This is an optimization exercise on Yosys and OpenROAD, whose aim is small area, not a production implementation.
At most, simulation tests tie the RTL to the original design; equivalence was not proved.
Some runs may be left out. An edit can pass the tests and still lose a function that they never use.
Only the layout flow was run in runs 7 and 8; the RTL was not checked for function there.

$ cat flow/constraint.sdc
create_clock -name core_clock -period 7.5 [get_ports {clk}]
set_input_delay 1.5000 -clock core_clock [delete_from_list [all_inputs] [get_ports {clk}]]
set_output_delay 1.5000 -clock core_clock [all_outputs]
set_load 0.01 [all_outputs]
$ cat flow/config.mk
export PLATFORM = sky130hd
export DESIGN_NAME = sdram_controller
export DESIGN_NICKNAME = sdram_controller
export VERILOG_FILES = /design/flow/design.v
export SDC_FILE = /design/flow/constraint.sdc
export NUM_CORES = 4
export LEC_CHECK = 0
export CAP_MARGIN = 20
export CORE_MARGIN = 2
export CORE_UTILIZATION = 40
export PLACE_DENSITY = 0.6
export SLEW_MARGIN = 20
$ cat flow/run.sh
#!/bin/bash
# synth_recipe.tcl (not shown) runs the flow's synth.tcl, then flattens the netlist and writes it again
# the make line also repeats each setting of config.mk as NAME=value (left out here)
make -C /OpenROAD-flow-scripts/flow DESIGN_CONFIG=/design/flow/config.mk WORK_HOME=/design/flow/orfs CLKGATE_MAP_FILE= SYNTH_SCRIPT=/design/flow/synth_recipe.tcl finish
$ cat flow/design.v
module sdram_controller (
    wr_addr,
    wr_data,
    wr_enable,
    rd_addr,
    rd_data,
    rd_ready,
    rd_enable,
    busy, rst_n, clk,
    addr, bank_addr, data_in, data_out, data_oe, clock_enable, cs_n, ras_n, cas_n, we_n,
    data_mask_low, data_mask_high
);
parameter ROW_WIDTH = 13;
parameter COL_WIDTH = 9;
parameter BANK_WIDTH = 2;
parameter SDRADDR_WIDTH = ROW_WIDTH > COL_WIDTH ? ROW_WIDTH : COL_WIDTH;
parameter HADDR_WIDTH = BANK_WIDTH + ROW_WIDTH + COL_WIDTH;
parameter CLK_FREQUENCY = 133;   
parameter REFRESH_TIME =  32;    
parameter REFRESH_COUNT = 8192;  
localparam CYCLES_BETWEEN_REFRESH = ( CLK_FREQUENCY
                                      * 1_000
                                      * REFRESH_TIME
                                    ) / REFRESH_COUNT;
localparam IDLE      = 5'b00000;
localparam INIT_NOP1 = 5'b01000,
           INIT_PRE1 = 5'b01001,
           INIT_NOP1_1=5'b00101,
           INIT_REF1 = 5'b01010,
           INIT_NOP2 = 5'b01011,
           INIT_REF2 = 5'b01100,
           INIT_NOP3 = 5'b01101,
           INIT_LOAD = 5'b01110,
           INIT_NOP4 = 5'b01111;
localparam REF_PRE  =  5'b00001,
           REF_NOP1 =  5'b00010,
           REF_REF  =  5'b00011,
           REF_NOP2 =  5'b00100;
localparam READ_ACT  = 5'b10000,
           READ_NOP1 = 5'b10001,
           READ_CAS  = 5'b10010,
           READ_NOP2 = 5'b10011,
           READ_READ = 5'b10100;
localparam WRIT_ACT  = 5'b11000,
           WRIT_NOP1 = 5'b11001,
           WRIT_CAS  = 5'b11010,
           WRIT_NOP2 = 5'b11011;
localparam CMD_PALL = 8'b10010001,
           CMD_REF  = 8'b10001000,
           CMD_NOP  = 8'b10111000,
           CMD_MRS  = 8'b10000000,
           CMD_BACT = 8'b10011000,
           CMD_READ = 8'b10101001,
           CMD_WRIT = 8'b10100001;
input  [HADDR_WIDTH-1:0]   wr_addr;
input  [15:0]              wr_data;
input                      wr_enable;
input  [HADDR_WIDTH-1:0]   rd_addr;
output [15:0]              rd_data;
input                      rd_enable;
output                     rd_ready;
output                     busy;
input                      rst_n;
input                      clk;
output [SDRADDR_WIDTH-1:0] addr;
output [BANK_WIDTH-1:0]    bank_addr;
input  [15:0]              data_in;
output [15:0]              data_out;
output                     data_oe;
output                     clock_enable;
output                     cs_n;
output                     ras_n;
output                     cas_n;
output                     we_n;
output                     data_mask_low;
output                     data_mask_high;
reg  [HADDR_WIDTH-1:0]   haddr_r;
reg  [15:0]              wr_data_r;
reg  [15:0]              rd_data_r;
reg                      busy;
reg                      data_mask_low_r;
reg                      data_mask_high_r;
reg [SDRADDR_WIDTH-1:0]  addr_r;
reg [BANK_WIDTH-1:0]     bank_addr_r;
reg                      rd_ready_r;
wire                     data_mask_low, data_mask_high;
assign data_mask_high = data_mask_high_r;
assign data_mask_low  = data_mask_low_r;
assign rd_data        = rd_data_r;
reg [3:0] state_cnt;
reg [9:0] refresh_cnt;
reg [7:0] command;
reg [4:0] state;
reg [7:0] command_nxt;
reg [3:0] state_cnt_nxt;
reg [4:0] next;
assign {clock_enable, cs_n, ras_n, cas_n, we_n} = command[7:3];
assign bank_addr      = (state[4]) ? bank_addr_r : command[2:1];
assign addr           = (state[4] | state == INIT_LOAD) ? addr_r : { {SDRADDR_WIDTH-11{1'b0}}, command[0], 10'd0 };
assign data_out = wr_data_r;
assign data_oe  = (state == WRIT_CAS);
assign rd_ready = rd_ready_r;
always @ (posedge clk)
  if (~rst_n)
    begin
    state <= INIT_NOP1;
    command <= CMD_NOP;
    state_cnt <= 4'hf;
    haddr_r <= {HADDR_WIDTH{1'b0}};
    wr_data_r <= 16'b0;
    rd_data_r <= 16'b0;
    busy <= 1'b0;
    end
  else
    begin
    state <= next;
    command <= command_nxt;
    if (!state_cnt)
      state_cnt <= state_cnt_nxt;
    else
      state_cnt <= state_cnt - 1'b1;
    if (wr_enable)
      wr_data_r <= wr_data;
    if (state == READ_READ)
      begin
      rd_data_r <= data_in;
      rd_ready_r <= 1'b1;
      end
    else
      rd_ready_r <= 1'b0;
    busy <= state[4];
    if (rd_enable)
      haddr_r <= rd_addr;
    else if (wr_enable)
      haddr_r <= wr_addr;
    end
always @ (posedge clk)
 if (~rst_n)
   refresh_cnt <= 10'b0;
 else
   if (state == REF_NOP2)
     refresh_cnt <= 10'b0;
   else
     refresh_cnt <= refresh_cnt + 1'b1;
always @*
begin
    if (state[4])
      {data_mask_low_r, data_mask_high_r} = 2'b00;
    else
      {data_mask_low_r, data_mask_high_r} = 2'b11;
   bank_addr_r = 2'b00;
   addr_r = {SDRADDR_WIDTH{1'b0}};
   if (state == READ_ACT | state == WRIT_ACT)
     begin
     bank_addr_r = haddr_r[HADDR_WIDTH-1:HADDR_WIDTH-(BANK_WIDTH)];
     addr_r = haddr_r[HADDR_WIDTH-(BANK_WIDTH+1):HADDR_WIDTH-(BANK_WIDTH+ROW_WIDTH)];
     end
   else if (state == READ_CAS | state == WRIT_CAS)
     begin
     bank_addr_r = haddr_r[HADDR_WIDTH-1:HADDR_WIDTH-(BANK_WIDTH)];
     addr_r = {
               {SDRADDR_WIDTH-(11){1'b0}},
               1'b1,                        
               {10-COL_WIDTH{1'b0}},
               haddr_r[COL_WIDTH-1:0]
              };
     end
   else if (state == INIT_LOAD)
     begin
     addr_r = {{SDRADDR_WIDTH-10{1'b0}}, 10'b1000110000};
     end
end
always @*
begin
   state_cnt_nxt = 4'd0;
   command_nxt = CMD_NOP;
   if (state == IDLE)
        if (refresh_cnt >= CYCLES_BETWEEN_REFRESH)
          begin
          next = REF_PRE;
          command_nxt = CMD_PALL;
          end
        else if (rd_enable)
          begin
          next = READ_ACT;
          command_nxt = CMD_BACT;
          end
        else if (wr_enable)
          begin
          next = WRIT_ACT;
          command_nxt = CMD_BACT;
          end
        else
          begin
          next = IDLE;
          end
    else
      if (!state_cnt)
        case (state)
          INIT_NOP1:
            begin
            next = INIT_PRE1;
            command_nxt = CMD_PALL;
            end
          INIT_PRE1:
            begin
            next = INIT_NOP1_1;
            end
          INIT_NOP1_1:
            begin
            next = INIT_REF1;
            command_nxt = CMD_REF;
            end
          INIT_REF1:
            begin
            next = INIT_NOP2;
            state_cnt_nxt = 4'd7;
            end
          INIT_NOP2:
            begin
            next = INIT_REF2;
            command_nxt = CMD_REF;
            end
          INIT_REF2:
            begin
            next = INIT_NOP3;
            state_cnt_nxt = 4'd7;
            end
          INIT_NOP3:
            begin
            next = INIT_LOAD;
            command_nxt = CMD_MRS;
            end
          INIT_LOAD:
            begin
            next = INIT_NOP4;
            state_cnt_nxt = 4'd1;
            end
          REF_PRE:
            begin
            next = REF_NOP1;
            end
          REF_NOP1:
            begin
            next = REF_REF;
            command_nxt = CMD_REF;
            end
          REF_REF:
            begin
            next = REF_NOP2;
            state_cnt_nxt = 4'd7;
            end
          WRIT_ACT:
            begin
            next = WRIT_NOP1;
            state_cnt_nxt = 4'd1;
            end
          WRIT_NOP1:
            begin
            next = WRIT_CAS;
            command_nxt = CMD_WRIT;
            end
          WRIT_CAS:
            begin
            next = WRIT_NOP2;
            state_cnt_nxt = 4'd1;
            end
          READ_ACT:
            begin
            next = READ_NOP1;
            state_cnt_nxt = 4'd1;
            end
          READ_NOP1:
            begin
            next = READ_CAS;
            command_nxt = CMD_READ;
            end
          READ_CAS:
            begin
            next = READ_NOP2;
            state_cnt_nxt = 4'd1;
            end
          READ_NOP2:
            begin
            next = READ_READ;
            end
          default:
            begin
            next = IDLE;
            end
          endcase
      else
        begin
        next = state;
        command_nxt = command;
        end
end
endmodule
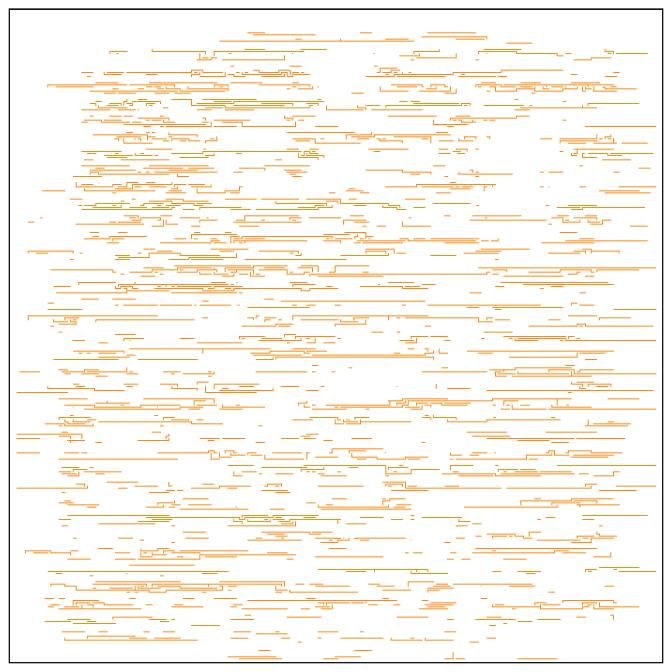
(run_1/layer_met1.png)
nets with wire on the layer = 647
wire length on this layer = 5210 um

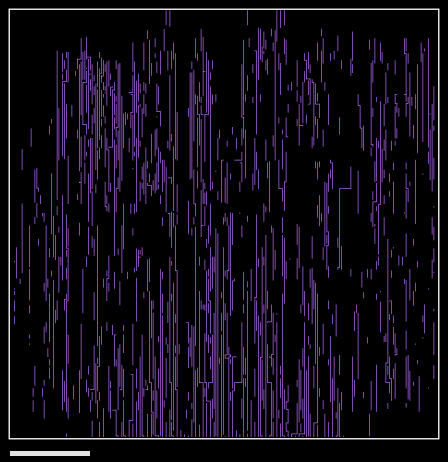
(run_1/layer_met2.png)
Scale bar: 20 um.
share of all routed wire = 49%
main direction = vertical
wire length on this layer = 5510 um

==> out/results.txt, run 1 <==
status - finished clean
grt total ovfl - 0
Diodes inserted - 0
RSZ-0062 raised after global routing - no
footprint of the multi-input gates - 0.00215 sq mm
core area - 0.0103 sq mm
Clock Skew - 0.0101 ns
cell row count - 37
Die H - 107 um
Clk pin slew, worst setup/hold paths - 0.09 ns
max-slew violation count - 0
Yosys cell types - 58
initial DRC count - 163
final worst-path cycle share - 53.9%
DIE WIDTH - 107 um
synthesized cell area - 0.00421 sq mm
drt drc - 0
Post-synth top cells - nor2_1 (94), dfxtp_1 (91), mux2i_1 (53), nand2_1 (53), a21oi_1 (48)
htree depth - 3
antenna violations before repair - 0
Mapped Cells - 494
dpl hpwl - 8.12 mm
initial core utilization - 41.0%
Crit Path Max Fanout - 8
maxcap violations - 0
CTS Buffer Depth - 2
GP Congestion - 0.898
setup TNS - 0 ns
Tightest Hold Check Type - reg -> reg
Global Route Usage Sum - 20.0%
CP Data Arrival Time - 2.54 ns
top-count cell post-synth - nor2_1
CP Capture Type - output port
die area - 0.0114 sq mm
largest area contributor in the netlist - dfxtp_1
Worst Setup Start Kind - flop
Synth async-reset ratio - 0%
filler cell count - 953
Seq/Total Area, Yosys - 44.0%
actual slew at the worst max-slew pin - 0.873 ns
routed wire length - 11.4 mm
clock sink total - 92
Post-CTS Setup Bufs - 0
register bit total from synthesis - 92
DR vias - 3736
global-route wire length before repair - 17.9 mm
cts bufs inserted - 9
Initial DRT Pass Iterations - 4
critical path class - reg -> out
Rel. slew slack - 41.4%
Worst Path Required - 6.00 ns
Hold-fix buffers, CTS - 0
DP Worst Slack - 3.18 ns
Main synth FF type - dfxtp_1
Mean Syn Cell Area - 8.52 sq um
Hold Path Depth - 2
YS warnings - 1
Vias/cell - 4.94
vias in the first global route - 3506
FMAX - 0.247 GHz
layout cell share with drive strength beyond 1 - 5.64%
Storage cell area - 0.00185 sq mm
Syn Nets - 588
Worst-Skew Late Latency - 0.36 ns
Synth top area share - 43.3%
endpoints failing hold - 0
Final Net Count - 710
routed len/inst - 15.0 um
I/O Buffers - 138
I/O pin cnt - 141
largest net degree at the start of global routing - 62
Resized cells post-CTS - 0
Clk Tree Root Cell - clkbuf_8
CTS tree - yes
setup violators final - 0
Area Overhead vs Synth - 38.9%
worst r2r path cells - 8
Post-synth EDFFs - 1
post-route antenna net violation count - 0
Synth area leaders - dfxtp_1 (43%), mux2i_1 (13%), nor2_1 (8.4%)
final worst slack - 3.46 ns
final core occ - 56.9%
Final Critical Period - 4.04 ns
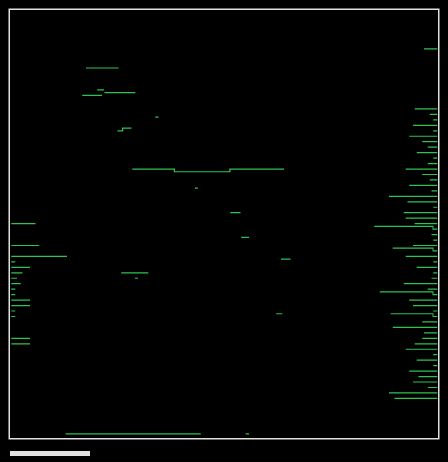
(run_1/layer_met3.png)
Scale bar: 20 um.
longest straight run = 33.4 um
main direction = horizontal
share of all routed wire = 3.9%
wire length on this layer = 447 um

run 1: critical path, stage by stage, from the launching register on:
cell and delay [ns]:
dfxtp_1 0.41, inv_1 0.18, nor3_1 0.71, nor2_1 0.17, a21oi_1 0.17, clkdlybuf4s50_1 0.56
run 1: through the flow:
| stage | cells | hold WS (ns) | area [sq um] |
|---|---|---|---|
| 6_report | 757 | 0.457 | 5850 |
| 5_1_grt | 757 | 0.482 | 5850 |
| 4_1_cts | 756 | 0.459 | 5840 |
| 3_5_place_dp | 740 | 0.437 | 5640 |
| 3_3_place_gp | 740 | 0.442 | 5640 |
| 2_1_floorplan | 494 | 0.424 | 4210 |
run 1: layout make-up:
type                            count  share of cell area [%]
Sequential cell                    92                    31.7
Inverter                           14                   0.941
Clock buffer                        9                    2.12
Clock inverter                      7                    1.35
Timing Repair Buffer              143                    24.2
Multi-Input combinational cell    356                    36.8
Tap cell                          136                    2.91
run 1: placed cells by master (no fill, tap or decap), types with 9 or more instances in the layout:
master | synthesis | routed
and3_1 | 12 | 12
nor2_1 | 94 | 94
mux2i_1 | 53 | 53
nand3_1 | 15 | 15
dfxtp_1 | 91 | 91
a21oi_1 | 48 | 48
clkdlybuf4s50_1 | 0 | 137
clkbuf_8 | 0 | 9
ha_1 | 10 | 10
inv_1 | 10 | 10
nand2_1 | 53 | 53
run 1: final timing paths:
path	startpoint	to	slack [ns]
worst min-delay path	rd_data_r[12]	rd_data_r[12]	0.46
worst min register to register	rd_data_r[12]	rd_data_r[12]	0.46
worst max-delay path	state[4]	addr[5]	3.46
worst max register to register	state[1]	flop	4.36
run 1: cell families (layout without fill, tap and decap cells):
logic type               after synthesis  in the layout  share of synthesized area [%]
flip-flops                            92             92                           44.0
buffers and inverters                 46            173                           4.82
AND/OR/NAND/NOR                      199            199                           20.8
AO/OA/AOI/OAI                         83             83                           12.6
adder cells (fa/ha/maj)               10             10                           2.97
other                                  2              2                          0.178
XOR/XNOR                               8              8                           1.66
multiplexers                          54             54                           13.0
run 1: metal layers:
| metal | global-route usage, % | wire length [um] |
|---|---|---|
| met4 | 6.77 | 187 |
| met5 | 0 | 0 |
| met3 | 2.49 | 447 |
| met2 | 34.5 | 5510 |
| met1 | 25.8 | 5210 |
==> run_1/placement.png <==
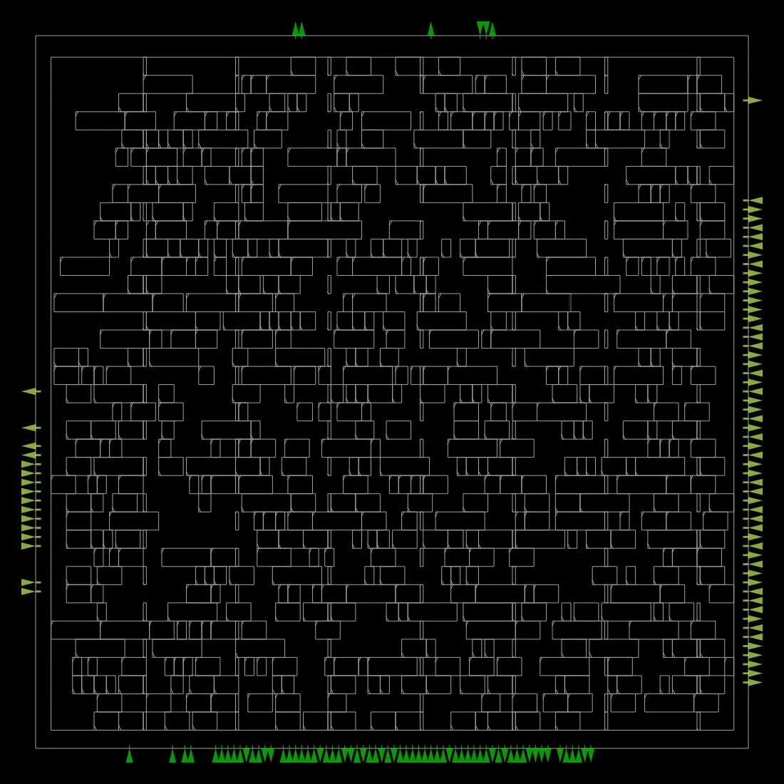

==> run 1 -> run 2 <==
==> flow/flow/run.sh (new file) <==
#!/bin/bash
# Standard ORFS layout, with each port buffered by the smallest buffer (buf_1).
set -euo pipefail
export BUFFER_PORTS_ARGS="-buffer_cell sky130_fd_sc_hd__buf_1"
bash standard.sh finish > flow_make.log 2>&1
==> flow/standard.sh (new file) <==
#!/bin/bash
# synth_recipe.tcl (not shown) runs the flow's synth.tcl, then flattens the netlist and writes it again
# the make line also repeats each setting of config.mk as NAME=value (left out here)
make -C /OpenROAD-flow-scripts/flow DESIGN_CONFIG=/design/flow/config.mk WORK_HOME=/design/flow/orfs CLKGATE_MAP_FILE= SYNTH_SCRIPT=/design/flow/synth_recipe.tcl "${@:-finish}"
removed: flow/run.sh
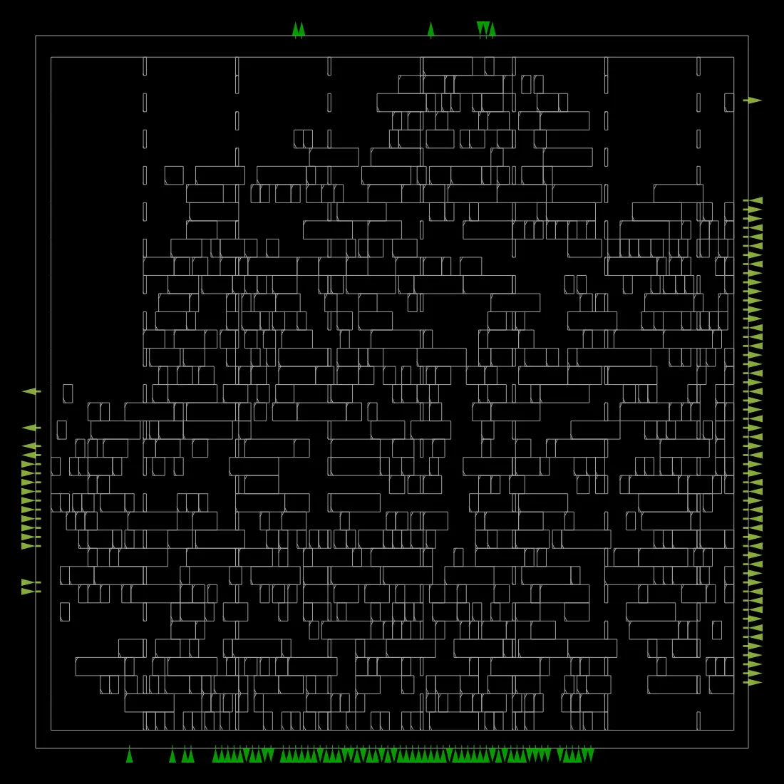
(run_2/placement.png)
filler cell count: 1043
core area: 0.0103 sq mm
Tap Cells: 136
cell row count: 37
final core occ: 48.1%

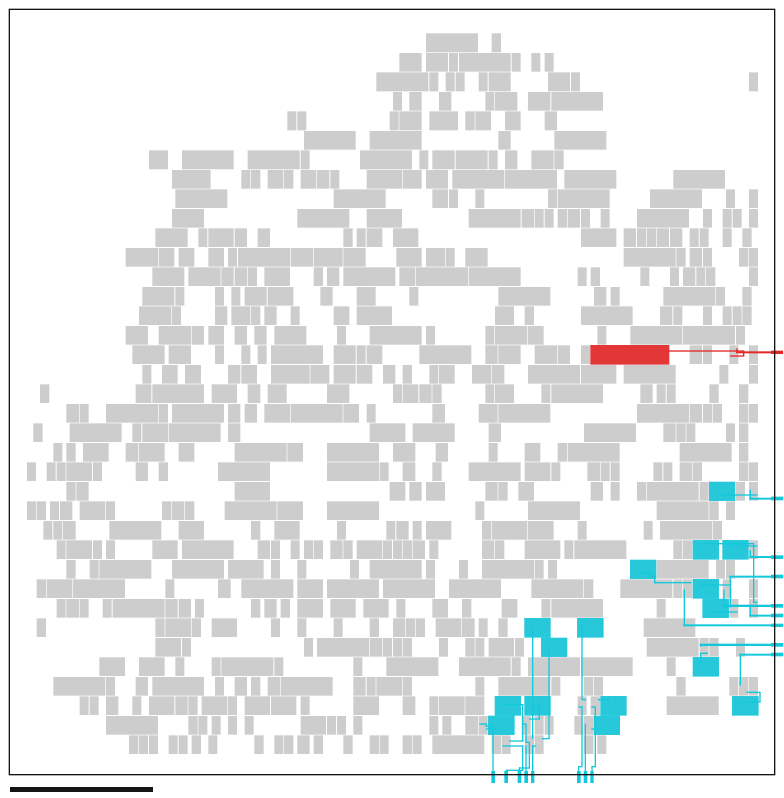
(run_2/io_fan.png)
Scale bar: 20 um.
cyan -> `wr_data`  # bits 16, direction input, end cells 16, buffers 16, wire 236 um
red -> `rd_ready`  # bits 1, direction output, end cells 1, buffers 1, wire 18.7 um

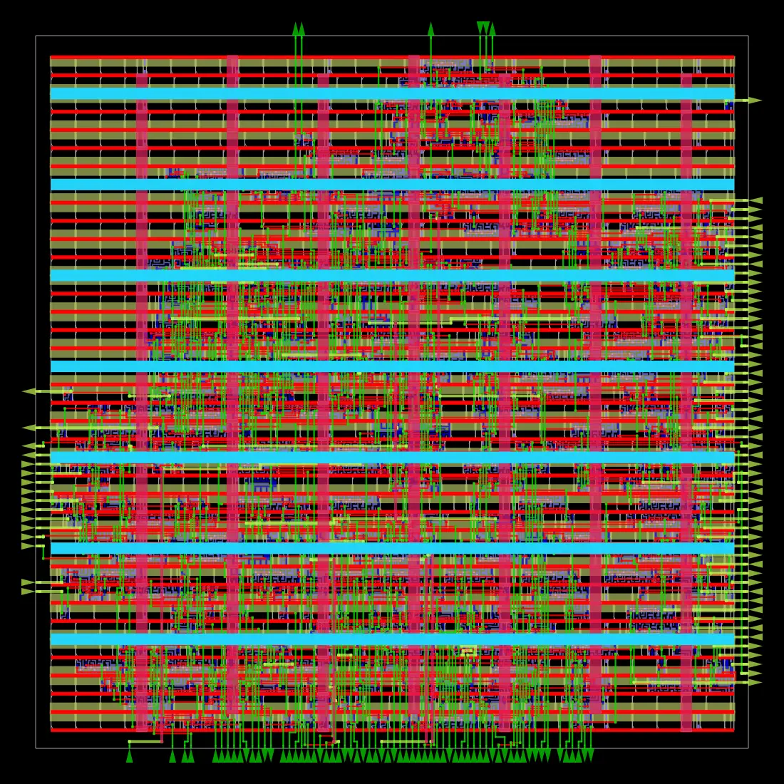
(run_2/chip.png)
I/O pin cnt: 141
fin cells: 755
Die H: 107 um
fin area: 0.00494 sq mm
routed wire length: 10.5 mm

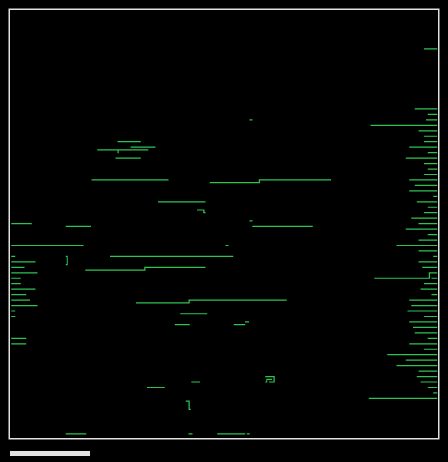
(run_2/layer_met3.png)
Scale bar: 20 um.
longest straight run = 30.4 um
nets with wire on the layer = 94

==> out/results.txt, run 2 <==
status - finished clean
Top delay family on crit path - simple AND/OR/NAND/NOR gates
max-slew violation count - 0 (unchanged)
register bit total from synthesis - 92 (unchanged)
Initial DRT Pass Iterations - 4 (unchanged)
Worst-Skew Late Latency - 0.34 ns (-0.02 ns)
initial core utilization - 41.0% (unchanged)
actual slew at the worst max-slew pin - 0.903 ns (+0.0306 ns)
synthesized cell area - 0.00421 sq mm (unchanged)
setup TNS - 0 ns (unchanged)
Main synth FF type - dfxtp_1
DP Worst Slack - 3.57 ns (+0.390 ns)
buffers and inverters on the worst path - 2 (unchanged)
Post-synth top cells - nor2_1 (94), dfxtp_1 (91), mux2i_1 (53), nand2_1 (53), a21oi_1 (48)
Rel. slew slack - 39.7% (-1.7 points)
global-route wire length before repair - 17.0 mm (-5.0%)
Clk Tree Root Cell - clkbuf_8
Mapped Cells - 494 (unchanged)
FMAX - 0.276 GHz (+11%)
Area Overhead vs Synth - 17.4%
grt total ovfl - 0 (unchanged)
CTS Buffer Depth - 2 (unchanged)
layout cell share with drive strength beyond 1 - 5.01% (-0.63 points)
drt drc - 0 (unchanged)
antenna violations before repair - 0 (unchanged)
Tightest Hold Check Type - reg -> reg
setup violators final - 0 (unchanged)
top-count cell post-synth - nor2_1
Global Route Usage Sum - 18.6% (-1.4 points)
CP Capture Type - output port
Resized cells post-CTS - 0 (unchanged)
CTS tree - yes
Yosys cell types - 58 (unchanged)
reg-to-reg setup timing slack - 4.37 ns (about the same)
largest net degree at the start of global routing - 62 (unchanged)
DIE WIDTH - 107 um (unchanged)
DR vias - 3797 (+1.6%)
Final Critical Period - 3.63 ns (-0.415 ns)
max incr delay on CP - 0.70 ns (about the same)
largest area contributor in the netlist - dfxtp_1
Synth async-reset ratio - 0% (unchanged)
Diodes inserted - 0 (unchanged)
CP Data Arrival Time - 2.13 ns (-0.41 ns)
Seq/Total Area, Yosys - 44.0% (unchanged)
I/O Buffers - 138 (unchanged)
Vias/cell - 5.03 (+1.9%)
Mean Syn Cell Area - 8.52 sq um (unchanged)
CP cell instances - inv_1, nor3_1, nor2_1, a21oi_1, buf_1
Final Net Count - 709 (-0.14%)
Worst Setup Start Kind - flop
Synth top area share - 43.3% (unchanged)
post-synthesis mux area share - 13.0% (unchanged)
Post-CTS Setup Bufs - 0 (unchanged)
YS warnings - 1 (unchanged)
Syn Nets - 588 (unchanged)
vias in the first global route - 3492 (-0.40%)
final worst-path cycle share - 48.4% (-5.5 points)
endpoints failing hold - 0 (unchanged)
Synth area leaders - dfxtp_1 (43%), mux2i_1 (13%), nor2_1 (8.4%)
GP Congestion - 0.868 (-3.4%)
largest family of logic cells by synthesized area - simple AND/OR/NAND/NOR gates
Clock Skew - 0.00649 ns (-0.00357 ns)
cts bufs inserted - 9 (unchanged)
Synth Area in Compound Gates - 12.6% (unchanged)
routed len/inst - 13.9 um (-7.0%)
Post-synth EDFFs - 1 (unchanged)
CP max stage cell - nor3_1
Clk pin slew, worst setup/hold paths - 0.08 ns (about the same)
simple-gate portion of the synthesized area - 20.8% (unchanged)
maxcap violations - 0 (unchanged)
clock sink total - 92 (unchanged)
Hold-fix buffers, CTS - 0 (unchanged)
Crit Path Max Fanout - 8 (unchanged)
Worst Path Required - 6.00 ns (about the same)
leading cell types in the layout, fill and taps excluded - buf_1 (136), nor2_1 (94), dfxtp_1 (91), mux2i_1 (53), nand2_1 (53)
RSZ-0062 raised after global routing - no
xor/xnor share of the synthesized area - 1.66% (unchanged)
initial DRC count - 245 (+50%)
dpl hpwl - 7.61 mm (-6.2%)
die area - 0.0114 sq mm (unchanged)
final worst slack - 3.87 ns (+0.415 ns)
critical path class - reg -> out
Post-Synth Adder-Cell Area - 2.97% (unchanged)
post-route antenna net violation count - 0 (unchanged)
htree depth - 3 (unchanged)
commonest non-fill, non-tap cell in the layout - buf_1
run 2: cell count changes in the layout (fill, tap and decap cells not counted), moves of 2 or more:
cell | previous run | this run
clkbuf_2 | 0 | 2
clkbuf_1 | 0 | 3
inv_6 | 3 | 0
buf_1 | 0 | 136
clkdlybuf4s50_1 | 137 | 0
run 2: kinds of logic after synthesis:
kind of cell               Yosys count
AOI/OAI and AO/OA                   83
xor gates and xnor gates             8
adders and majority gates           10
buffers and inverters               46
DFF                                 92
muxes                               54
other                                2
and+or+nand+nor                    199
run 2: worst paths after layout:
path | start | endpoint | depth (start not counted)
worst max-delay path | state[4] | addr[4] | 5
worst min-delay path | rd_data_r[14] | rd_data_r[14] | 2
worst max register to register | state[1] | flop | 8
worst min register to register | rd_data_r[14] | rd_data_r[14] | 2
run 2: routing by layer:
metal  vias up  global-route usage (%)  share of wire (%)
li1       1919                       -                  -
met1      1742                    25.1                 47
met2       123                    30.1                 46
met3        13                    3.34                5.8
met4         0                    6.22                1.7
met5         -                       0                  0
run 2: tightest hold or removal path: stages, from the launching register on:
cell and delay (ns):
dfxtp_1 0.31, nand2_1 0.05, a21oi_1 0.05
run 2: cell type report:
| cell class | instances | area [sq um] | area share [%] |
|---|---|---|---|
| well taps | 136 | 170 | 3.44 |
| inverters | 14 | 55.1 | 1.11 |
| repair buffers | 142 | 548 | 11.1 |
| multi-input cells | 356 | 2150 | 43.6 |
| clock buffers | 13 | 149 | 3.01 |
| flip-flops and latches | 92 | 1850 | 37.5 |
| clock inverters | 2 | 12.5 | 0.253 |
run 2: per-stage QoR:
step | util, % | cell area (sq um) | hold WS, ns | instances
2_1_floorplan | - | 4210 | 0.424 | 494
3_3_place_gp | 46.5 | 4770 | 0.440 | 739
3_5_place_dp | 46.5 | 4770 | 0.446 | 739
4_1_cts | 48.0 | 4940 | 0.458 | 754
5_1_grt | 48.1 | 4940 | 0.485 | 755
6_report | 48.1 | 4940 | 0.457 | 755
==> run_2/layer_met2.png <==
Scale bar: 20 um.
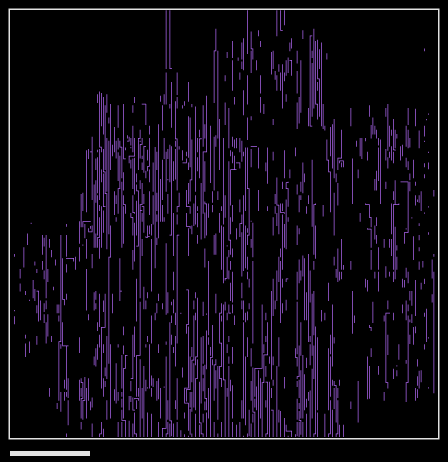

==> run 2 -> run 3 <==
==> flow/design.v (replaced) <==
module sdram_controller (
    wr_addr,
    wr_data,
    wr_enable,
    rd_addr,
    rd_data,
    rd_ready,
    rd_enable,
    busy, rst_n, clk,
    addr, bank_addr, data_in, data_out, data_oe, clock_enable, cs_n, ras_n, cas_n, we_n,
    data_mask_low, data_mask_high
);
input  [23:0] wr_addr;
input  [15:0] wr_data;
input         wr_enable;
input  [23:0] rd_addr;
output [15:0] rd_data;
input         rd_enable;
output        rd_ready;
output        busy;
input         rst_n;
input         clk;
output [12:0] addr;
output [1:0]  bank_addr;
input  [15:0] data_in;
output [15:0] data_out;
output        data_oe;
output        clock_enable;
output        cs_n;
output        ras_n;
output        cas_n;
output        we_n;
output        data_mask_low;
output        data_mask_high;
localparam [9:0] C = 10'd1017;
reg [12:0] row_r;      
reg [8:0]  col_r;      
reg [1:0]  bank_r;     
reg [15:0] wr_data_r;
reg [15:0] rd_data_r;
reg [9:0]  rcnt;
reg        seq;        
reg        acc;        
reg        rd;         
reg [2:0]  phase;
wire post   = acc & phase[2] & phase[1] & (phase[0] | ~rd);
wire act    = acc & (phase == 3'd0);
wire cas    = acc & (phase == 3'd3);
wire dec    = (~seq & ~acc) | post;             
wire due    = rcnt[9] & ~rcnt[8];               
wire s_pall = seq & (rcnt == C + 10'd16 || rcnt == C - 10'd11);
wire s_ref  = seq & (rcnt == C + 10'd18 || rcnt == C + 10'd27 || rcnt == C - 10'd9);
wire s_mrs  = seq & (rcnt == C + 10'd36);
wire s_end  = (rcnt == C + 10'd38 || rcnt == C - 10'd1);
always @(posedge clk) begin
  if (rd_enable)
    {bank_r, col_r} <= {rd_addr[23:22], rd_addr[8:0]};
  else if (wr_enable)
    {bank_r, col_r} <= {wr_addr[23:22], wr_addr[8:0]};
  row_r <= rd_enable ? rd_addr[21:9] : wr_addr[21:9];
  if (wr_enable)
    wr_data_r <= wr_data;
  rd_data_r <= data_in;
  phase <= dec ? 3'd0 : phase + 3'd1;
  if (dec)
    rd <= rd_enable;
  if (~rst_n) begin
    seq  <= 1'b1;
    acc  <= 1'b0;
    rcnt <= C;
  end else if (dec) begin
    seq  <= due;
    acc  <= ~due & (rd_enable | wr_enable);
    rcnt <= due ? C - 10'd11 : rcnt + 10'd1;
  end else begin
    if (s_end)
      seq <= 1'b0;
    rcnt <= rcnt + 10'd1;
  end
end
assign clock_enable = 1'b1;
assign cs_n  = 1'b0;
assign ras_n = ~(act | s_pall | s_ref | s_mrs);
assign cas_n = ~(cas | s_ref | s_mrs);
assign we_n  = ~((cas & ~rd) | s_pall | s_mrs);
assign data_oe  = cas & ~rd;
assign data_out = wr_data_r;
assign data_mask_low  = ~acc | post;
assign data_mask_high = ~acc | post;
assign busy     = acc & (phase != 3'd0);
assign rd_ready = post & rd;
assign rd_data  = rd_data_r;
assign bank_addr = bank_r & {2{acc}};
assign addr[12:11] = row_r[12:11] & {2{acc}};
assign addr[10]    = acc ? (row_r[10] | ~act) : ~s_mrs;
assign addr[9]     = row_r[9] | ~acc;
assign addr[8:0]   = acc ? (act ? row_r[8:0] : col_r) : 9'h030;
endmodule
--- a/flow/config.mk
+++ b/flow/config.mk
@@ -10,2 +10,3 @@
 export CORE_UTILIZATION = 40
+export CTS_BUF_LIST = sky130_fd_sc_hd__clkbuf_4
 export PLACE_DENSITY = 0.6
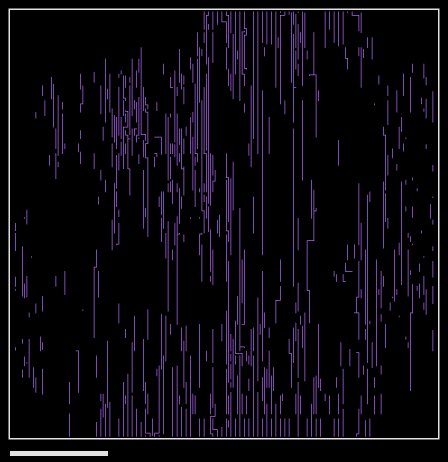
(run_3/layer_met2.png)
Scale bar: 20 um.
nets with wire on the layer = 376
share of all routed wire = 50%
wire length on this layer = 2860 um

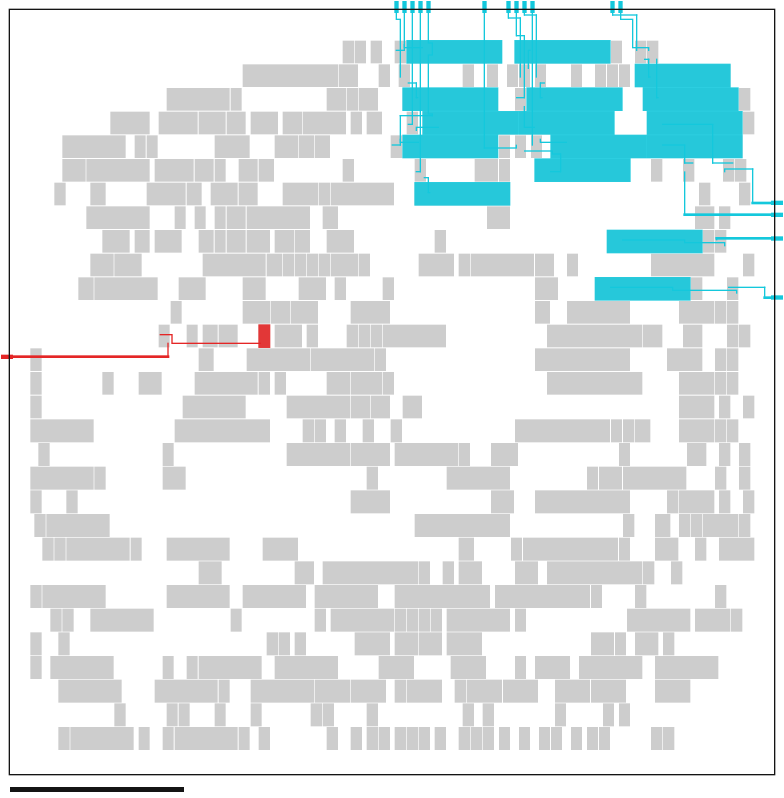
(run_3/io_fan.png)
Scale bar: 20 um.
cyan -> `wr_data`  # bits 16, direction input, end cells 16, buffers 16, wire 265 um
red -> `rd_ready`  # bits 1, direction output, end cells 1, buffers 1, wire 31.8 um

==> out/results.txt, run 3 <==
initial core utilization - 41.3% (+0.37 points)
CTS Buffer Depth - 2 (unchanged)
largest area contributor in the netlist - dfxtp_1
initial DRC count - 98 (-60%)
Global Route Usage Sum - 14.9% (-3.7 points)
top-count cell post-synth - dfxtp_1
layout cell share with drive strength beyond 1 - 11.1% (+6.1 points)
Main synth FF type - dfxtp_1
Vias/cell - 4.44 (-12%)
Seq/Total Area, Yosys - 61.3% (+17 points)
Mean Syn Cell Area - 11.9 sq um (+40%)
critical path class - reg -> out
I/O Buffers - 138 (unchanged)
CP Data Arrival Time - 2.16 ns (+0.03 ns)
RSZ-0062 raised after global routing - no
Syn Nets - 327 (-44%)
Yosys cell types - 33 (-43%)
CTS tree - yes
Post-synth top cells - dfxtp_1 (44), nand2_1 (32), edfxtp_1 (28), mux2_2 (24), nor2_1 (12)
global-route wire length before repair - 8.78 mm (-49%)
Synth async-reset ratio - 0% (unchanged)
dpl hpwl - 4.28 mm (-44%)
YS warnings - 1 (unchanged)
actual slew at the worst max-slew pin - 0.867 ns (-0.0363 ns)
fin area - 0.00352 sq mm (-29%)
Rel. slew slack - 42.2% (+2.5 points)
Clock Skew - 0.00771 ns (+0.00122 ns)
Storage cell area - 0.00172 sq mm (-7.0%)
endpoints failing hold - 0 (unchanged)
Worst Path Required - 6.00 ns (about the same)
grt total ovfl - 0 (unchanged)
synthesized cell area - 0.00281 sq mm (-33%)
Fin Hold WS - 0.467 ns (+0.00942 ns)
DP Area - 0.00338 sq mm (-29%)
Crit Path Max Fanout - 4 (-4)
Diodes inserted - 0 (unchanged)
DR vias - 2105 (-45%)
setup violators final - 0 (unchanged)
Post-synth EDFFs - 28 (+27)
Worst-Skew Late Latency - 0.40 ns (+0.06 ns)
post-route antenna net violation count - 0 (unchanged)
FMAX - 0.273 GHz (-0.91%)
htree depth - 3 (unchanged)
leading cell types in the layout, fill and taps excluded - buf_1 (138), dfxtp_1 (44), nand2_1 (32), edfxtp_1 (28), mux2_2 (24)
Mapped Cells - 236 (-52%)
CP Capture Type - output port
cts bufs inserted - 9 (unchanged)
Clk Tree Root Cell - clkbuf_4
footprint of the multi-input gates - 975 sq um (-55%)
I/O pin cnt - 141 (unchanged)
routed len/inst - 12.0 um (-14%)
Final Critical Period - 3.66 ns (+0.0333 ns)
status - finished clean
Initial DRT Pass Iterations - 4 (unchanged)
clock sink total - 72 (-22%)
Area Overhead vs Synth - 25.2%
die area - 0.00771 sq mm (-32%)
largest net degree at the start of global routing - 27 (-56%)
vias in the first global route - 1980 (-43%)
routed wire length - 5.68 mm (-46%)
antenna violations before repair - 0 (unchanged)
cell row count - 30 (-19%)
Synth area leaders - dfxtp_1 (31%), edfxtp_1 (30%), mux2_2 (9.6%)
Worst Setup Start Kind - flop
DIE WIDTH - 87.8 um (-18%)
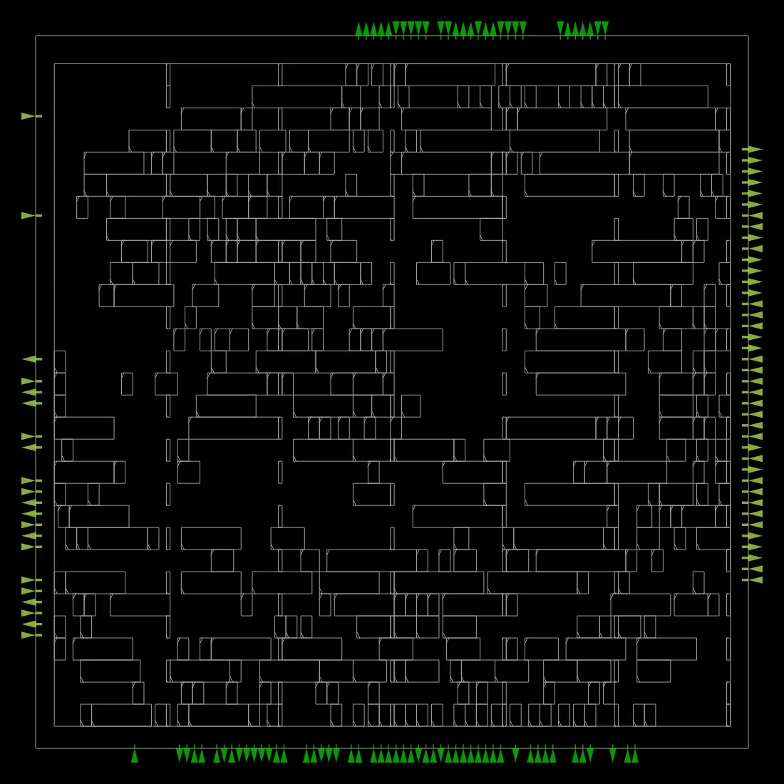
(run_3/placement.png)
final core occ: 51.7%
Tap Cells: 96
fin cells: 474
core area: 0.00679 sq mm
filler cell count: 635

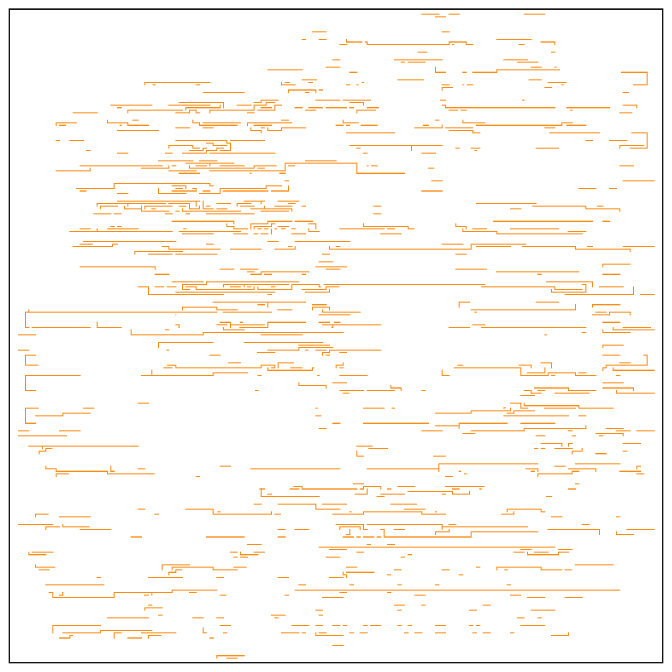
(run_3/layer_met1.png)
wire length on this layer = 2380 um
main direction = horizontal
share of all routed wire = 42%

-- run 3: changes by cell type after synthesis, moves of 4 or more --
cell      before  now
clkbuf_1      18    5
mux2_2         0   24
a21boi_0       0    7
buf_1          5    0
nand2_1       53   32
dfxtp_1       91   44
a21oi_1       48    3
nand3_1       15    5
nor2_1        94   12
and3_1        12    2
a311o_1        4    0
edfxtp_1       1   28
mux2i_1       53    0
-- run 3: routing by layer --
layer | routed length [um] | GRT usage (%) | up-vias
met5 | 0 | 0 | -
met4 | 44 | 5.03 | 0
met3 | 390 | 5.09 | 5
met2 | 2860 | 25.6 | 74
met1 | 2380 | 17.4 | 948
li1 | - | - | 1078
-- run 3: critical path, cell delays in order (launching register included) --
cell	delay [ns]
dfxtp_1	0.36
or4_4	0.56
or4b_4	0.52
nor2_1	0.10
a21oi_1	0.05
buf_1	0.16
-- run 3: layout make-up --
cell class	count	share of cell area, %
sequential	72	49.0
tap	96	3.42
multi-input combinational	141	27.7
timing repair buffer	139	14.9
inverter	10	1.07
clock buffer	10	2.14
clock inverter	6	1.74
-- run 3: stage by stage --
| stage | std cells | util (%) | setup WS [ns] |
|---|---|---|---|
| finish | 474 | 51.7 | 3.84 |
| floorplan | 236 | - | 4.40 |
| detailed placement | 458 | 49.7 | 4.25 |
| global route | 474 | 51.7 | 3.61 |
| CTS | 474 | 51.7 | 3.79 |
| global placement | 458 | 49.7 | 4.29 |
-- run 3: kinds of logic (layout without fill, tap and decap cells) --
family | after synthesis | after routing | share of synthesized area, %
AO/OA/AOI/OAI | 21 | 21 | 5.08
XOR/XNOR | 9 | 9 | 2.81
adder cells (fa/ha/maj) | 7 | 7 | 3.12
buffers and inverters | 23 | 165 | 3.97
flip-flops | 72 | 72 | 61.3
multiplexers | 24 | 24 | 9.63
other | 2 | 2 | 0.267
AND/OR/NAND/NOR | 78 | 78 | 13.8
-- run 3: worst paths after layout --
| kind | startpoint | to | cells after the start |
|---|---|---|---|
| setup / recovery | rcnt[7] | addr[10] | 5 |
| hold / removal | phase[0] | phase[0] | 1 |
| setup reg to reg | acc | seq | 4 |
| hold reg to reg | phase[0] | phase[0] | 1 |
==> run_3/chip.png <==
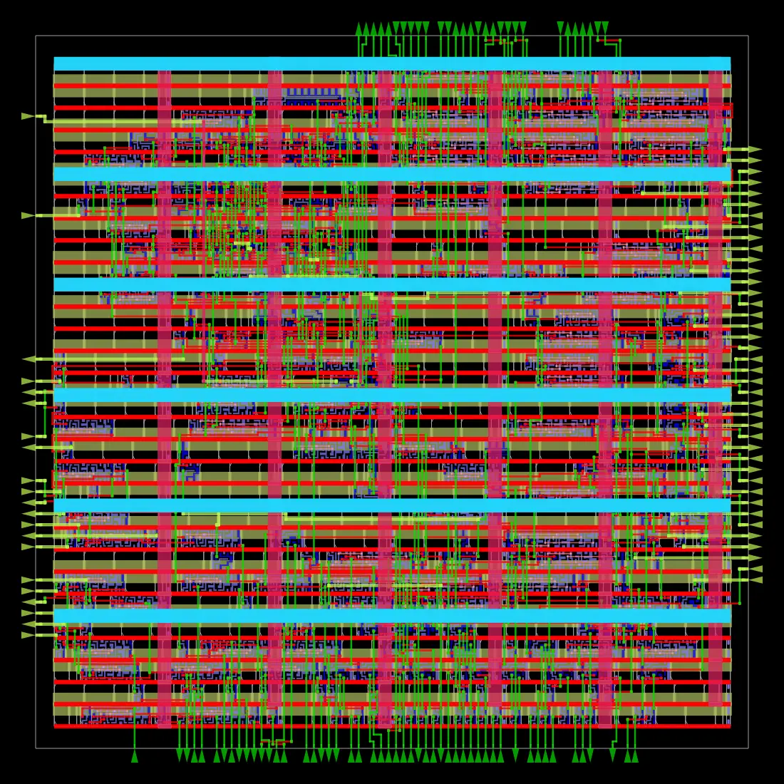

==> run 3 -> run 4 <==
--- a/flow/config.mk
+++ b/flow/config.mk
@@ -10,3 +10,2 @@
 export CORE_UTILIZATION = 40
-export CTS_BUF_LIST = sky130_fd_sc_hd__clkbuf_4
 export PLACE_DENSITY = 0.6
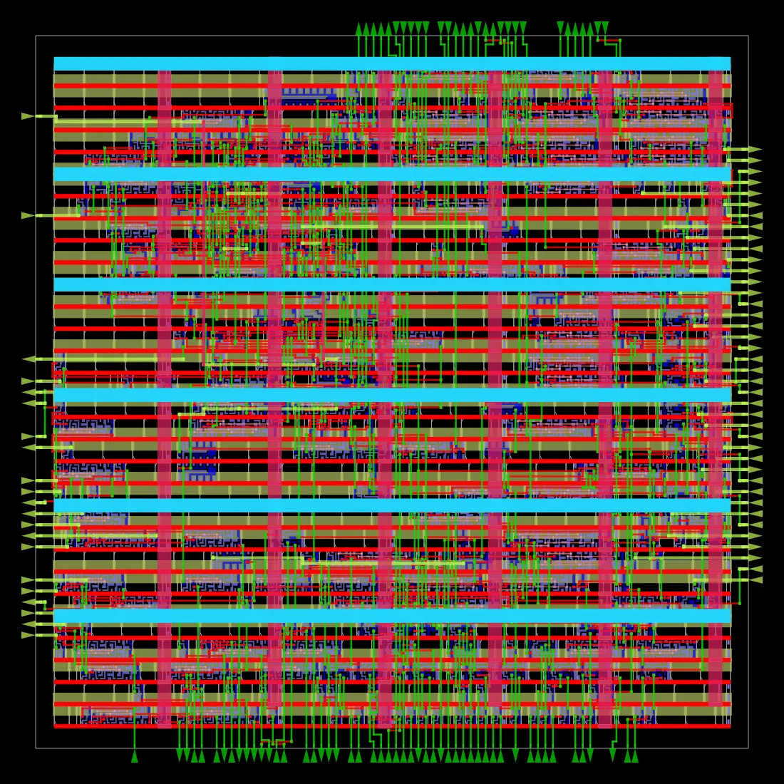
(run_4/chip.png)
final core occ: 52.6%
die area: 0.00771 sq mm
DIE WIDTH: 87.8 um

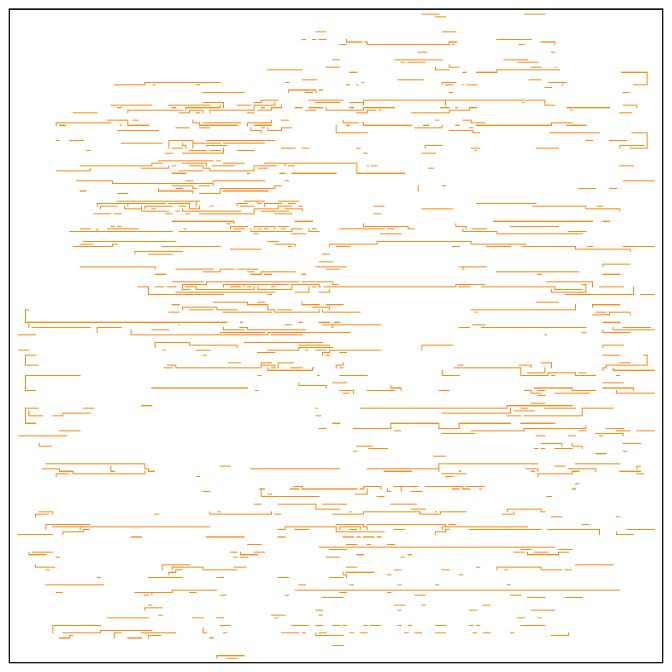
(run_4/layer_met1.png)
main direction = horizontal
share of all routed wire = 42%
wire length on this layer = 2420 um
longest straight run = 43.7 um
nets with wire on the layer = 391

==> out/results.txt, run 4 <==
Syn Nets - 327 (unchanged)
DR vias - 2109 (+0.19%)
dpl hpwl - 4.28 mm (unchanged)
I/O Buffers - 138 (unchanged)
top-count cell post-synth - dfxtp_1
Seq/Total Area, Yosys - 61.3% (unchanged)
CTS tree - yes
Final Net Count - 464
Final Critical Period - 3.59 ns (-0.0718 ns)
Worst Path Required - 6.00 ns (about the same)
cell row count - 30 (unchanged)
Post-synth EDFFs - 28 (unchanged)
Synth async-reset ratio - 0% (unchanged)
Worst Setup Start Kind - flop
register bit total from synthesis - 72
Resized cells post-CTS - 0
Diodes inserted - 0 (unchanged)
GP Congestion - 0.799
setup violators final - 0 (unchanged)
RSZ-0062 raised after global routing - no
max-slew violation count - 0
setup TNS - 0 ns
initial core utilization - 41.3% (unchanged)
Yosys cell types - 33 (unchanged)
CP Data Arrival Time - 2.09 ns (-0.07 ns)
synthesized cell area - 0.00281 sq mm (unchanged)
actual slew at the worst max-slew pin - 0.890 ns (+0.0225 ns)
final worst-path cycle share - 47.8%
Synth top area share - 31.4%
Post-synth top cells - dfxtp_1 (44), nand2_1 (32), edfxtp_1 (28), mux2_2 (24), nor2_1 (12)
Main synth FF type - dfxtp_1
Regs by FF count - rd_data_r (16), wr_data_r (16), row_r (13)
Area Overhead vs Synth - 27.3%
clock sink total - 72 (unchanged)
largest net degree at the start of global routing - 27 (unchanged)
critical path class - reg -> out
largest area contributor in the netlist - dfxtp_1
global-route wire length before repair - 8.77 mm (about the same)
Mean Syn Cell Area - 11.9 sq um (unchanged)
vias in the first global route - 1981 (+0.051%)
commonest non-fill, non-tap cell in the layout - buf_1
cts bufs inserted - 9 (unchanged)
Rel. slew slack - 40.7% (-1.5 points)
Clk pin slew, worst setup/hold paths - 0.07 ns
Worst-Skew Late Latency - 0.34 ns (-0.06 ns)
routed wire length - 5.70 mm (+0.51%)
Global Route Usage Sum - 15.0% (+0.056 points)
maxcap violations - 0
Mapped Cells - 236 (unchanged)
Hold-fix buffers, CTS - 0
drt drc - 0
Storage cell area - 0.00172 sq mm (unchanged)
CP Capture Type - output port
Clock Skew - 0.00729 ns (-0.000422 ns)
routed len/inst - 12.0 um (+0.51%)
Clk Tree Root Cell - clkbuf_8
htree depth - 3 (unchanged)
endpoints failing hold - 0 (unchanged)
Post-CTS Setup Bufs - 0
footprint of the multi-input gates - 975 sq um (unchanged)
Synth area leaders - dfxtp_1 (31%), edfxtp_1 (30%), mux2_2 (9.6%)
I/O pin cnt - 141 (unchanged)
CTS Buffer Depth - 2 (unchanged)
core area - 0.00679 sq mm (unchanged)
antenna violations before repair - 0 (unchanged)
status - finished clean
YS warnings - 1 (unchanged)
Crit Path Max Fanout - 6 (+2)
Initial DRT Pass Iterations - 4 (unchanged)
FMAX - 0.279 GHz (+2.0%)
filler cell count - 630 (-0.79%)
Vias/cell - 4.45 (+0.19%)
grt total ovfl - 0 (unchanged)
Tightest Hold Check Type - reg -> reg
leading cell types in the layout, fill and taps excluded - buf_1 (138), dfxtp_1 (44), nand2_1 (32), edfxtp_1 (28), mux2_2 (24)
initial DRC count - 53 (-46%)
layout cell share with drive strength beyond 1 - 11.1% (unchanged)
post-route antenna net violation count - 0 (unchanged)
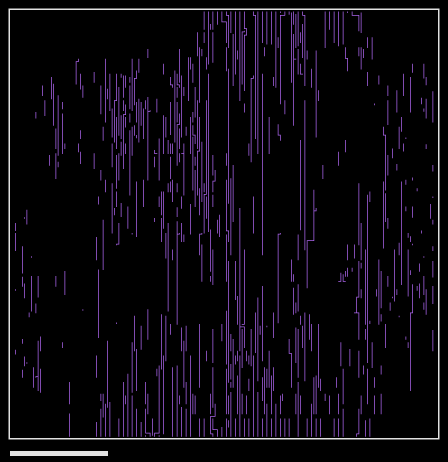
(run_4/layer_met2.png)
Scale bar: 20 um.
longest straight run = 37.1 um
nets with wire on the layer = 378
wire length on this layer = 2850 um
share of all routed wire = 50%
main direction = vertical

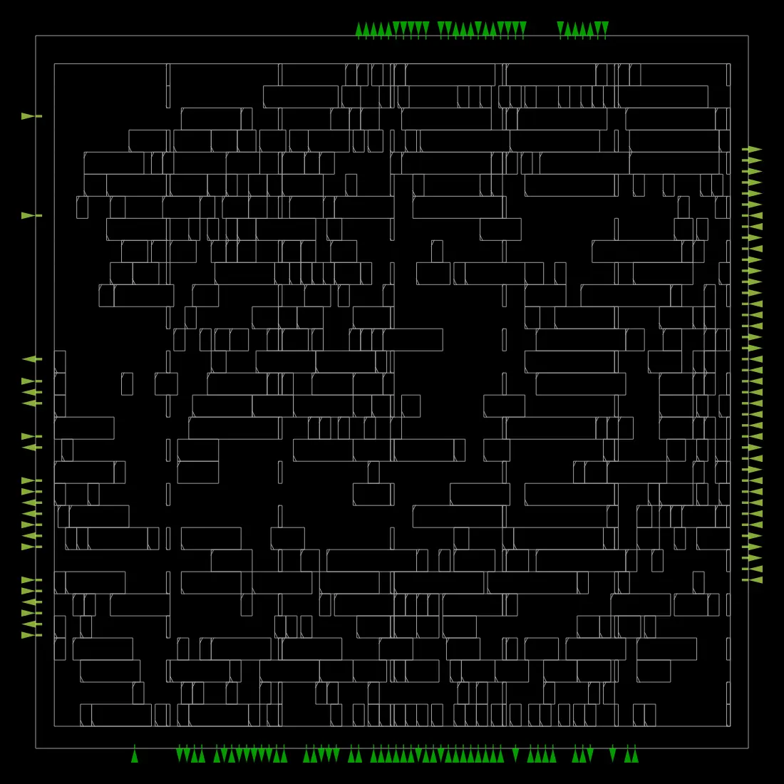
(run_4/placement.png)
fraction of area in registers: 48.2%
seq_cells: 72

==> run 4: cell types whose count changed in the layout (fill, tap and decap cells not counted), sizes merged <==
| cell | before | now |
|---|---|---|
| clkinv | 5 | 4 |
| clkbuf | 10 | 12 |
| bufinv | 1 | 0 |
==> run 4: through the flow <==
| stage | worst slack (ns) | cell area, sq um | instances | hold slack, ns |
|---|---|---|---|---|
| floorplan | 4.40 | 2810 | 236 | 0.425 |
| global placement | 4.29 | 3380 | 458 | 0.442 |
| detailed placement | 4.25 | 3380 | 458 | 0.448 |
| CTS | 3.87 | 3570 | 474 | 0.466 |
| global route | 3.70 | 3570 | 474 | 0.495 |
| finish | 3.91 | 3570 | 474 | 0.458 |
==> run 4: cell families after synthesis <==
group                      synth area share, %
DFF                                       61.3
AOI/OAI and AO/OA                         5.08
buffers and inverters                     3.97
muxes                                     9.63
adders and majority gates                 3.12
other                                    0.267
xor gates and xnor gates                  2.81
and+or+nand+nor                           13.8
==> run 4: area by class of cell <==
type                       count  area share (%)
inverter                      10            1.05
timing repair buffer         139            14.7
clock inverter                 4           0.770
multi-input combinational    141            27.3
sequential                    72            48.2
clock buffer                  12            4.66
tap                           96            3.36
==> run 4: critical path, cell delays in order, from the launching register on <==
cell and delay (ns):
dfxtp_1 0.36, or4_4 0.55, or4b_4 0.52, nor2_1 0.10
a21oi_1 0.05, buf_1 0.16
==> run 4: worst paths after layout <==
path | startpoint | end | slack, ns | cells after the start
max | rcnt[5] | addr[10] | 3.91 | 5
min reg2reg | phase[0] | phase[0] | 0.46 | 1
max reg2reg | acc | seq | 5.58 | 4
min | phase[0] | phase[0] | 0.46 | 1
==> run 4: per-layer routing <==
metal | up-vias | wire length (um) | global-route usage, %
met1 | 952 | 2420 | 17.4
li1 | 1078 | - | -
met3 | 4 | 387 | 5.66
met2 | 75 | 2850 | 25.6
met5 | - | 0 | 0
met4 | 0 | 44 | 4.62
==> run_4/io_fan.png <==
Scale bar: 20 um.
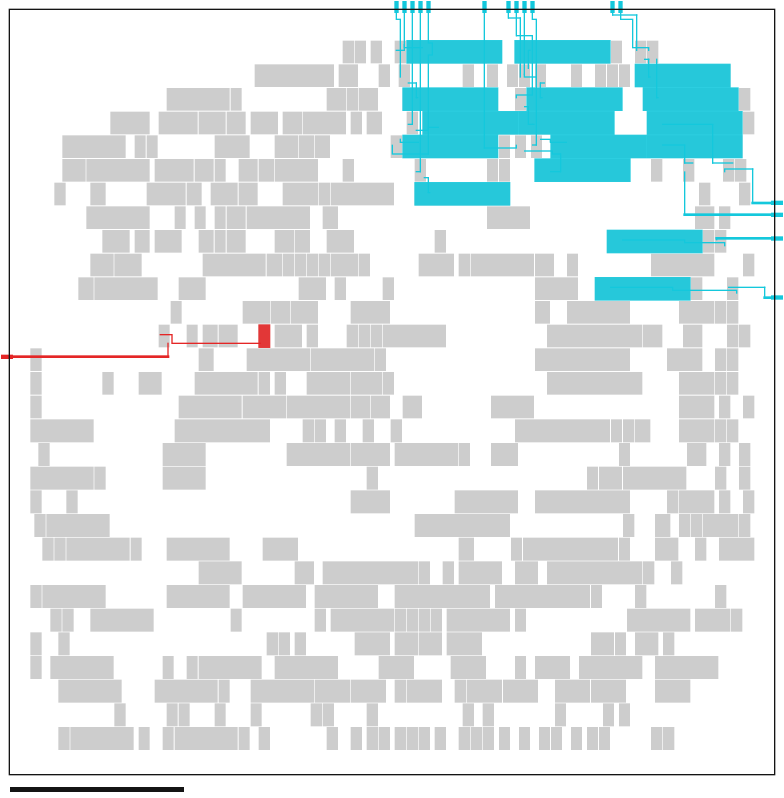

==> run 4 -> run 5 <==
==> flow/flow/run.sh (replaced) <==
#!/bin/bash
# Standard ORFS layout, with each port buffered by buf_1 and a small clock tree
# (no dummy clock loads).
set -euo pipefail
export BUFFER_PORTS_ARGS="-buffer_cell sky130_fd_sc_hd__buf_1"
export CTS_ARGS="-repair_clock_nets -dont_use_dummy_load -buf_list sky130_fd_sc_hd__clkbuf_8 -root_buf sky130_fd_sc_hd__clkbuf_8 -sink_clustering_enable -sink_clustering_size 40 -sink_clustering_max_diameter 200"
bash standard.sh finish > flow_make.log 2>&1
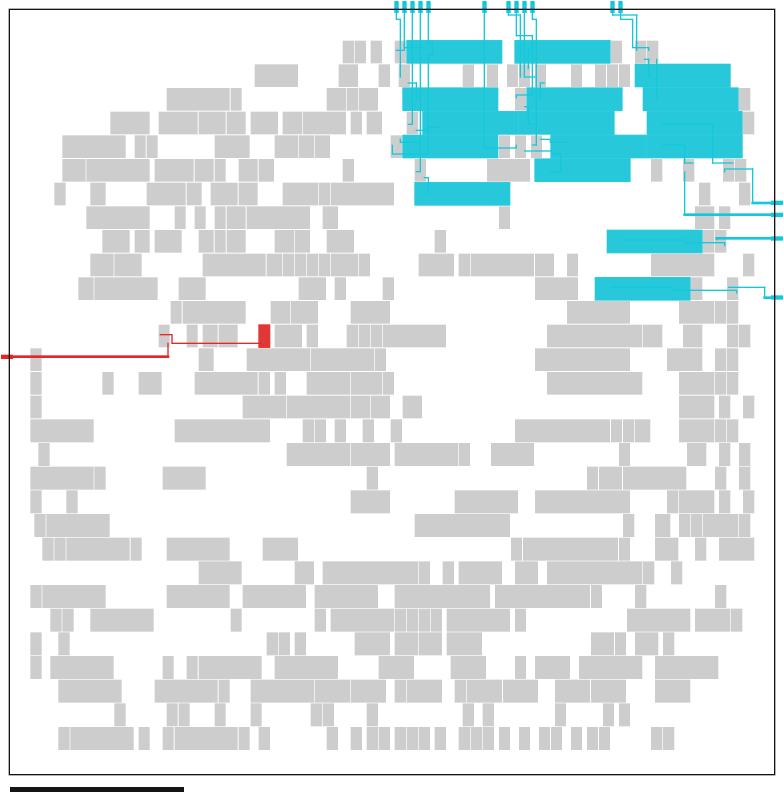
(run_5/io_fan.png)
Scale bar: 20 um.
red -> `rd_ready`  # bits 1, direction output, end cells 1, buffers 1, wire 31.8 um
cyan -> `wr_data`  # bits 16, direction input, end cells 16, buffers 16, wire 269 um

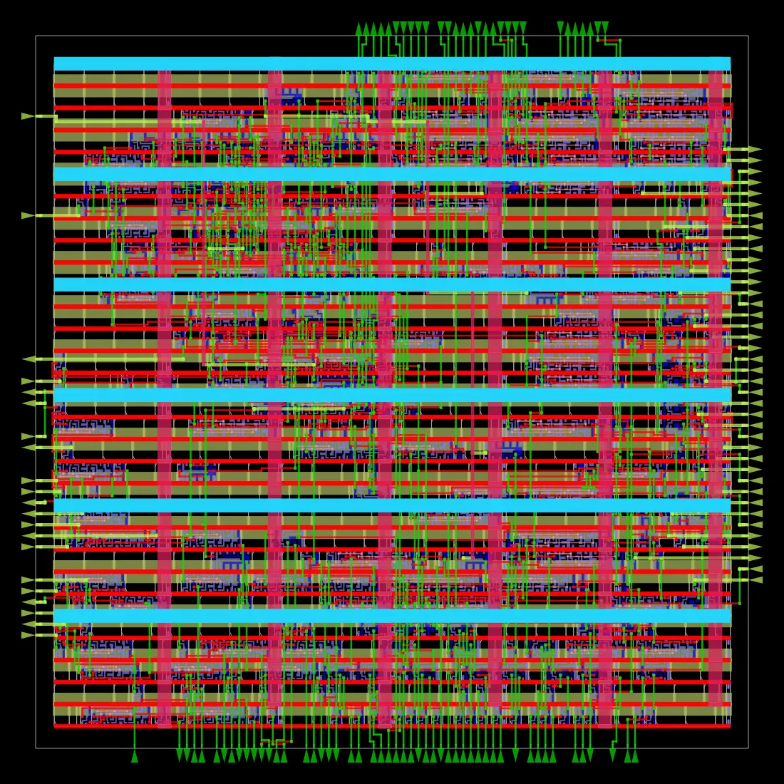
(run_5/chip.png)
routed wire length: 5.63 mm
fin cells: 467

==> out/results.txt, run 5 <==
actual slew at the worst max-slew pin - 0.891 ns (+0.00129 ns)
Post-CTS Setup Bufs - 0 (unchanged)
critical path class - reg -> out
global-route wire length before repair - 8.76 mm (-0.15%)
DR vias - 2103 (-0.28%)
Post-synth top cells - dfxtp_1 (44), nand2_1 (32), edfxtp_1 (28), mux2_2 (24), nor2_1 (12)
largest area contributor in the netlist - dfxtp_1
setup TNS - 0 ns (unchanged)
Synth top area share - 31.4% (unchanged)
final worst-path cycle share - 47.6% (-0.25 points)
Rel. slew slack - 40.6% (-0.086 points)
GRT Max-Usage Layer - met2
RSZ-0062 raised after global routing - no
I/O Buffers - 138 (unchanged)
filler cell count - 634 (+0.63%)
die area - 0.00771 sq mm (unchanged)
Storage cell area - 0.00172 sq mm (unchanged)
Global Route Usage Sum - 14.9% (-0.017 points)
dpl hpwl - 4.28 mm (unchanged)
Worst-Skew Late Latency - 0.33 ns (about the same)
max-slew violation count - 0 (unchanged)
Die H - 87.8 um
maxcap violations - 0 (unchanged)
Hold-fix buffers, CTS - 0 (unchanged)
endpoints failing hold - 0 (unchanged)
CTS Buffer Depth - 2 (unchanged)
Syn Nets - 327 (unchanged)
Crit Path Max Fanout - 4 (-2)
Tightest Hold Check Type - reg -> reg
top-count cell post-synth - dfxtp_1
Initial DRT Pass Iterations - 4 (unchanged)
vias in the first global route - 1969 (-0.61%)
antenna violations before repair - 0 (unchanged)
Worst Setup Start Kind - flop
largest net degree at the start of global routing - 27 (unchanged)
CP Capture Type - output port
cts bufs inserted - 9 (unchanged)
drt drc - 0 (unchanged)
grt total ovfl - 0 (unchanged)
Clk pin slew, worst setup/hold paths - 0.06 ns (about the same)
initial core utilization - 41.3% (unchanged)
grt met1 use - 17.2% (-0.23 points)
commonest non-fill, non-tap cell in the layout - buf_1
Resized cells post-CTS - 0 (unchanged)
status - finished clean
Synth async-reset ratio - 0% (unchanged)
FMAX - 0.280 GHz (+0.54%)
CP Data Arrival Time - 2.07 ns (-0.02 ns)
Worst Path Required - 6.00 ns (about the same)
Synth area leaders - dfxtp_1 (31%), edfxtp_1 (30%), mux2_2 (9.6%)
Seq/Total Area, Yosys - 61.3% (unchanged)
grt met2 use - 25.6% (unchanged)
Final Critical Period - 3.57 ns (-0.0191 ns)
Regs by FF count - rd_data_r (16), wr_data_r (16), row_r (13)
Yosys cell types - 33 (unchanged)
register bit total from synthesis - 72 (unchanged)
YS warnings - 1 (unchanged)
core area - 0.00679 sq mm (unchanged)
Area Overhead vs Synth - 24.8%
footprint of the multi-input gates - 975 sq um (unchanged)
Mapped Cells - 236 (unchanged)
initial DRC count - 93 (+75%)
Clk Tree Root Cell - clkbuf_8
Final Net Count - 464 (unchanged)
DIE WIDTH - 87.8 um (unchanged)
GP Congestion - 0.799 (unchanged)
Post-synth EDFFs - 28 (unchanged)
Main synth FF type - dfxtp_1
synthesized cell area - 0.00281 sq mm (unchanged)
Vias/cell - 4.50 (+1.2%)
routed len/inst - 12.1 um (+0.20%)
htree depth - 3 (unchanged)
clock sink total - 72 (unchanged)
setup violators final - 0 (unchanged)
Clock Skew - 0.0105 ns (+0.00319 ns)
CTS tree - yes
grt met3 use - 4.52% (-1.1 points)
post-route antenna net violation count - 0 (unchanged)
Diodes inserted - 0 (unchanged)
Mean Syn Cell Area - 11.9 sq um (unchanged)
layout cell share with drive strength beyond 1 - 9.70% (-1.4 points)
leading cell types in the layout, fill and taps excluded - buf_1 (138), dfxtp_1 (44), nand2_1 (32), edfxtp_1 (28), mux2_2 (24)
I/O pin cnt - 141 (unchanged)
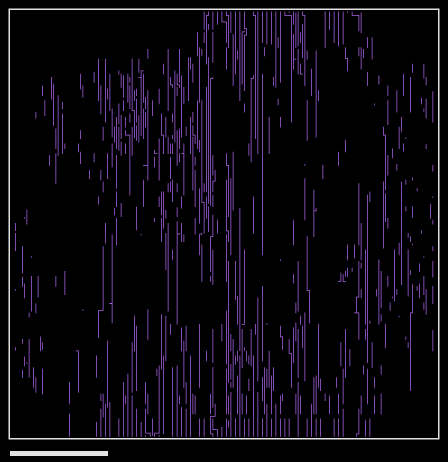
(run_5/layer_met2.png)
Scale bar: 20 um.
wire length on this layer = 2790 um
main direction = vertical

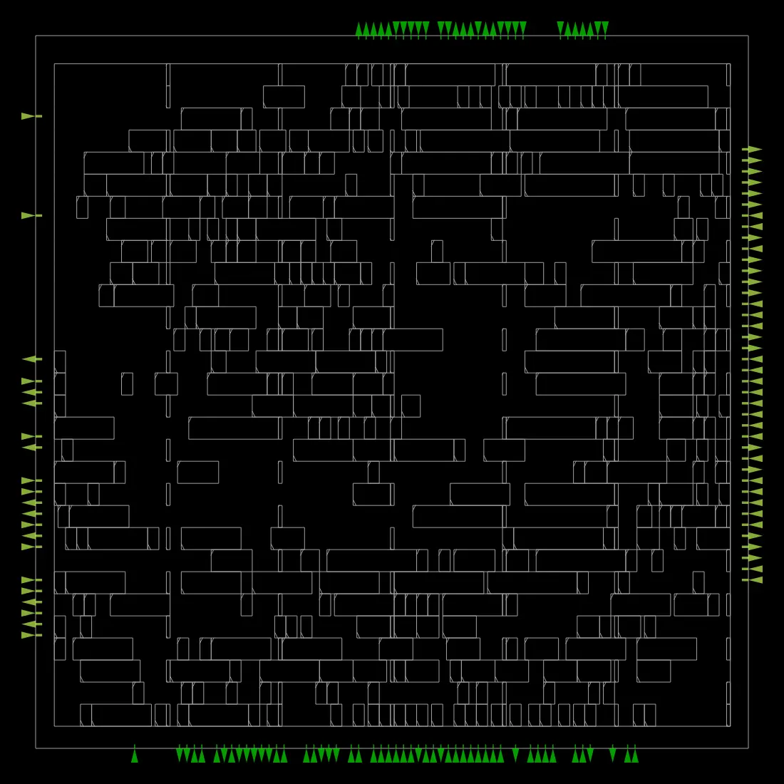
(run_5/placement.png)
cell row count: 30
final core occ: 51.6%
fraction of area in registers: 49.1%

run 5: cell types whose count changed in the layout (fill, tap and decap cells not counted), sizes merged:
cell / change
clkbuf: -3
clkinv: -4
run 5: logic make-up after synthesis:
| family | synth area share [%] |
|---|---|
| simple gates | 13.8 |
| buf+inv | 3.97 |
| xor+xnor | 2.81 |
| flops | 61.3 |
| fa+ha+maj | 3.12 |
| compound gates | 5.08 |
| mux | 9.63 |
| other cells | 0.267 |
run 5: metal layers:
layer,up-vias,wire length [um]
met1,951,2380
met3,9,374
met2,71,2790
met5,-,0
met4,0,83
li1,1072,-
run 5: metrics by stage:
stage / utilization (%) / instances / hold WS (ns) / area, sq um / worst slack, ns
after floorplan: - / 236 / 0.425 / 2810 / 4.40
after global placement: 49.7 / 458 / 0.442 / 3380 / 4.29
after detailed placement: 49.7 / 458 / 0.448 / 3380 / 4.25
after CTS: 51.6 / 467 / 0.464 / 3500 / 3.87
after global routing: 51.6 / 467 / 0.493 / 3500 / 3.71
final: 51.6 / 467 / 0.457 / 3500 / 3.93
run 5: path summary, 6_finish.rpt:
check                           cells after the start  slack (ns)  endpoint  startpoint
worst min-delay path                                1        0.46  phase[0]    phase[0]
worst max register to register                      4        5.58       seq         acc
worst max-delay path                                5        3.93  addr[10]     rcnt[7]
worst min register to register                      1        0.46  phase[0]    phase[0]
run 5: critical path, stage by stage, from the launching register on:
cell and delay, ns:
dfxtp_1 0.34, or4_4 0.56, or4b_4 0.52, nor2_1 0.10, a21oi_1 0.05, buf_1 0.16
run 5: cell type report:
type,count,share of cell area (%)
timing repair buffer,139,15.0
multi-input combinational,141,27.8
clock buffer,9,3.54
sequential,72,49.1
inverter,10,1.07
tap,96,3.43
==> run_5/layer_met1.png <==
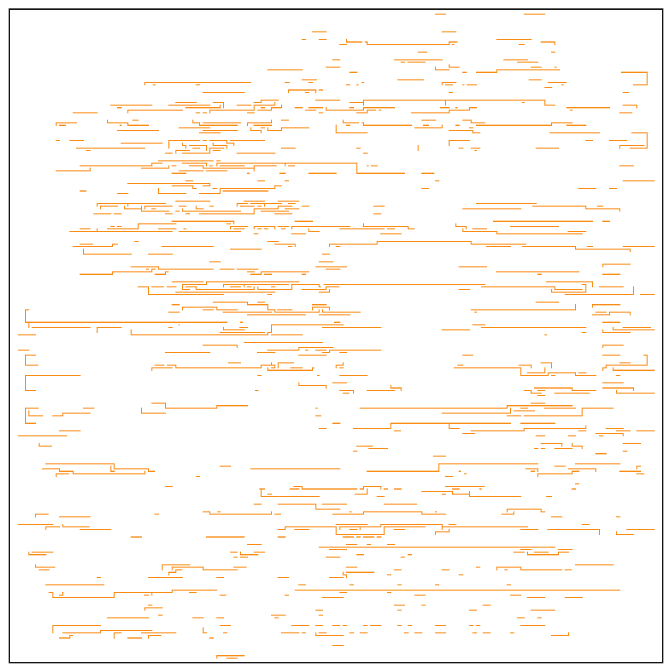

==> run 5 -> run 6 <==
==> flow/flow/run.sh (replaced) <==
#!/bin/bash
# Standard ORFS layout, with each port buffered by buf_1 and a small clock tree
# (no dummy clock loads).
set -euo pipefail
export BUFFER_PORTS_ARGS="-buffer_cell sky130_fd_sc_hd__buf_1"
export CTS_ARGS="-sink_clustering_enable -repair_clock_nets -dont_use_dummy_load -buf_list sky130_fd_sc_hd__clkbuf_4 -sink_clustering_size 24 -sink_clustering_max_diameter 100"
bash standard.sh finish > flow_make.log 2>&1
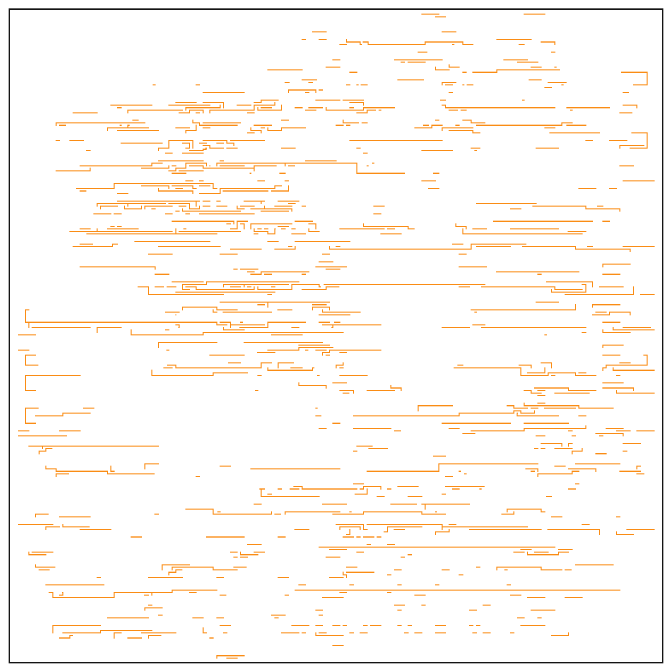
(run_6/layer_met1.png)
share of all routed wire = 42%
main direction = horizontal
longest straight run = 43.7 um
nets with wire on the layer = 392
wire length on this layer = 2350 um

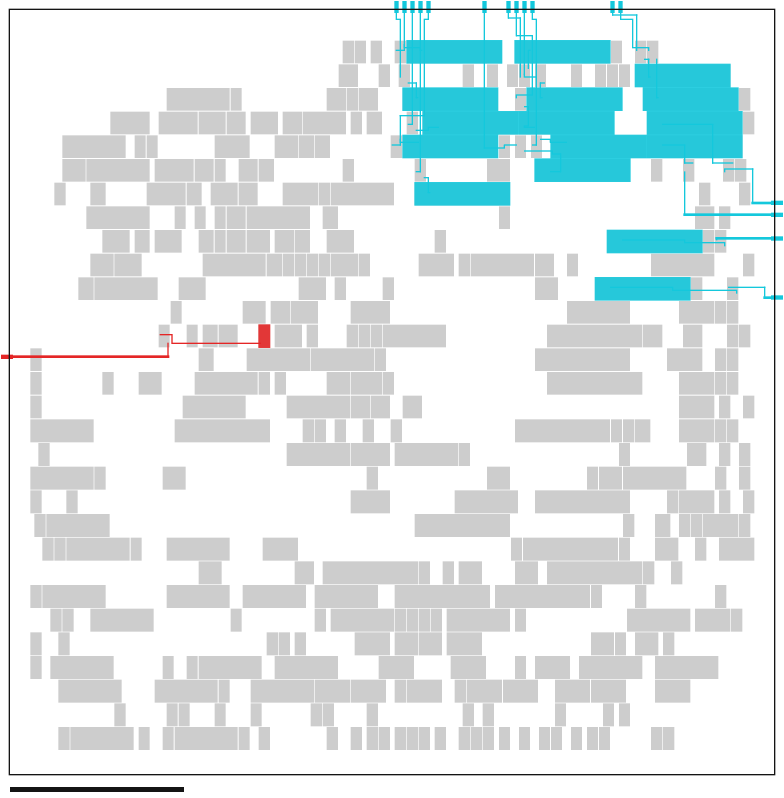
(run_6/io_fan.png)
Scale bar: 20 um.
I/O Buffers: 138

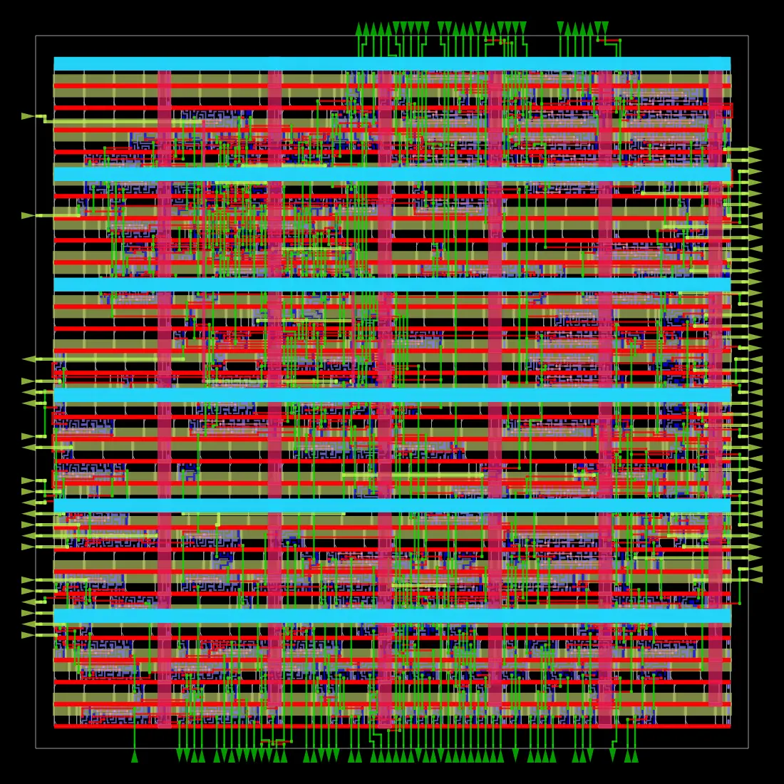
(run_6/chip.png)
routed wire length: 5.67 mm
Die H: 87.8 um

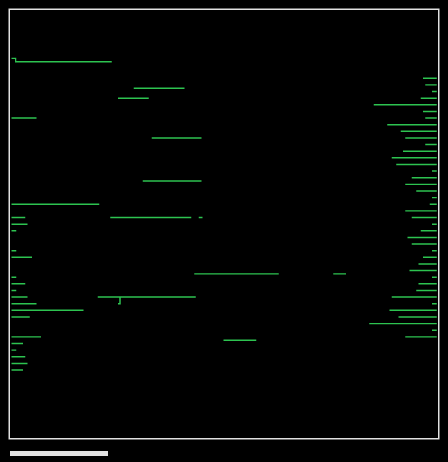
(run_6/layer_met3.png)
Scale bar: 20 um.
nets with wire on the layer = 66
share of all routed wire = 6.8%

==> out/results.txt, run 6 <==
largest net degree at the start of global routing - 27 (unchanged)
GP Congestion - 0.799 (unchanged)
routed len/inst - 12.1 um (+0.64%)
Seq/Total Area, Yosys - 61.3% (unchanged)
global-route wire length before repair - 8.75 mm (about the same)
Synth top area share - 31.4% (unchanged)
Synth area leaders - dfxtp_1 (31%), edfxtp_1 (30%), mux2_2 (9.6%)
CP max stage cell - or4_4
Worst Setup Start Kind - flop
fin cells - 467 (unchanged)
DIE WIDTH - 87.8 um (unchanged)
Mapped Cells - 236 (unchanged)
grt total ovfl - 0 (unchanged)
FMAX - 0.275 GHz (-1.7%)
CP Data Arrival Time - 2.13 ns (+0.06 ns)
layout cell share with drive strength beyond 1 - 9.70% (unchanged)
worst r2r path cells - 4 (unchanged)
critical path class - reg -> out
Rel. slew slack - 42.7% (+2.1 points)
Final Net Count - 464 (unchanged)
drt drc - 0 (unchanged)
Hold-fix buffers, CTS - 0 (unchanged)
Final Critical Period - 3.63 ns (+0.0636 ns)
Area Overhead vs Synth - 22.8%
Synth async-reset ratio - 0% (unchanged)
synthesized cell area - 0.00281 sq mm (unchanged)
dpl hpwl - 4.28 mm (unchanged)
Placed Cells - 458 (unchanged)
Mean Syn Cell Area - 11.9 sq um (unchanged)
Worst Path Required - 6.00 ns (about the same)
reg-to-reg setup timing slack - 5.56 ns (-0.02 ns)
buffers and inverters on the worst path - 1 (unchanged)
Initial DRT Pass Iterations - 4 (unchanged)
core area - 0.00679 sq mm (unchanged)
final worst slack - 3.87 ns (-0.0636 ns)
RSZ-0062 raised after global routing - no
htree depth - 3 (unchanged)
Resized cells post-CTS - 0 (unchanged)
Clk pin slew, worst setup/hold paths - 0.10 ns (+0.04 ns)
DP Area - 0.00338 sq mm (unchanged)
status - finished clean
max incr delay on CP - 0.56 ns (about the same)
I/O pin cnt - 141 (unchanged)
setup TNS - 0 ns (unchanged)
Clk Tree Root Cell - clkbuf_4
vias in the first global route - 1969 (unchanged)
initial core utilization - 41.3% (unchanged)
CP cell instances - or4_4, or4b_4, nor2_1, a21oi_1, buf_1
Diodes inserted - 0 (unchanged)
Top delay family on crit path - simple AND/OR/NAND/NOR gates
die area - 0.00771 sq mm (unchanged)
Hold Path Depth - 1 (unchanged)
Main synth FF type - dfxtp_1
CP Capture Type - output port
Crit Path Max Fanout - 4 (unchanged)
filler cell count - 642 (+1.3%)
fin area - 0.00345 sq mm (-1.6%)
Hold EP - phase[0]
clock sink total - 72 (unchanged)
register bit total from synthesis - 72 (unchanged)
DR vias - 2096 (-0.33%)
Syn Nets - 327 (unchanged)
Global Route Usage Sum - 14.9% (-0.040 points)
Post-synth top cells - dfxtp_1 (44), nand2_1 (32), edfxtp_1 (28), mux2_2 (24), nor2_1 (12)
final worst-path cycle share - 48.4% (+0.85 points)
Tightest Hold Check Type - reg -> reg
Worst-Skew Late Latency - 0.38 ns (+0.05 ns)
Regs by FF count - rd_data_r (16), wr_data_r (16), row_r (13)
Post-synth EDFFs - 28 (unchanged)
Worst Setup SP - rcnt[7]
YS warnings - 1 (unchanged)
setup violators final - 0 (unchanged)
commonest non-fill, non-tap cell in the layout - buf_1
actual slew at the worst max-slew pin - 0.859 ns (-0.0318 ns)
Clock Skew - 0.0130 ns (+0.00256 ns)
antenna violations before repair - 0 (unchanged)
post-route antenna net violation count - 0 (unchanged)
Critical R2R Launch - acc
cts bufs inserted - 9 (unchanged)
CTS tree - yes
cell row count - 30 (unchanged)
largest area contributor in the netlist - dfxtp_1
Post-CTS Setup Bufs - 0 (unchanged)
FF-to-FF End - seq
CTS Buffer Depth - 2 (unchanged)
endpoints failing hold - 0 (unchanged)
max-slew violation count - 0 (unchanged)
initial DRC count - 109 (+17%)
DP Worst Slack - 4.25 ns (unchanged)
top-count cell post-synth - dfxtp_1
Hold Crit Start - phase[0]
Vias/cell - 4.49 (-0.33%)
leading cell types in the layout, fill and taps excluded - buf_1 (138), dfxtp_1 (44), nand2_1 (32), edfxtp_1 (28), mux2_2 (24)
maxcap violations - 0 (unchanged)
Yosys cell types - 33 (unchanged)
-- run 6: cell counts after synthesis --
No cell type changed its count.
-- run 6: logic make-up after synthesis --
family	after synthesis	share of synthesized area, %
and+or+nand+nor	78	13.8
DFF	72	61.3
muxes	24	9.63
AOI/OAI and AO/OA	21	5.08
other	2	0.267
xor gates and xnor gates	9	2.81
buffers and inverters	23	3.97
adders and majority gates	7	3.12
-- run 6: routing by layer --
| metal | part of all wire (%) | GRT usage, % | vias to the layer above |
|---|---|---|---|
| met1 | 42 | 17.5 | 944 |
| met2 | 51 | 25.3 | 77 |
| li1 | - | - | 1070 |
| met4 | 0.85 | 5.03 | 0 |
| met5 | 0 | 0 | - |
| met3 | 6.8 | 5.37 | 5 |
-- run 6: layout make-up --
cell class,count,area [sq um],area share (%)
repair buffers,139,526,15.2
multi-input cells,141,975,28.3
inverters,10,37.5,1.09
flip-flops and latches,72,1720,49.9
well taps,96,120,3.48
clock buffers,9,67.6,1.96
-- run 6: through the flow --
stage	util, %	hold slack [ns]
floorplan	-	0.425
global placement	49.7	0.442
detailed placement	49.7	0.448
CTS	50.7	0.473
global route	50.7	0.503
finish	50.7	0.465
-- run 6: how the worst max path moves through the flow --
stage | end | depth (start not counted) | slack, ns
CTS | addr[6] | 6 | 3.80
global placement | addr[10] | 5 | 4.29
detailed placement | addr[6] | 6 | 4.25
floorplan | cas_n | 3 | 4.40
global route | addr[8] | 6 | 3.62
finish | addr[10] | 5 | 3.87
==> run_6/placement.png <==
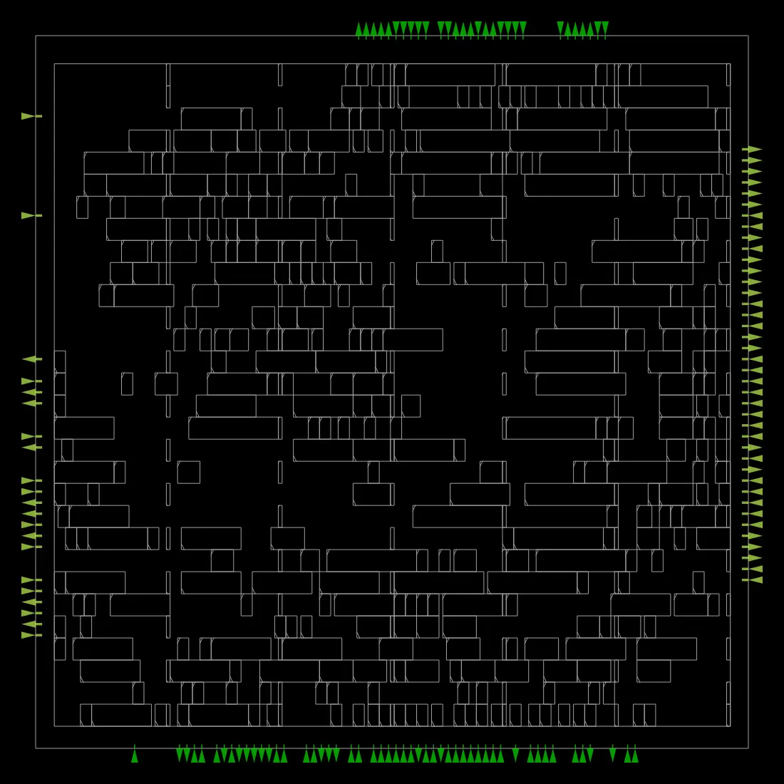

==> run 6 -> run 7 <==
--- a/flow/design.v
+++ b/flow/design.v
@@ -34,3 +34,4 @@
 output        data_mask_high;
-localparam [9:0] C = 10'd1017;
+localparam [9:0] S0  = 10'd363;    
+localparam [9:0] SM11 = 10'd291;   
 reg [12:0] row_r;      
@@ -41,2 +42,3 @@
 reg [9:0]  rcnt;
+reg        ref_due;    
 reg        seq;        
@@ -49,7 +51,9 @@
 wire dec    = (~seq & ~acc) | post;             
-wire due    = rcnt[9] & ~rcnt[8];               
-wire s_pall = seq & (rcnt == C + 10'd16 || rcnt == C - 10'd11);
-wire s_ref  = seq & (rcnt == C + 10'd18 || rcnt == C + 10'd27 || rcnt == C - 10'd9);
-wire s_mrs  = seq & (rcnt == C + 10'd36);
-wire s_end  = (rcnt == C + 10'd38 || rcnt == C - 10'd1);
+wire [9:0] rcnt_next = {rcnt[8:0], rcnt[9] ^ rcnt[2]};
+wire at518  = ~rcnt[8] & ~rcnt[7] & ~rcnt[4] & ~rcnt[3] & ~rcnt[1] & ~rcnt[0];
+wire s_pall = seq & ~rcnt[4] & ~rcnt[3] & ~rcnt[2];                  
+wire s_ref  = seq & ((~rcnt[6] & ~rcnt[5] & ~rcnt[4]) |
+                     (~rcnt[9] & rcnt[7] & rcnt[4] & ~rcnt[2]));    
+wire s_mrs  = seq & ~rcnt[4] & ~rcnt[2] & ~rcnt[1];                  
+wire s_end  = ~rcnt[6] & rcnt[5] & ~rcnt[3] & rcnt[2];               
 always @(posedge clk) begin
@@ -67,13 +71,19 @@
   if (~rst_n) begin
-    seq  <= 1'b1;
-    acc  <= 1'b0;
-    rcnt <= C;
-  end else if (dec) begin
-    seq  <= due;
-    acc  <= ~due & (rd_enable | wr_enable);
-    rcnt <= due ? C - 10'd11 : rcnt + 10'd1;
+    seq     <= 1'b1;
+    acc     <= 1'b0;
+    ref_due <= 1'b0;
+    rcnt    <= S0;
+  end else if (dec & ref_due) begin
+    seq     <= 1'b1;
+    acc     <= 1'b0;
+    ref_due <= 1'b0;
+    rcnt    <= SM11;
   end else begin
+    if (dec)
+      acc <= rd_enable | wr_enable;
     if (s_end)
       seq <= 1'b0;
-    rcnt <= rcnt + 10'd1;
+    if (at518)
+      ref_due <= 1'b1;
+    rcnt <= rcnt_next;
   end
@@ -94,3 +104,3 @@
 assign addr[12:11] = row_r[12:11] & {2{acc}};
-assign addr[10]    = acc ? (row_r[10] | ~act) : ~s_mrs;
+assign addr[10]    = acc ? (row_r[10] | ~act) : rcnt[1];   
 assign addr[9]     = row_r[9] | ~acc;
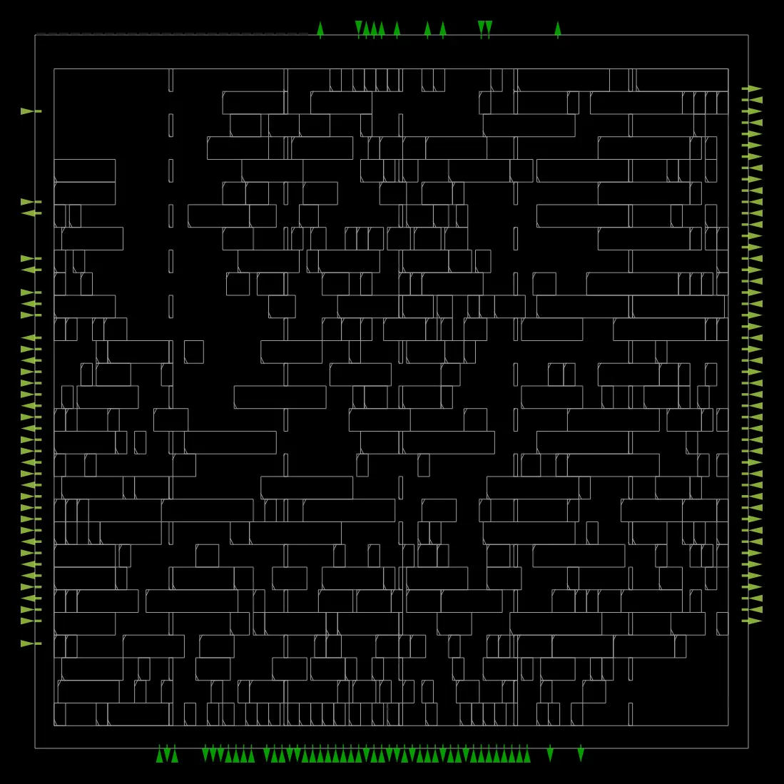
(run_7/placement.png)
cell row count: 29
fraction of area in registers: 52.7%

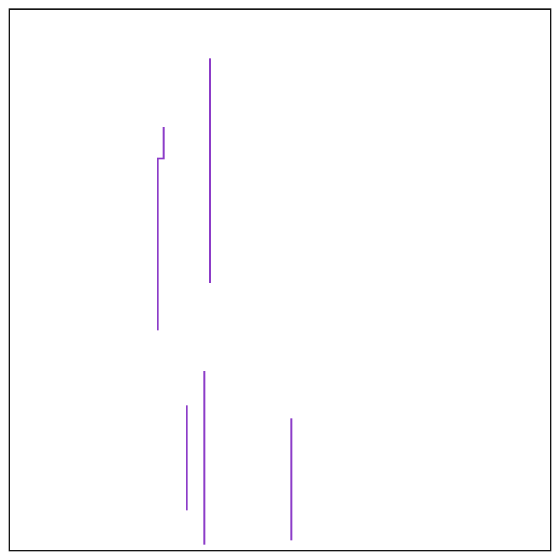
(run_7/layer_met4.png)
share of all routed wire = 2.2%
main direction = vertical

==> out/results.txt, run 7 <==
Worst Path Required - 6.00 ns (about the same)
core area - 0.00639 sq mm (-6.0%)
Seq/Total Area, Yosys - 65.3% (+4.0 points)
Post-synth top cells - dfxtp_1 (45), edfxtp_1 (28), nand2_1 (25), mux2_2 (24), nor2_1 (8)
layout cell share with drive strength beyond 1 - 12.0% (+2.2 points)
dpl hpwl - 4.33 mm (+1.3%)
Final Critical Period - 3.71 ns (+0.0729 ns)
FMAX - 0.270 GHz (-2.0%)
largest net degree at the start of global routing - 28 (+3.7%)
I/O Buffers - 138 (unchanged)
CP Data Arrival Time - 2.21 ns (+0.08 ns)
synthesized cell area - 0.00267 sq mm (-5.0%)
Global Route Usage Sum - 16.1% (+1.2 points)
largest area contributor in the netlist - dfxtp_1
post-route antenna net violation count - 0 (unchanged)
Clk pin slew, worst setup/hold paths - 0.09 ns (about the same)
CTS tree - yes
actual slew at the worst max-slew pin - 0.895 ns (+0.0354 ns)
setup TNS - 0 ns (unchanged)
vias in the first global route - 1959 (-0.51%)
global-route wire length before repair - 8.89 mm (+1.6%)
Yosys cell types - 36 (+9.1%)
routed wire length - 5.85 mm (+3.2%)
YS warnings - 1 (unchanged)
commonest non-fill, non-tap cell in the layout - buf_1
Synth area leaders - dfxtp_1 (34%), edfxtp_1 (32%), mux2_2 (10%)
Hold-fix buffers, CTS - 0 (unchanged)
Clk Tree Root Cell - clkbuf_4
cts bufs inserted - 9 (unchanged)
Crit Path Max Fanout - 10 (+6)
CTS Buffer Depth - 2 (unchanged)
Synth top area share - 33.8% (+2.4 points)
htree depth - 3 (unchanged)
Worst Setup Start Kind - flop
drt drc - 0 (unchanged)
Rel. slew slack - 40.4% (-2.4 points)
initial DRC count - 106 (-2.8%)
Final Net Count - 432 (-6.9%)
initial core utilization - 41.8% (+0.45 points)
Clock Skew - 0.0251 ns (+0.0121 ns)
Fin Hold WS - 0.432 ns (-0.0325 ns)
top-count cell post-synth - dfxtp_1
final worst-path cycle share - 49.4% (+0.97 points)
leading cell types in the layout, fill and taps excluded - buf_1 (138), dfxtp_1 (45), edfxtp_1 (28), nand2_1 (25), mux2_2 (24)
critical path class - reg -> out
Tightest Hold Check Type - reg -> reg
die area - 0.00734 sq mm (-4.8%)
Die H - 85.7 um (-2.4%)
Vias/cell - 4.84 (+7.8%)
Area Overhead vs Synth - 23.8%
clock sink total - 73 (+1.4%)
status - finished clean
Regs by FF count - rd_data_r (16), wr_data_r (16), row_r (13)
CP Capture Type - output port
Syn Nets - 292 (-11%)
maxcap violations - 0 (unchanged)
RSZ-0062 raised after global routing - no
setup violators final - 0 (unchanged)
DIE WIDTH - 85.7 um (-2.4%)
routed len/inst - 13.9 um (+15%)
Main synth FF type - dfxtp_1
max-slew violation count - 0 (unchanged)
GP Congestion - 0.831 (+4.0%)
Diodes inserted - 0 (unchanged)
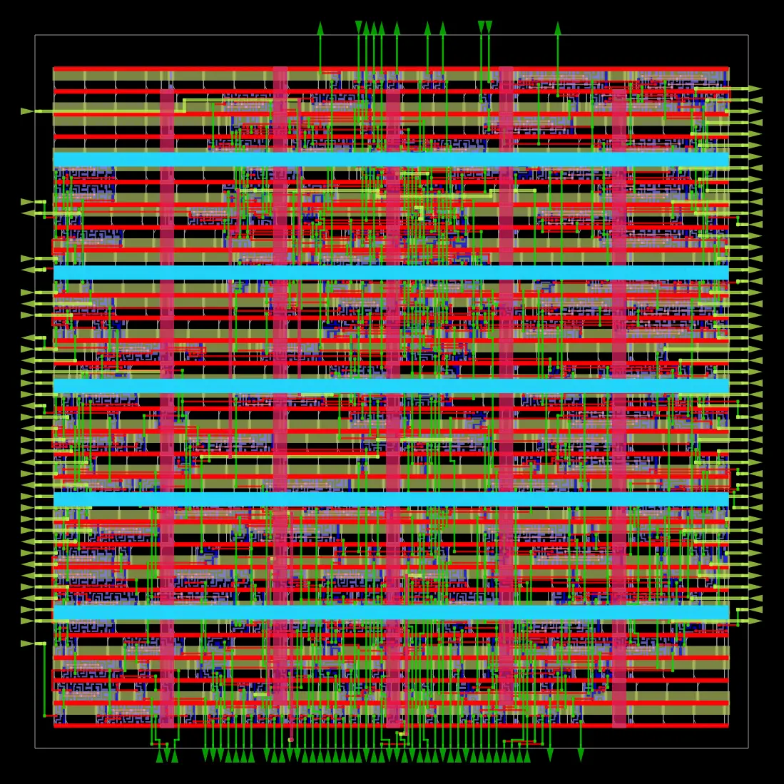
(run_7/chip.png)
fin area: 0.00330 sq mm
final core occ: 51.7%
fin cells: 420

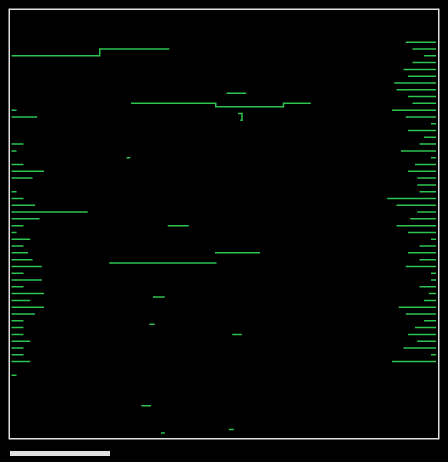
(run_7/layer_met3.png)
Scale bar: 20 um.
share of all routed wire = 7.6%
nets with wire on the layer = 89
main direction = horizontal
wire length on this layer = 445 um

==> run 7: cell count changes after synthesis, sizes merged, moves of 4 or more <==
cell,change
ha,-4
inv,-4
nand2,-7
nand4,-5
nor2,-4
o211a,+4
o211ai,+5
o21ai,-4
xnor2,-4
xor2,-4
==> run 7: layout make-up <==
| type | instances | area [sq um] |
|---|---|---|
| Fill cell | 610 | 3080 |
| Sequential cell | 73 | 1740 |
| Multi-Input combinational cell | 115 | 842 |
| Timing Repair Buffer | 139 | 526 |
| Tap cell | 77 | 96.3 |
| Clock buffer | 9 | 67.6 |
| Inverter | 7 | 28.8 |
==> run 7: layer usage <==
layer  track usage [%]  part of all wire (%)  up-vias
met4              7.65                   2.2        0
li1                  -                     -     1000
met3              4.72                   7.6       11
met2              26.2                    46      101
met1              19.6                    44      920
met5                 0                     0        -
==> run 7: final timing paths <==
| kind | from | endpoint | slack, ns | depth (start not counted) |
|---|---|---|---|---|
| max reg2reg | acc | rcnt[1] | 5.74 | 4 |
| min | rcnt[8] | rcnt[9] | 0.43 | 1 |
| min reg2reg | rcnt[8] | rcnt[9] | 0.43 | 1 |
| max | phase[0] | addr[7] | 3.79 | 6 |
==> run 7: logic make-up (layout without fill, tap and decap cells) <==
group	count (synthesis)	after routing	share of synthesized area [%]
compound gates	34	34	9.99
xor+xnor	1	1	0.328
fa+ha+maj	3	3	1.41
buf+inv	17	155	3.14
flops	73	73	65.3
mux	24	24	10.1
other cells	2	2	0.282
simple gates	51	51	9.43
==> run 7: critical path: stages (launching register included) <==
cell and delay (ns):
dfxtp_1 0.38, inv_1 0.09, ha_1 0.15, nor2b_1 0.66, nand2_1 0.13, a21boi_0 0.25
buf_1 0.18
==> run 7: stage by stage <==
| step | std cells | worst slack, ns | utilization (%) |
|---|---|---|---|
| final | 420 | 3.79 | 51.7 |
| after global routing | 420 | 3.58 | 51.7 |
| after CTS | 420 | 3.76 | 51.7 |
| after detailed placement | 411 | 4.18 | 50.6 |
| after global placement | 411 | 4.33 | 50.6 |
| after floorplan | 205 | 4.64 | - |
==> run_7/layer_met1.png <==
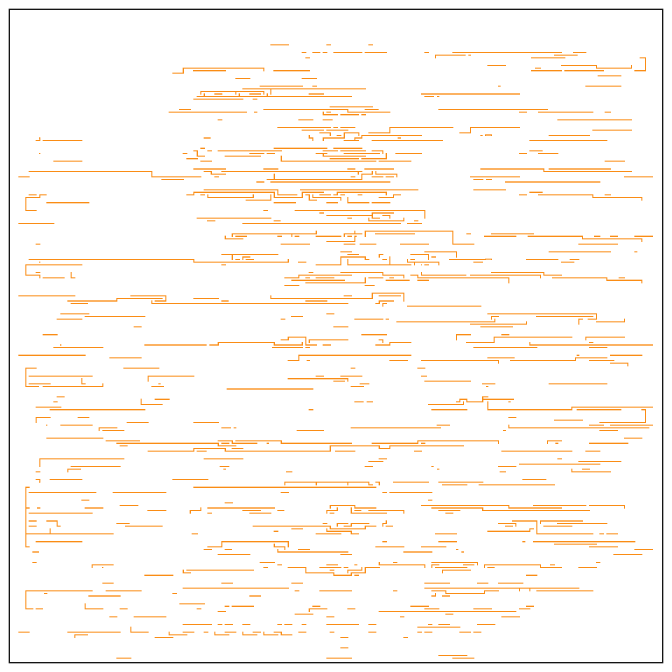

==> run 7 -> run 8 <==
--- a/flow/design.v
+++ b/flow/design.v
@@ -37,4 +37,6 @@
 reg [12:0] row_r;      
-reg [8:0]  col_r;      
-reg [1:0]  bank_r;     
+reg [8:0]  col_n;      
+reg [1:0]  bank_n;     
+wire [8:0] col_r  = ~col_n;
+wire [1:0] bank_r = ~bank_n;
 reg [15:0] wr_data_r;
@@ -58,10 +60,11 @@
 wire s_end  = ~rcnt[6] & rcnt[5] & ~rcnt[3] & rcnt[2];               
+wire ld_rd = rd_enable;
+wire ld_wr = ~rd_enable & wr_enable;
+wire hold  = ~rd_enable & ~wr_enable;
 always @(posedge clk) begin
-  if (rd_enable)
-    {bank_r, col_r} <= {rd_addr[23:22], rd_addr[8:0]};
-  else if (wr_enable)
-    {bank_r, col_r} <= {wr_addr[23:22], wr_addr[8:0]};
+  {bank_n, col_n} <= ~(({11{ld_rd}} & {rd_addr[23:22], rd_addr[8:0]}) |
+                     ({11{ld_wr}} & {wr_addr[23:22], wr_addr[8:0]}) |
+                     ({11{hold}}  & {bank_r, col_r}));
   row_r <= rd_enable ? rd_addr[21:9] : wr_addr[21:9];
-  if (wr_enable)
-    wr_data_r <= wr_data;
+  wr_data_r <= ({16{wr_enable}} & wr_data) | ({16{~wr_enable}} & wr_data_r);
   rd_data_r <= data_in;
==> flow/flow/run.sh (replaced) <==
#!/bin/bash
# The standard ORFS layout with three changes to how it is made:
#  - synthesis maps logic with an area-oriented ABC script (abc_area_map.script)
#    in place of ORFS's delay-oriented one; everything else in synthesis,
#    including the flip-flops and their names, is the standard synthesis;
#  - each port is buffered by the smallest buffer (buf_1);
#  - the clock tree uses clkbuf_4 and no dummy loads.
set -euo pipefail
rm -rf scripts_area
cp -r "$FLOW_HOME/scripts" scripts_area
cp flow/abc_area_map.script scripts_area/abc_speed.script
export SCRIPTS_DIR="$PWD/scripts_area"
export BUFFER_PORTS_ARGS="-buffer_cell sky130_fd_sc_hd__buf_1"
export CTS_ARGS="-sink_clustering_enable -repair_clock_nets -dont_use_dummy_load -buf_list sky130_fd_sc_hd__clkbuf_4"
bash standard.sh finish > flow_make.log 2>&1
==> flow/flow/abc_area_map.script (new file) <==
strash
dch
amap
topo
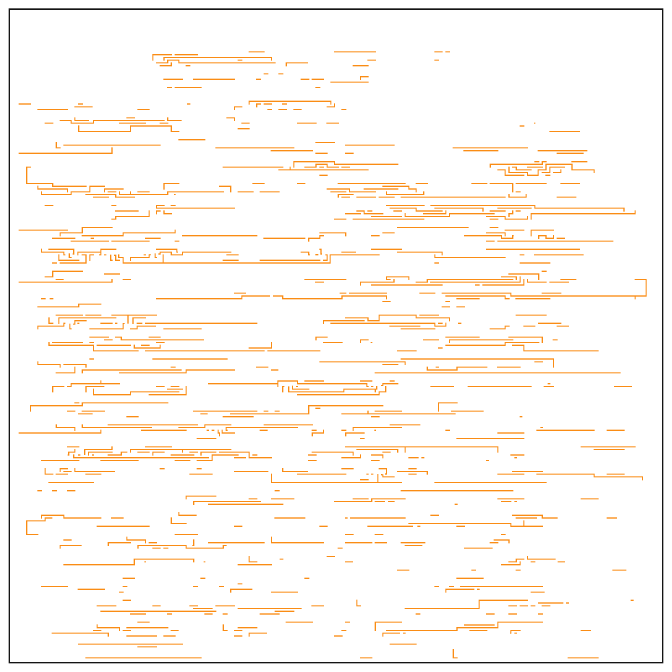
(run_8/layer_met1.png)
DR vias: 1948
grt met1 use: 22.9%

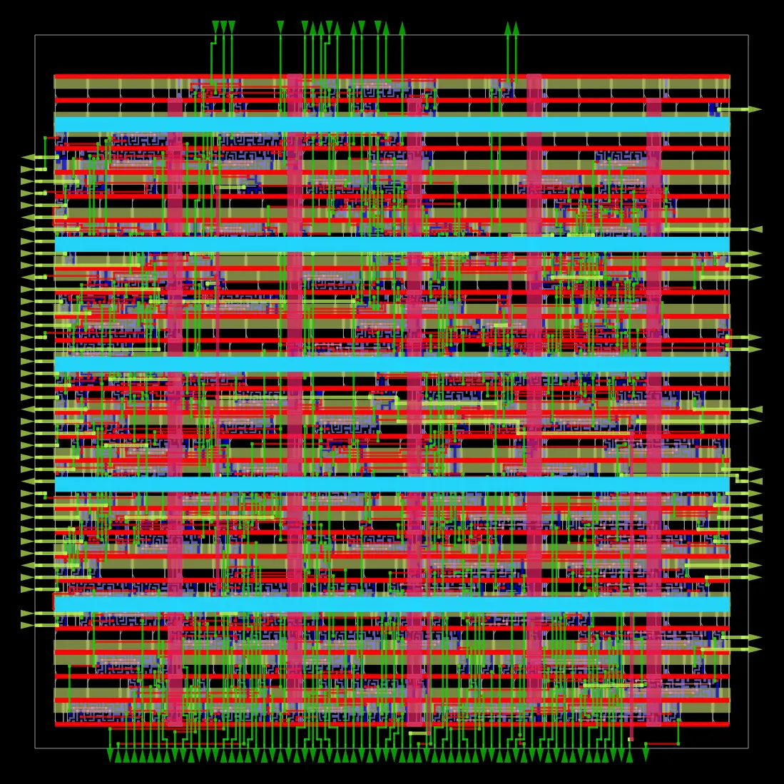
(run_8/chip.png)
Die H: 80.9 um
fin cells: 417
DIE WIDTH: 80.9 um
cell row count: 27
die area: 0.00654 sq mm

==> out/results.txt, run 8 <==
maxcap violations - 0 (unchanged)
Tightest Hold Check Type - reg -> reg
actual slew at the worst max-slew pin - 0.929 ns (+0.0345 ns)
Final Critical Period - 3.87 ns (+0.167 ns)
Crit Path Max Fanout - 8 (-2)
top-count cell post-synth - dfxtp_1
Mean Syn Cell Area - 11.9 sq um
Synth area leaders - dfxtp_1 (47%), edfxtp_1 (22%), a22o_1 (4.8%)
htree depth - 3 (unchanged)
initial DRC count - 111 (+4.7%)
Resized cells post-CTS - 0
synthesized cell area - 0.00236 sq mm (-11%)
Vias/cell - 4.67 (-3.4%)
clock sink total - 73 (unchanged)
Clk pin slew, worst setup/hold paths - 0.08 ns (about the same)
Synth top area share - 47.5% (+14 points)
vias in the first global route - 1880 (-4.0%)
drt drc - 0 (unchanged)
global-route wire length before repair - 8.83 mm (-0.62%)
Rel. slew slack - 37.4% (-3.0 points)
Clk Tree Root Cell - clkbuf_4
commonest non-fill, non-tap cell in the layout - buf_1
Clock Skew - 0.0330 ns (+0.00788 ns)
Post-synth top cells - dfxtp_1 (56), clkinv_1 (28), edfxtp_1 (17), nor2_1 (15), a22o_1 (13)
final core occ - 54.0% (+2.3 points)
final worst-path cycle share - 51.6% (+2.2 points)
critical path class - reg -> out
Area Overhead vs Synth - 28.3%
Synth async-reset ratio - 0%
largest net degree at the start of global routing - 29 (+3.6%)
GP Congestion - 0.761 (-8.3%)
setup TNS - 0 ns (unchanged)
Final Net Count - 434 (+0.46%)
status - finished clean
Syn Nets - 286 (-2.1%)
initial core utilization - 42.1% (+0.35 points)
layout cell share with drive strength beyond 1 - 3.19% (-8.8 points)
RSZ-0062 raised after global routing - no
register bit total from synthesis - 73
cts bufs inserted - 9 (unchanged)
fin area - 0.00303 sq mm (-8.2%)
max-slew violation count - 0 (unchanged)
Worst Setup Start Kind - flop
setup violators final - 0 (unchanged)
I/O Buffers - 138 (unchanged)
CP Capture Type - output port
CTS Buffer Depth - 2 (unchanged)
CTS tree - yes
largest area contributor in the netlist - dfxtp_1
Worst Path Required - 6.00 ns (about the same)
FMAX - 0.258 GHz (-4.3%)
DP Worst Slack - 3.97 ns (-0.216 ns)
Seq/Total Area, Yosys - 69.1% (+3.8 points)
CP Data Arrival Time - 2.37 ns (+0.16 ns)
core area - 0.00561 sq mm (-12%)
I/O pin cnt - 141
dpl hpwl - 4.22 mm (-2.7%)
Hold-fix buffers, CTS - 0 (unchanged)
Yosys cell types - 23 (-36%)
final worst slack - 3.63 ns (-0.167 ns)
routed len/inst - 13.4 um (-4.0%)
leading cell types in the layout, fill and taps excluded - buf_1 (138), dfxtp_1 (56), clkinv_1 (28), edfxtp_1 (17), nor2_1 (15)
Global Route Usage Sum - 18.2% (+2.2 points)
Main synth FF type - dfxtp_1
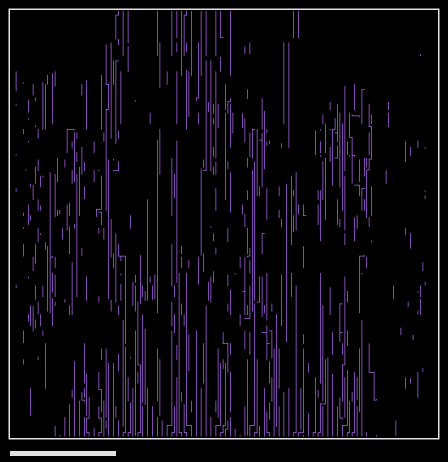
(run_8/layer_met2.png)
Scale bar: 20 um.
grt met2 use: 29.0%
routed wire length: 5.57 mm

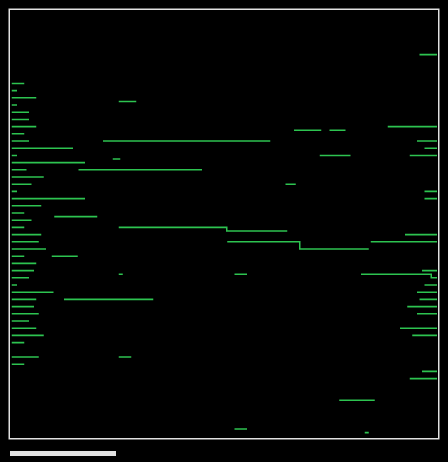
(run_8/layer_met3.png)
Scale bar: 20 um.
wire length on this layer = 433 um
main direction = horizontal
share of all routed wire = 7.8%

run 8: metal layers:
metal  vias to the layer above  track usage [%]  routed length [um]
met1                       851             22.9                2330
met3                        11             4.33                 433
met4                         0             10.0                 122
li1                        997                -                   -
met5                         -                0                   0
met2                        89             29.0                2690
run 8: final cells by class:
type / count / area [sq um]
fill: 560 / 2580
sequential: 73 / 1630
multi-input combinational: 95 / 603
timing repair buffer: 140 / 533
inverter: 28 / 105
tap: 72 / 90.1
clock buffer: 9 / 67.6
run 8: metrics by stage:
step | hold slack (ns) | std cells
3_3_place_gp | 0.433 | 408
4_1_cts | 0.455 | 417
5_1_grt | 0.477 | 417
2_1_floorplan | 0.420 | 199
6_report | 0.455 | 417
3_5_place_dp | 0.435 | 408
run 8: cell families after synthesis:
group / after synthesis / synth area share [%]
flops: 73 / 69.1
compound gates: 46 / 14.8
simple gates: 44 / 8.84
other cells: 2 / 0.318
fa+ha+maj: 3 / 1.59
buf+inv: 31 / 5.40
run 8: worst paths after layout:
check | from | endpoint | slack [ns] | cells after the start
worst max-delay path | phase[0] | addr[4] | 3.63 | 7
worst min-delay path | rcnt[0] | rcnt[1] | 0.45 | 1
worst max register to register | rd | rcnt[1] | 5.48 | 8
worst min register to register | rcnt[0] | rcnt[1] | 0.45 | 1
run 8: worst max-delay path, cell delays in order (launching register included):
cell	delay (ns)
dfxtp_1	0.35
clkinv_1	0.05
ha_1	0.14
clkinv_1	0.07
o21ai_0	0.73
clkinv_1	0.29
a21oi_1	0.22
buf_1	0.16

==> afterwards: timing with drivers on the ports <==
How much do the figures lean on ideal ports? The routed layouts below were timed once more, with nothing changed but the port constraints.
Step 1 sets driving cells, clkbuf_16 on the clock port and buf_2 on the other inputs (assumed; they add their load-dependent delay and slew).
Step 2 times the ports against the registers' clock, not the clock port: input delays grow and output delays shrink by t, the midpoint of the rising clock arrivals with the driver on.
a / b / c = no drivers / after step 1 / after step 2; a / b = the first two.
| run | shift t [ns] | setup WS [ns] | worst slew at a driven data input, ns |
|---|---|---|---|
| run 1 | 0.387 | 3.458 / 3.421 / 3.139 | 0.06 |
| run 2 | 0.370 | 3.873 / 3.842 / 3.526 | 0.06 |
| run 3 | 0.417 | 3.840 / 3.813 / 4.230 | 0.04 |
| run 4 | 0.362 | 3.911 / 3.883 / 4.245 | 0.04 |
| run 5 | 0.354 | 3.930 / 3.902 / 4.256 | 0.04 |
| run 6 | 0.406 | 3.867 / 3.840 / 4.246 | 0.04 |
| run 7 | 0.410 | 3.794 / 3.766 / 4.176 | 0.05 |
| run 8 | 0.402 | 3.627 / 3.600 / 4.003 | 0.05 |
After both steps setup and hold are still met in every run listed. For run 2, which loses most, drivers alone change the setup slack by -0.031 ns; drivers and shift together by -0.347 ns.
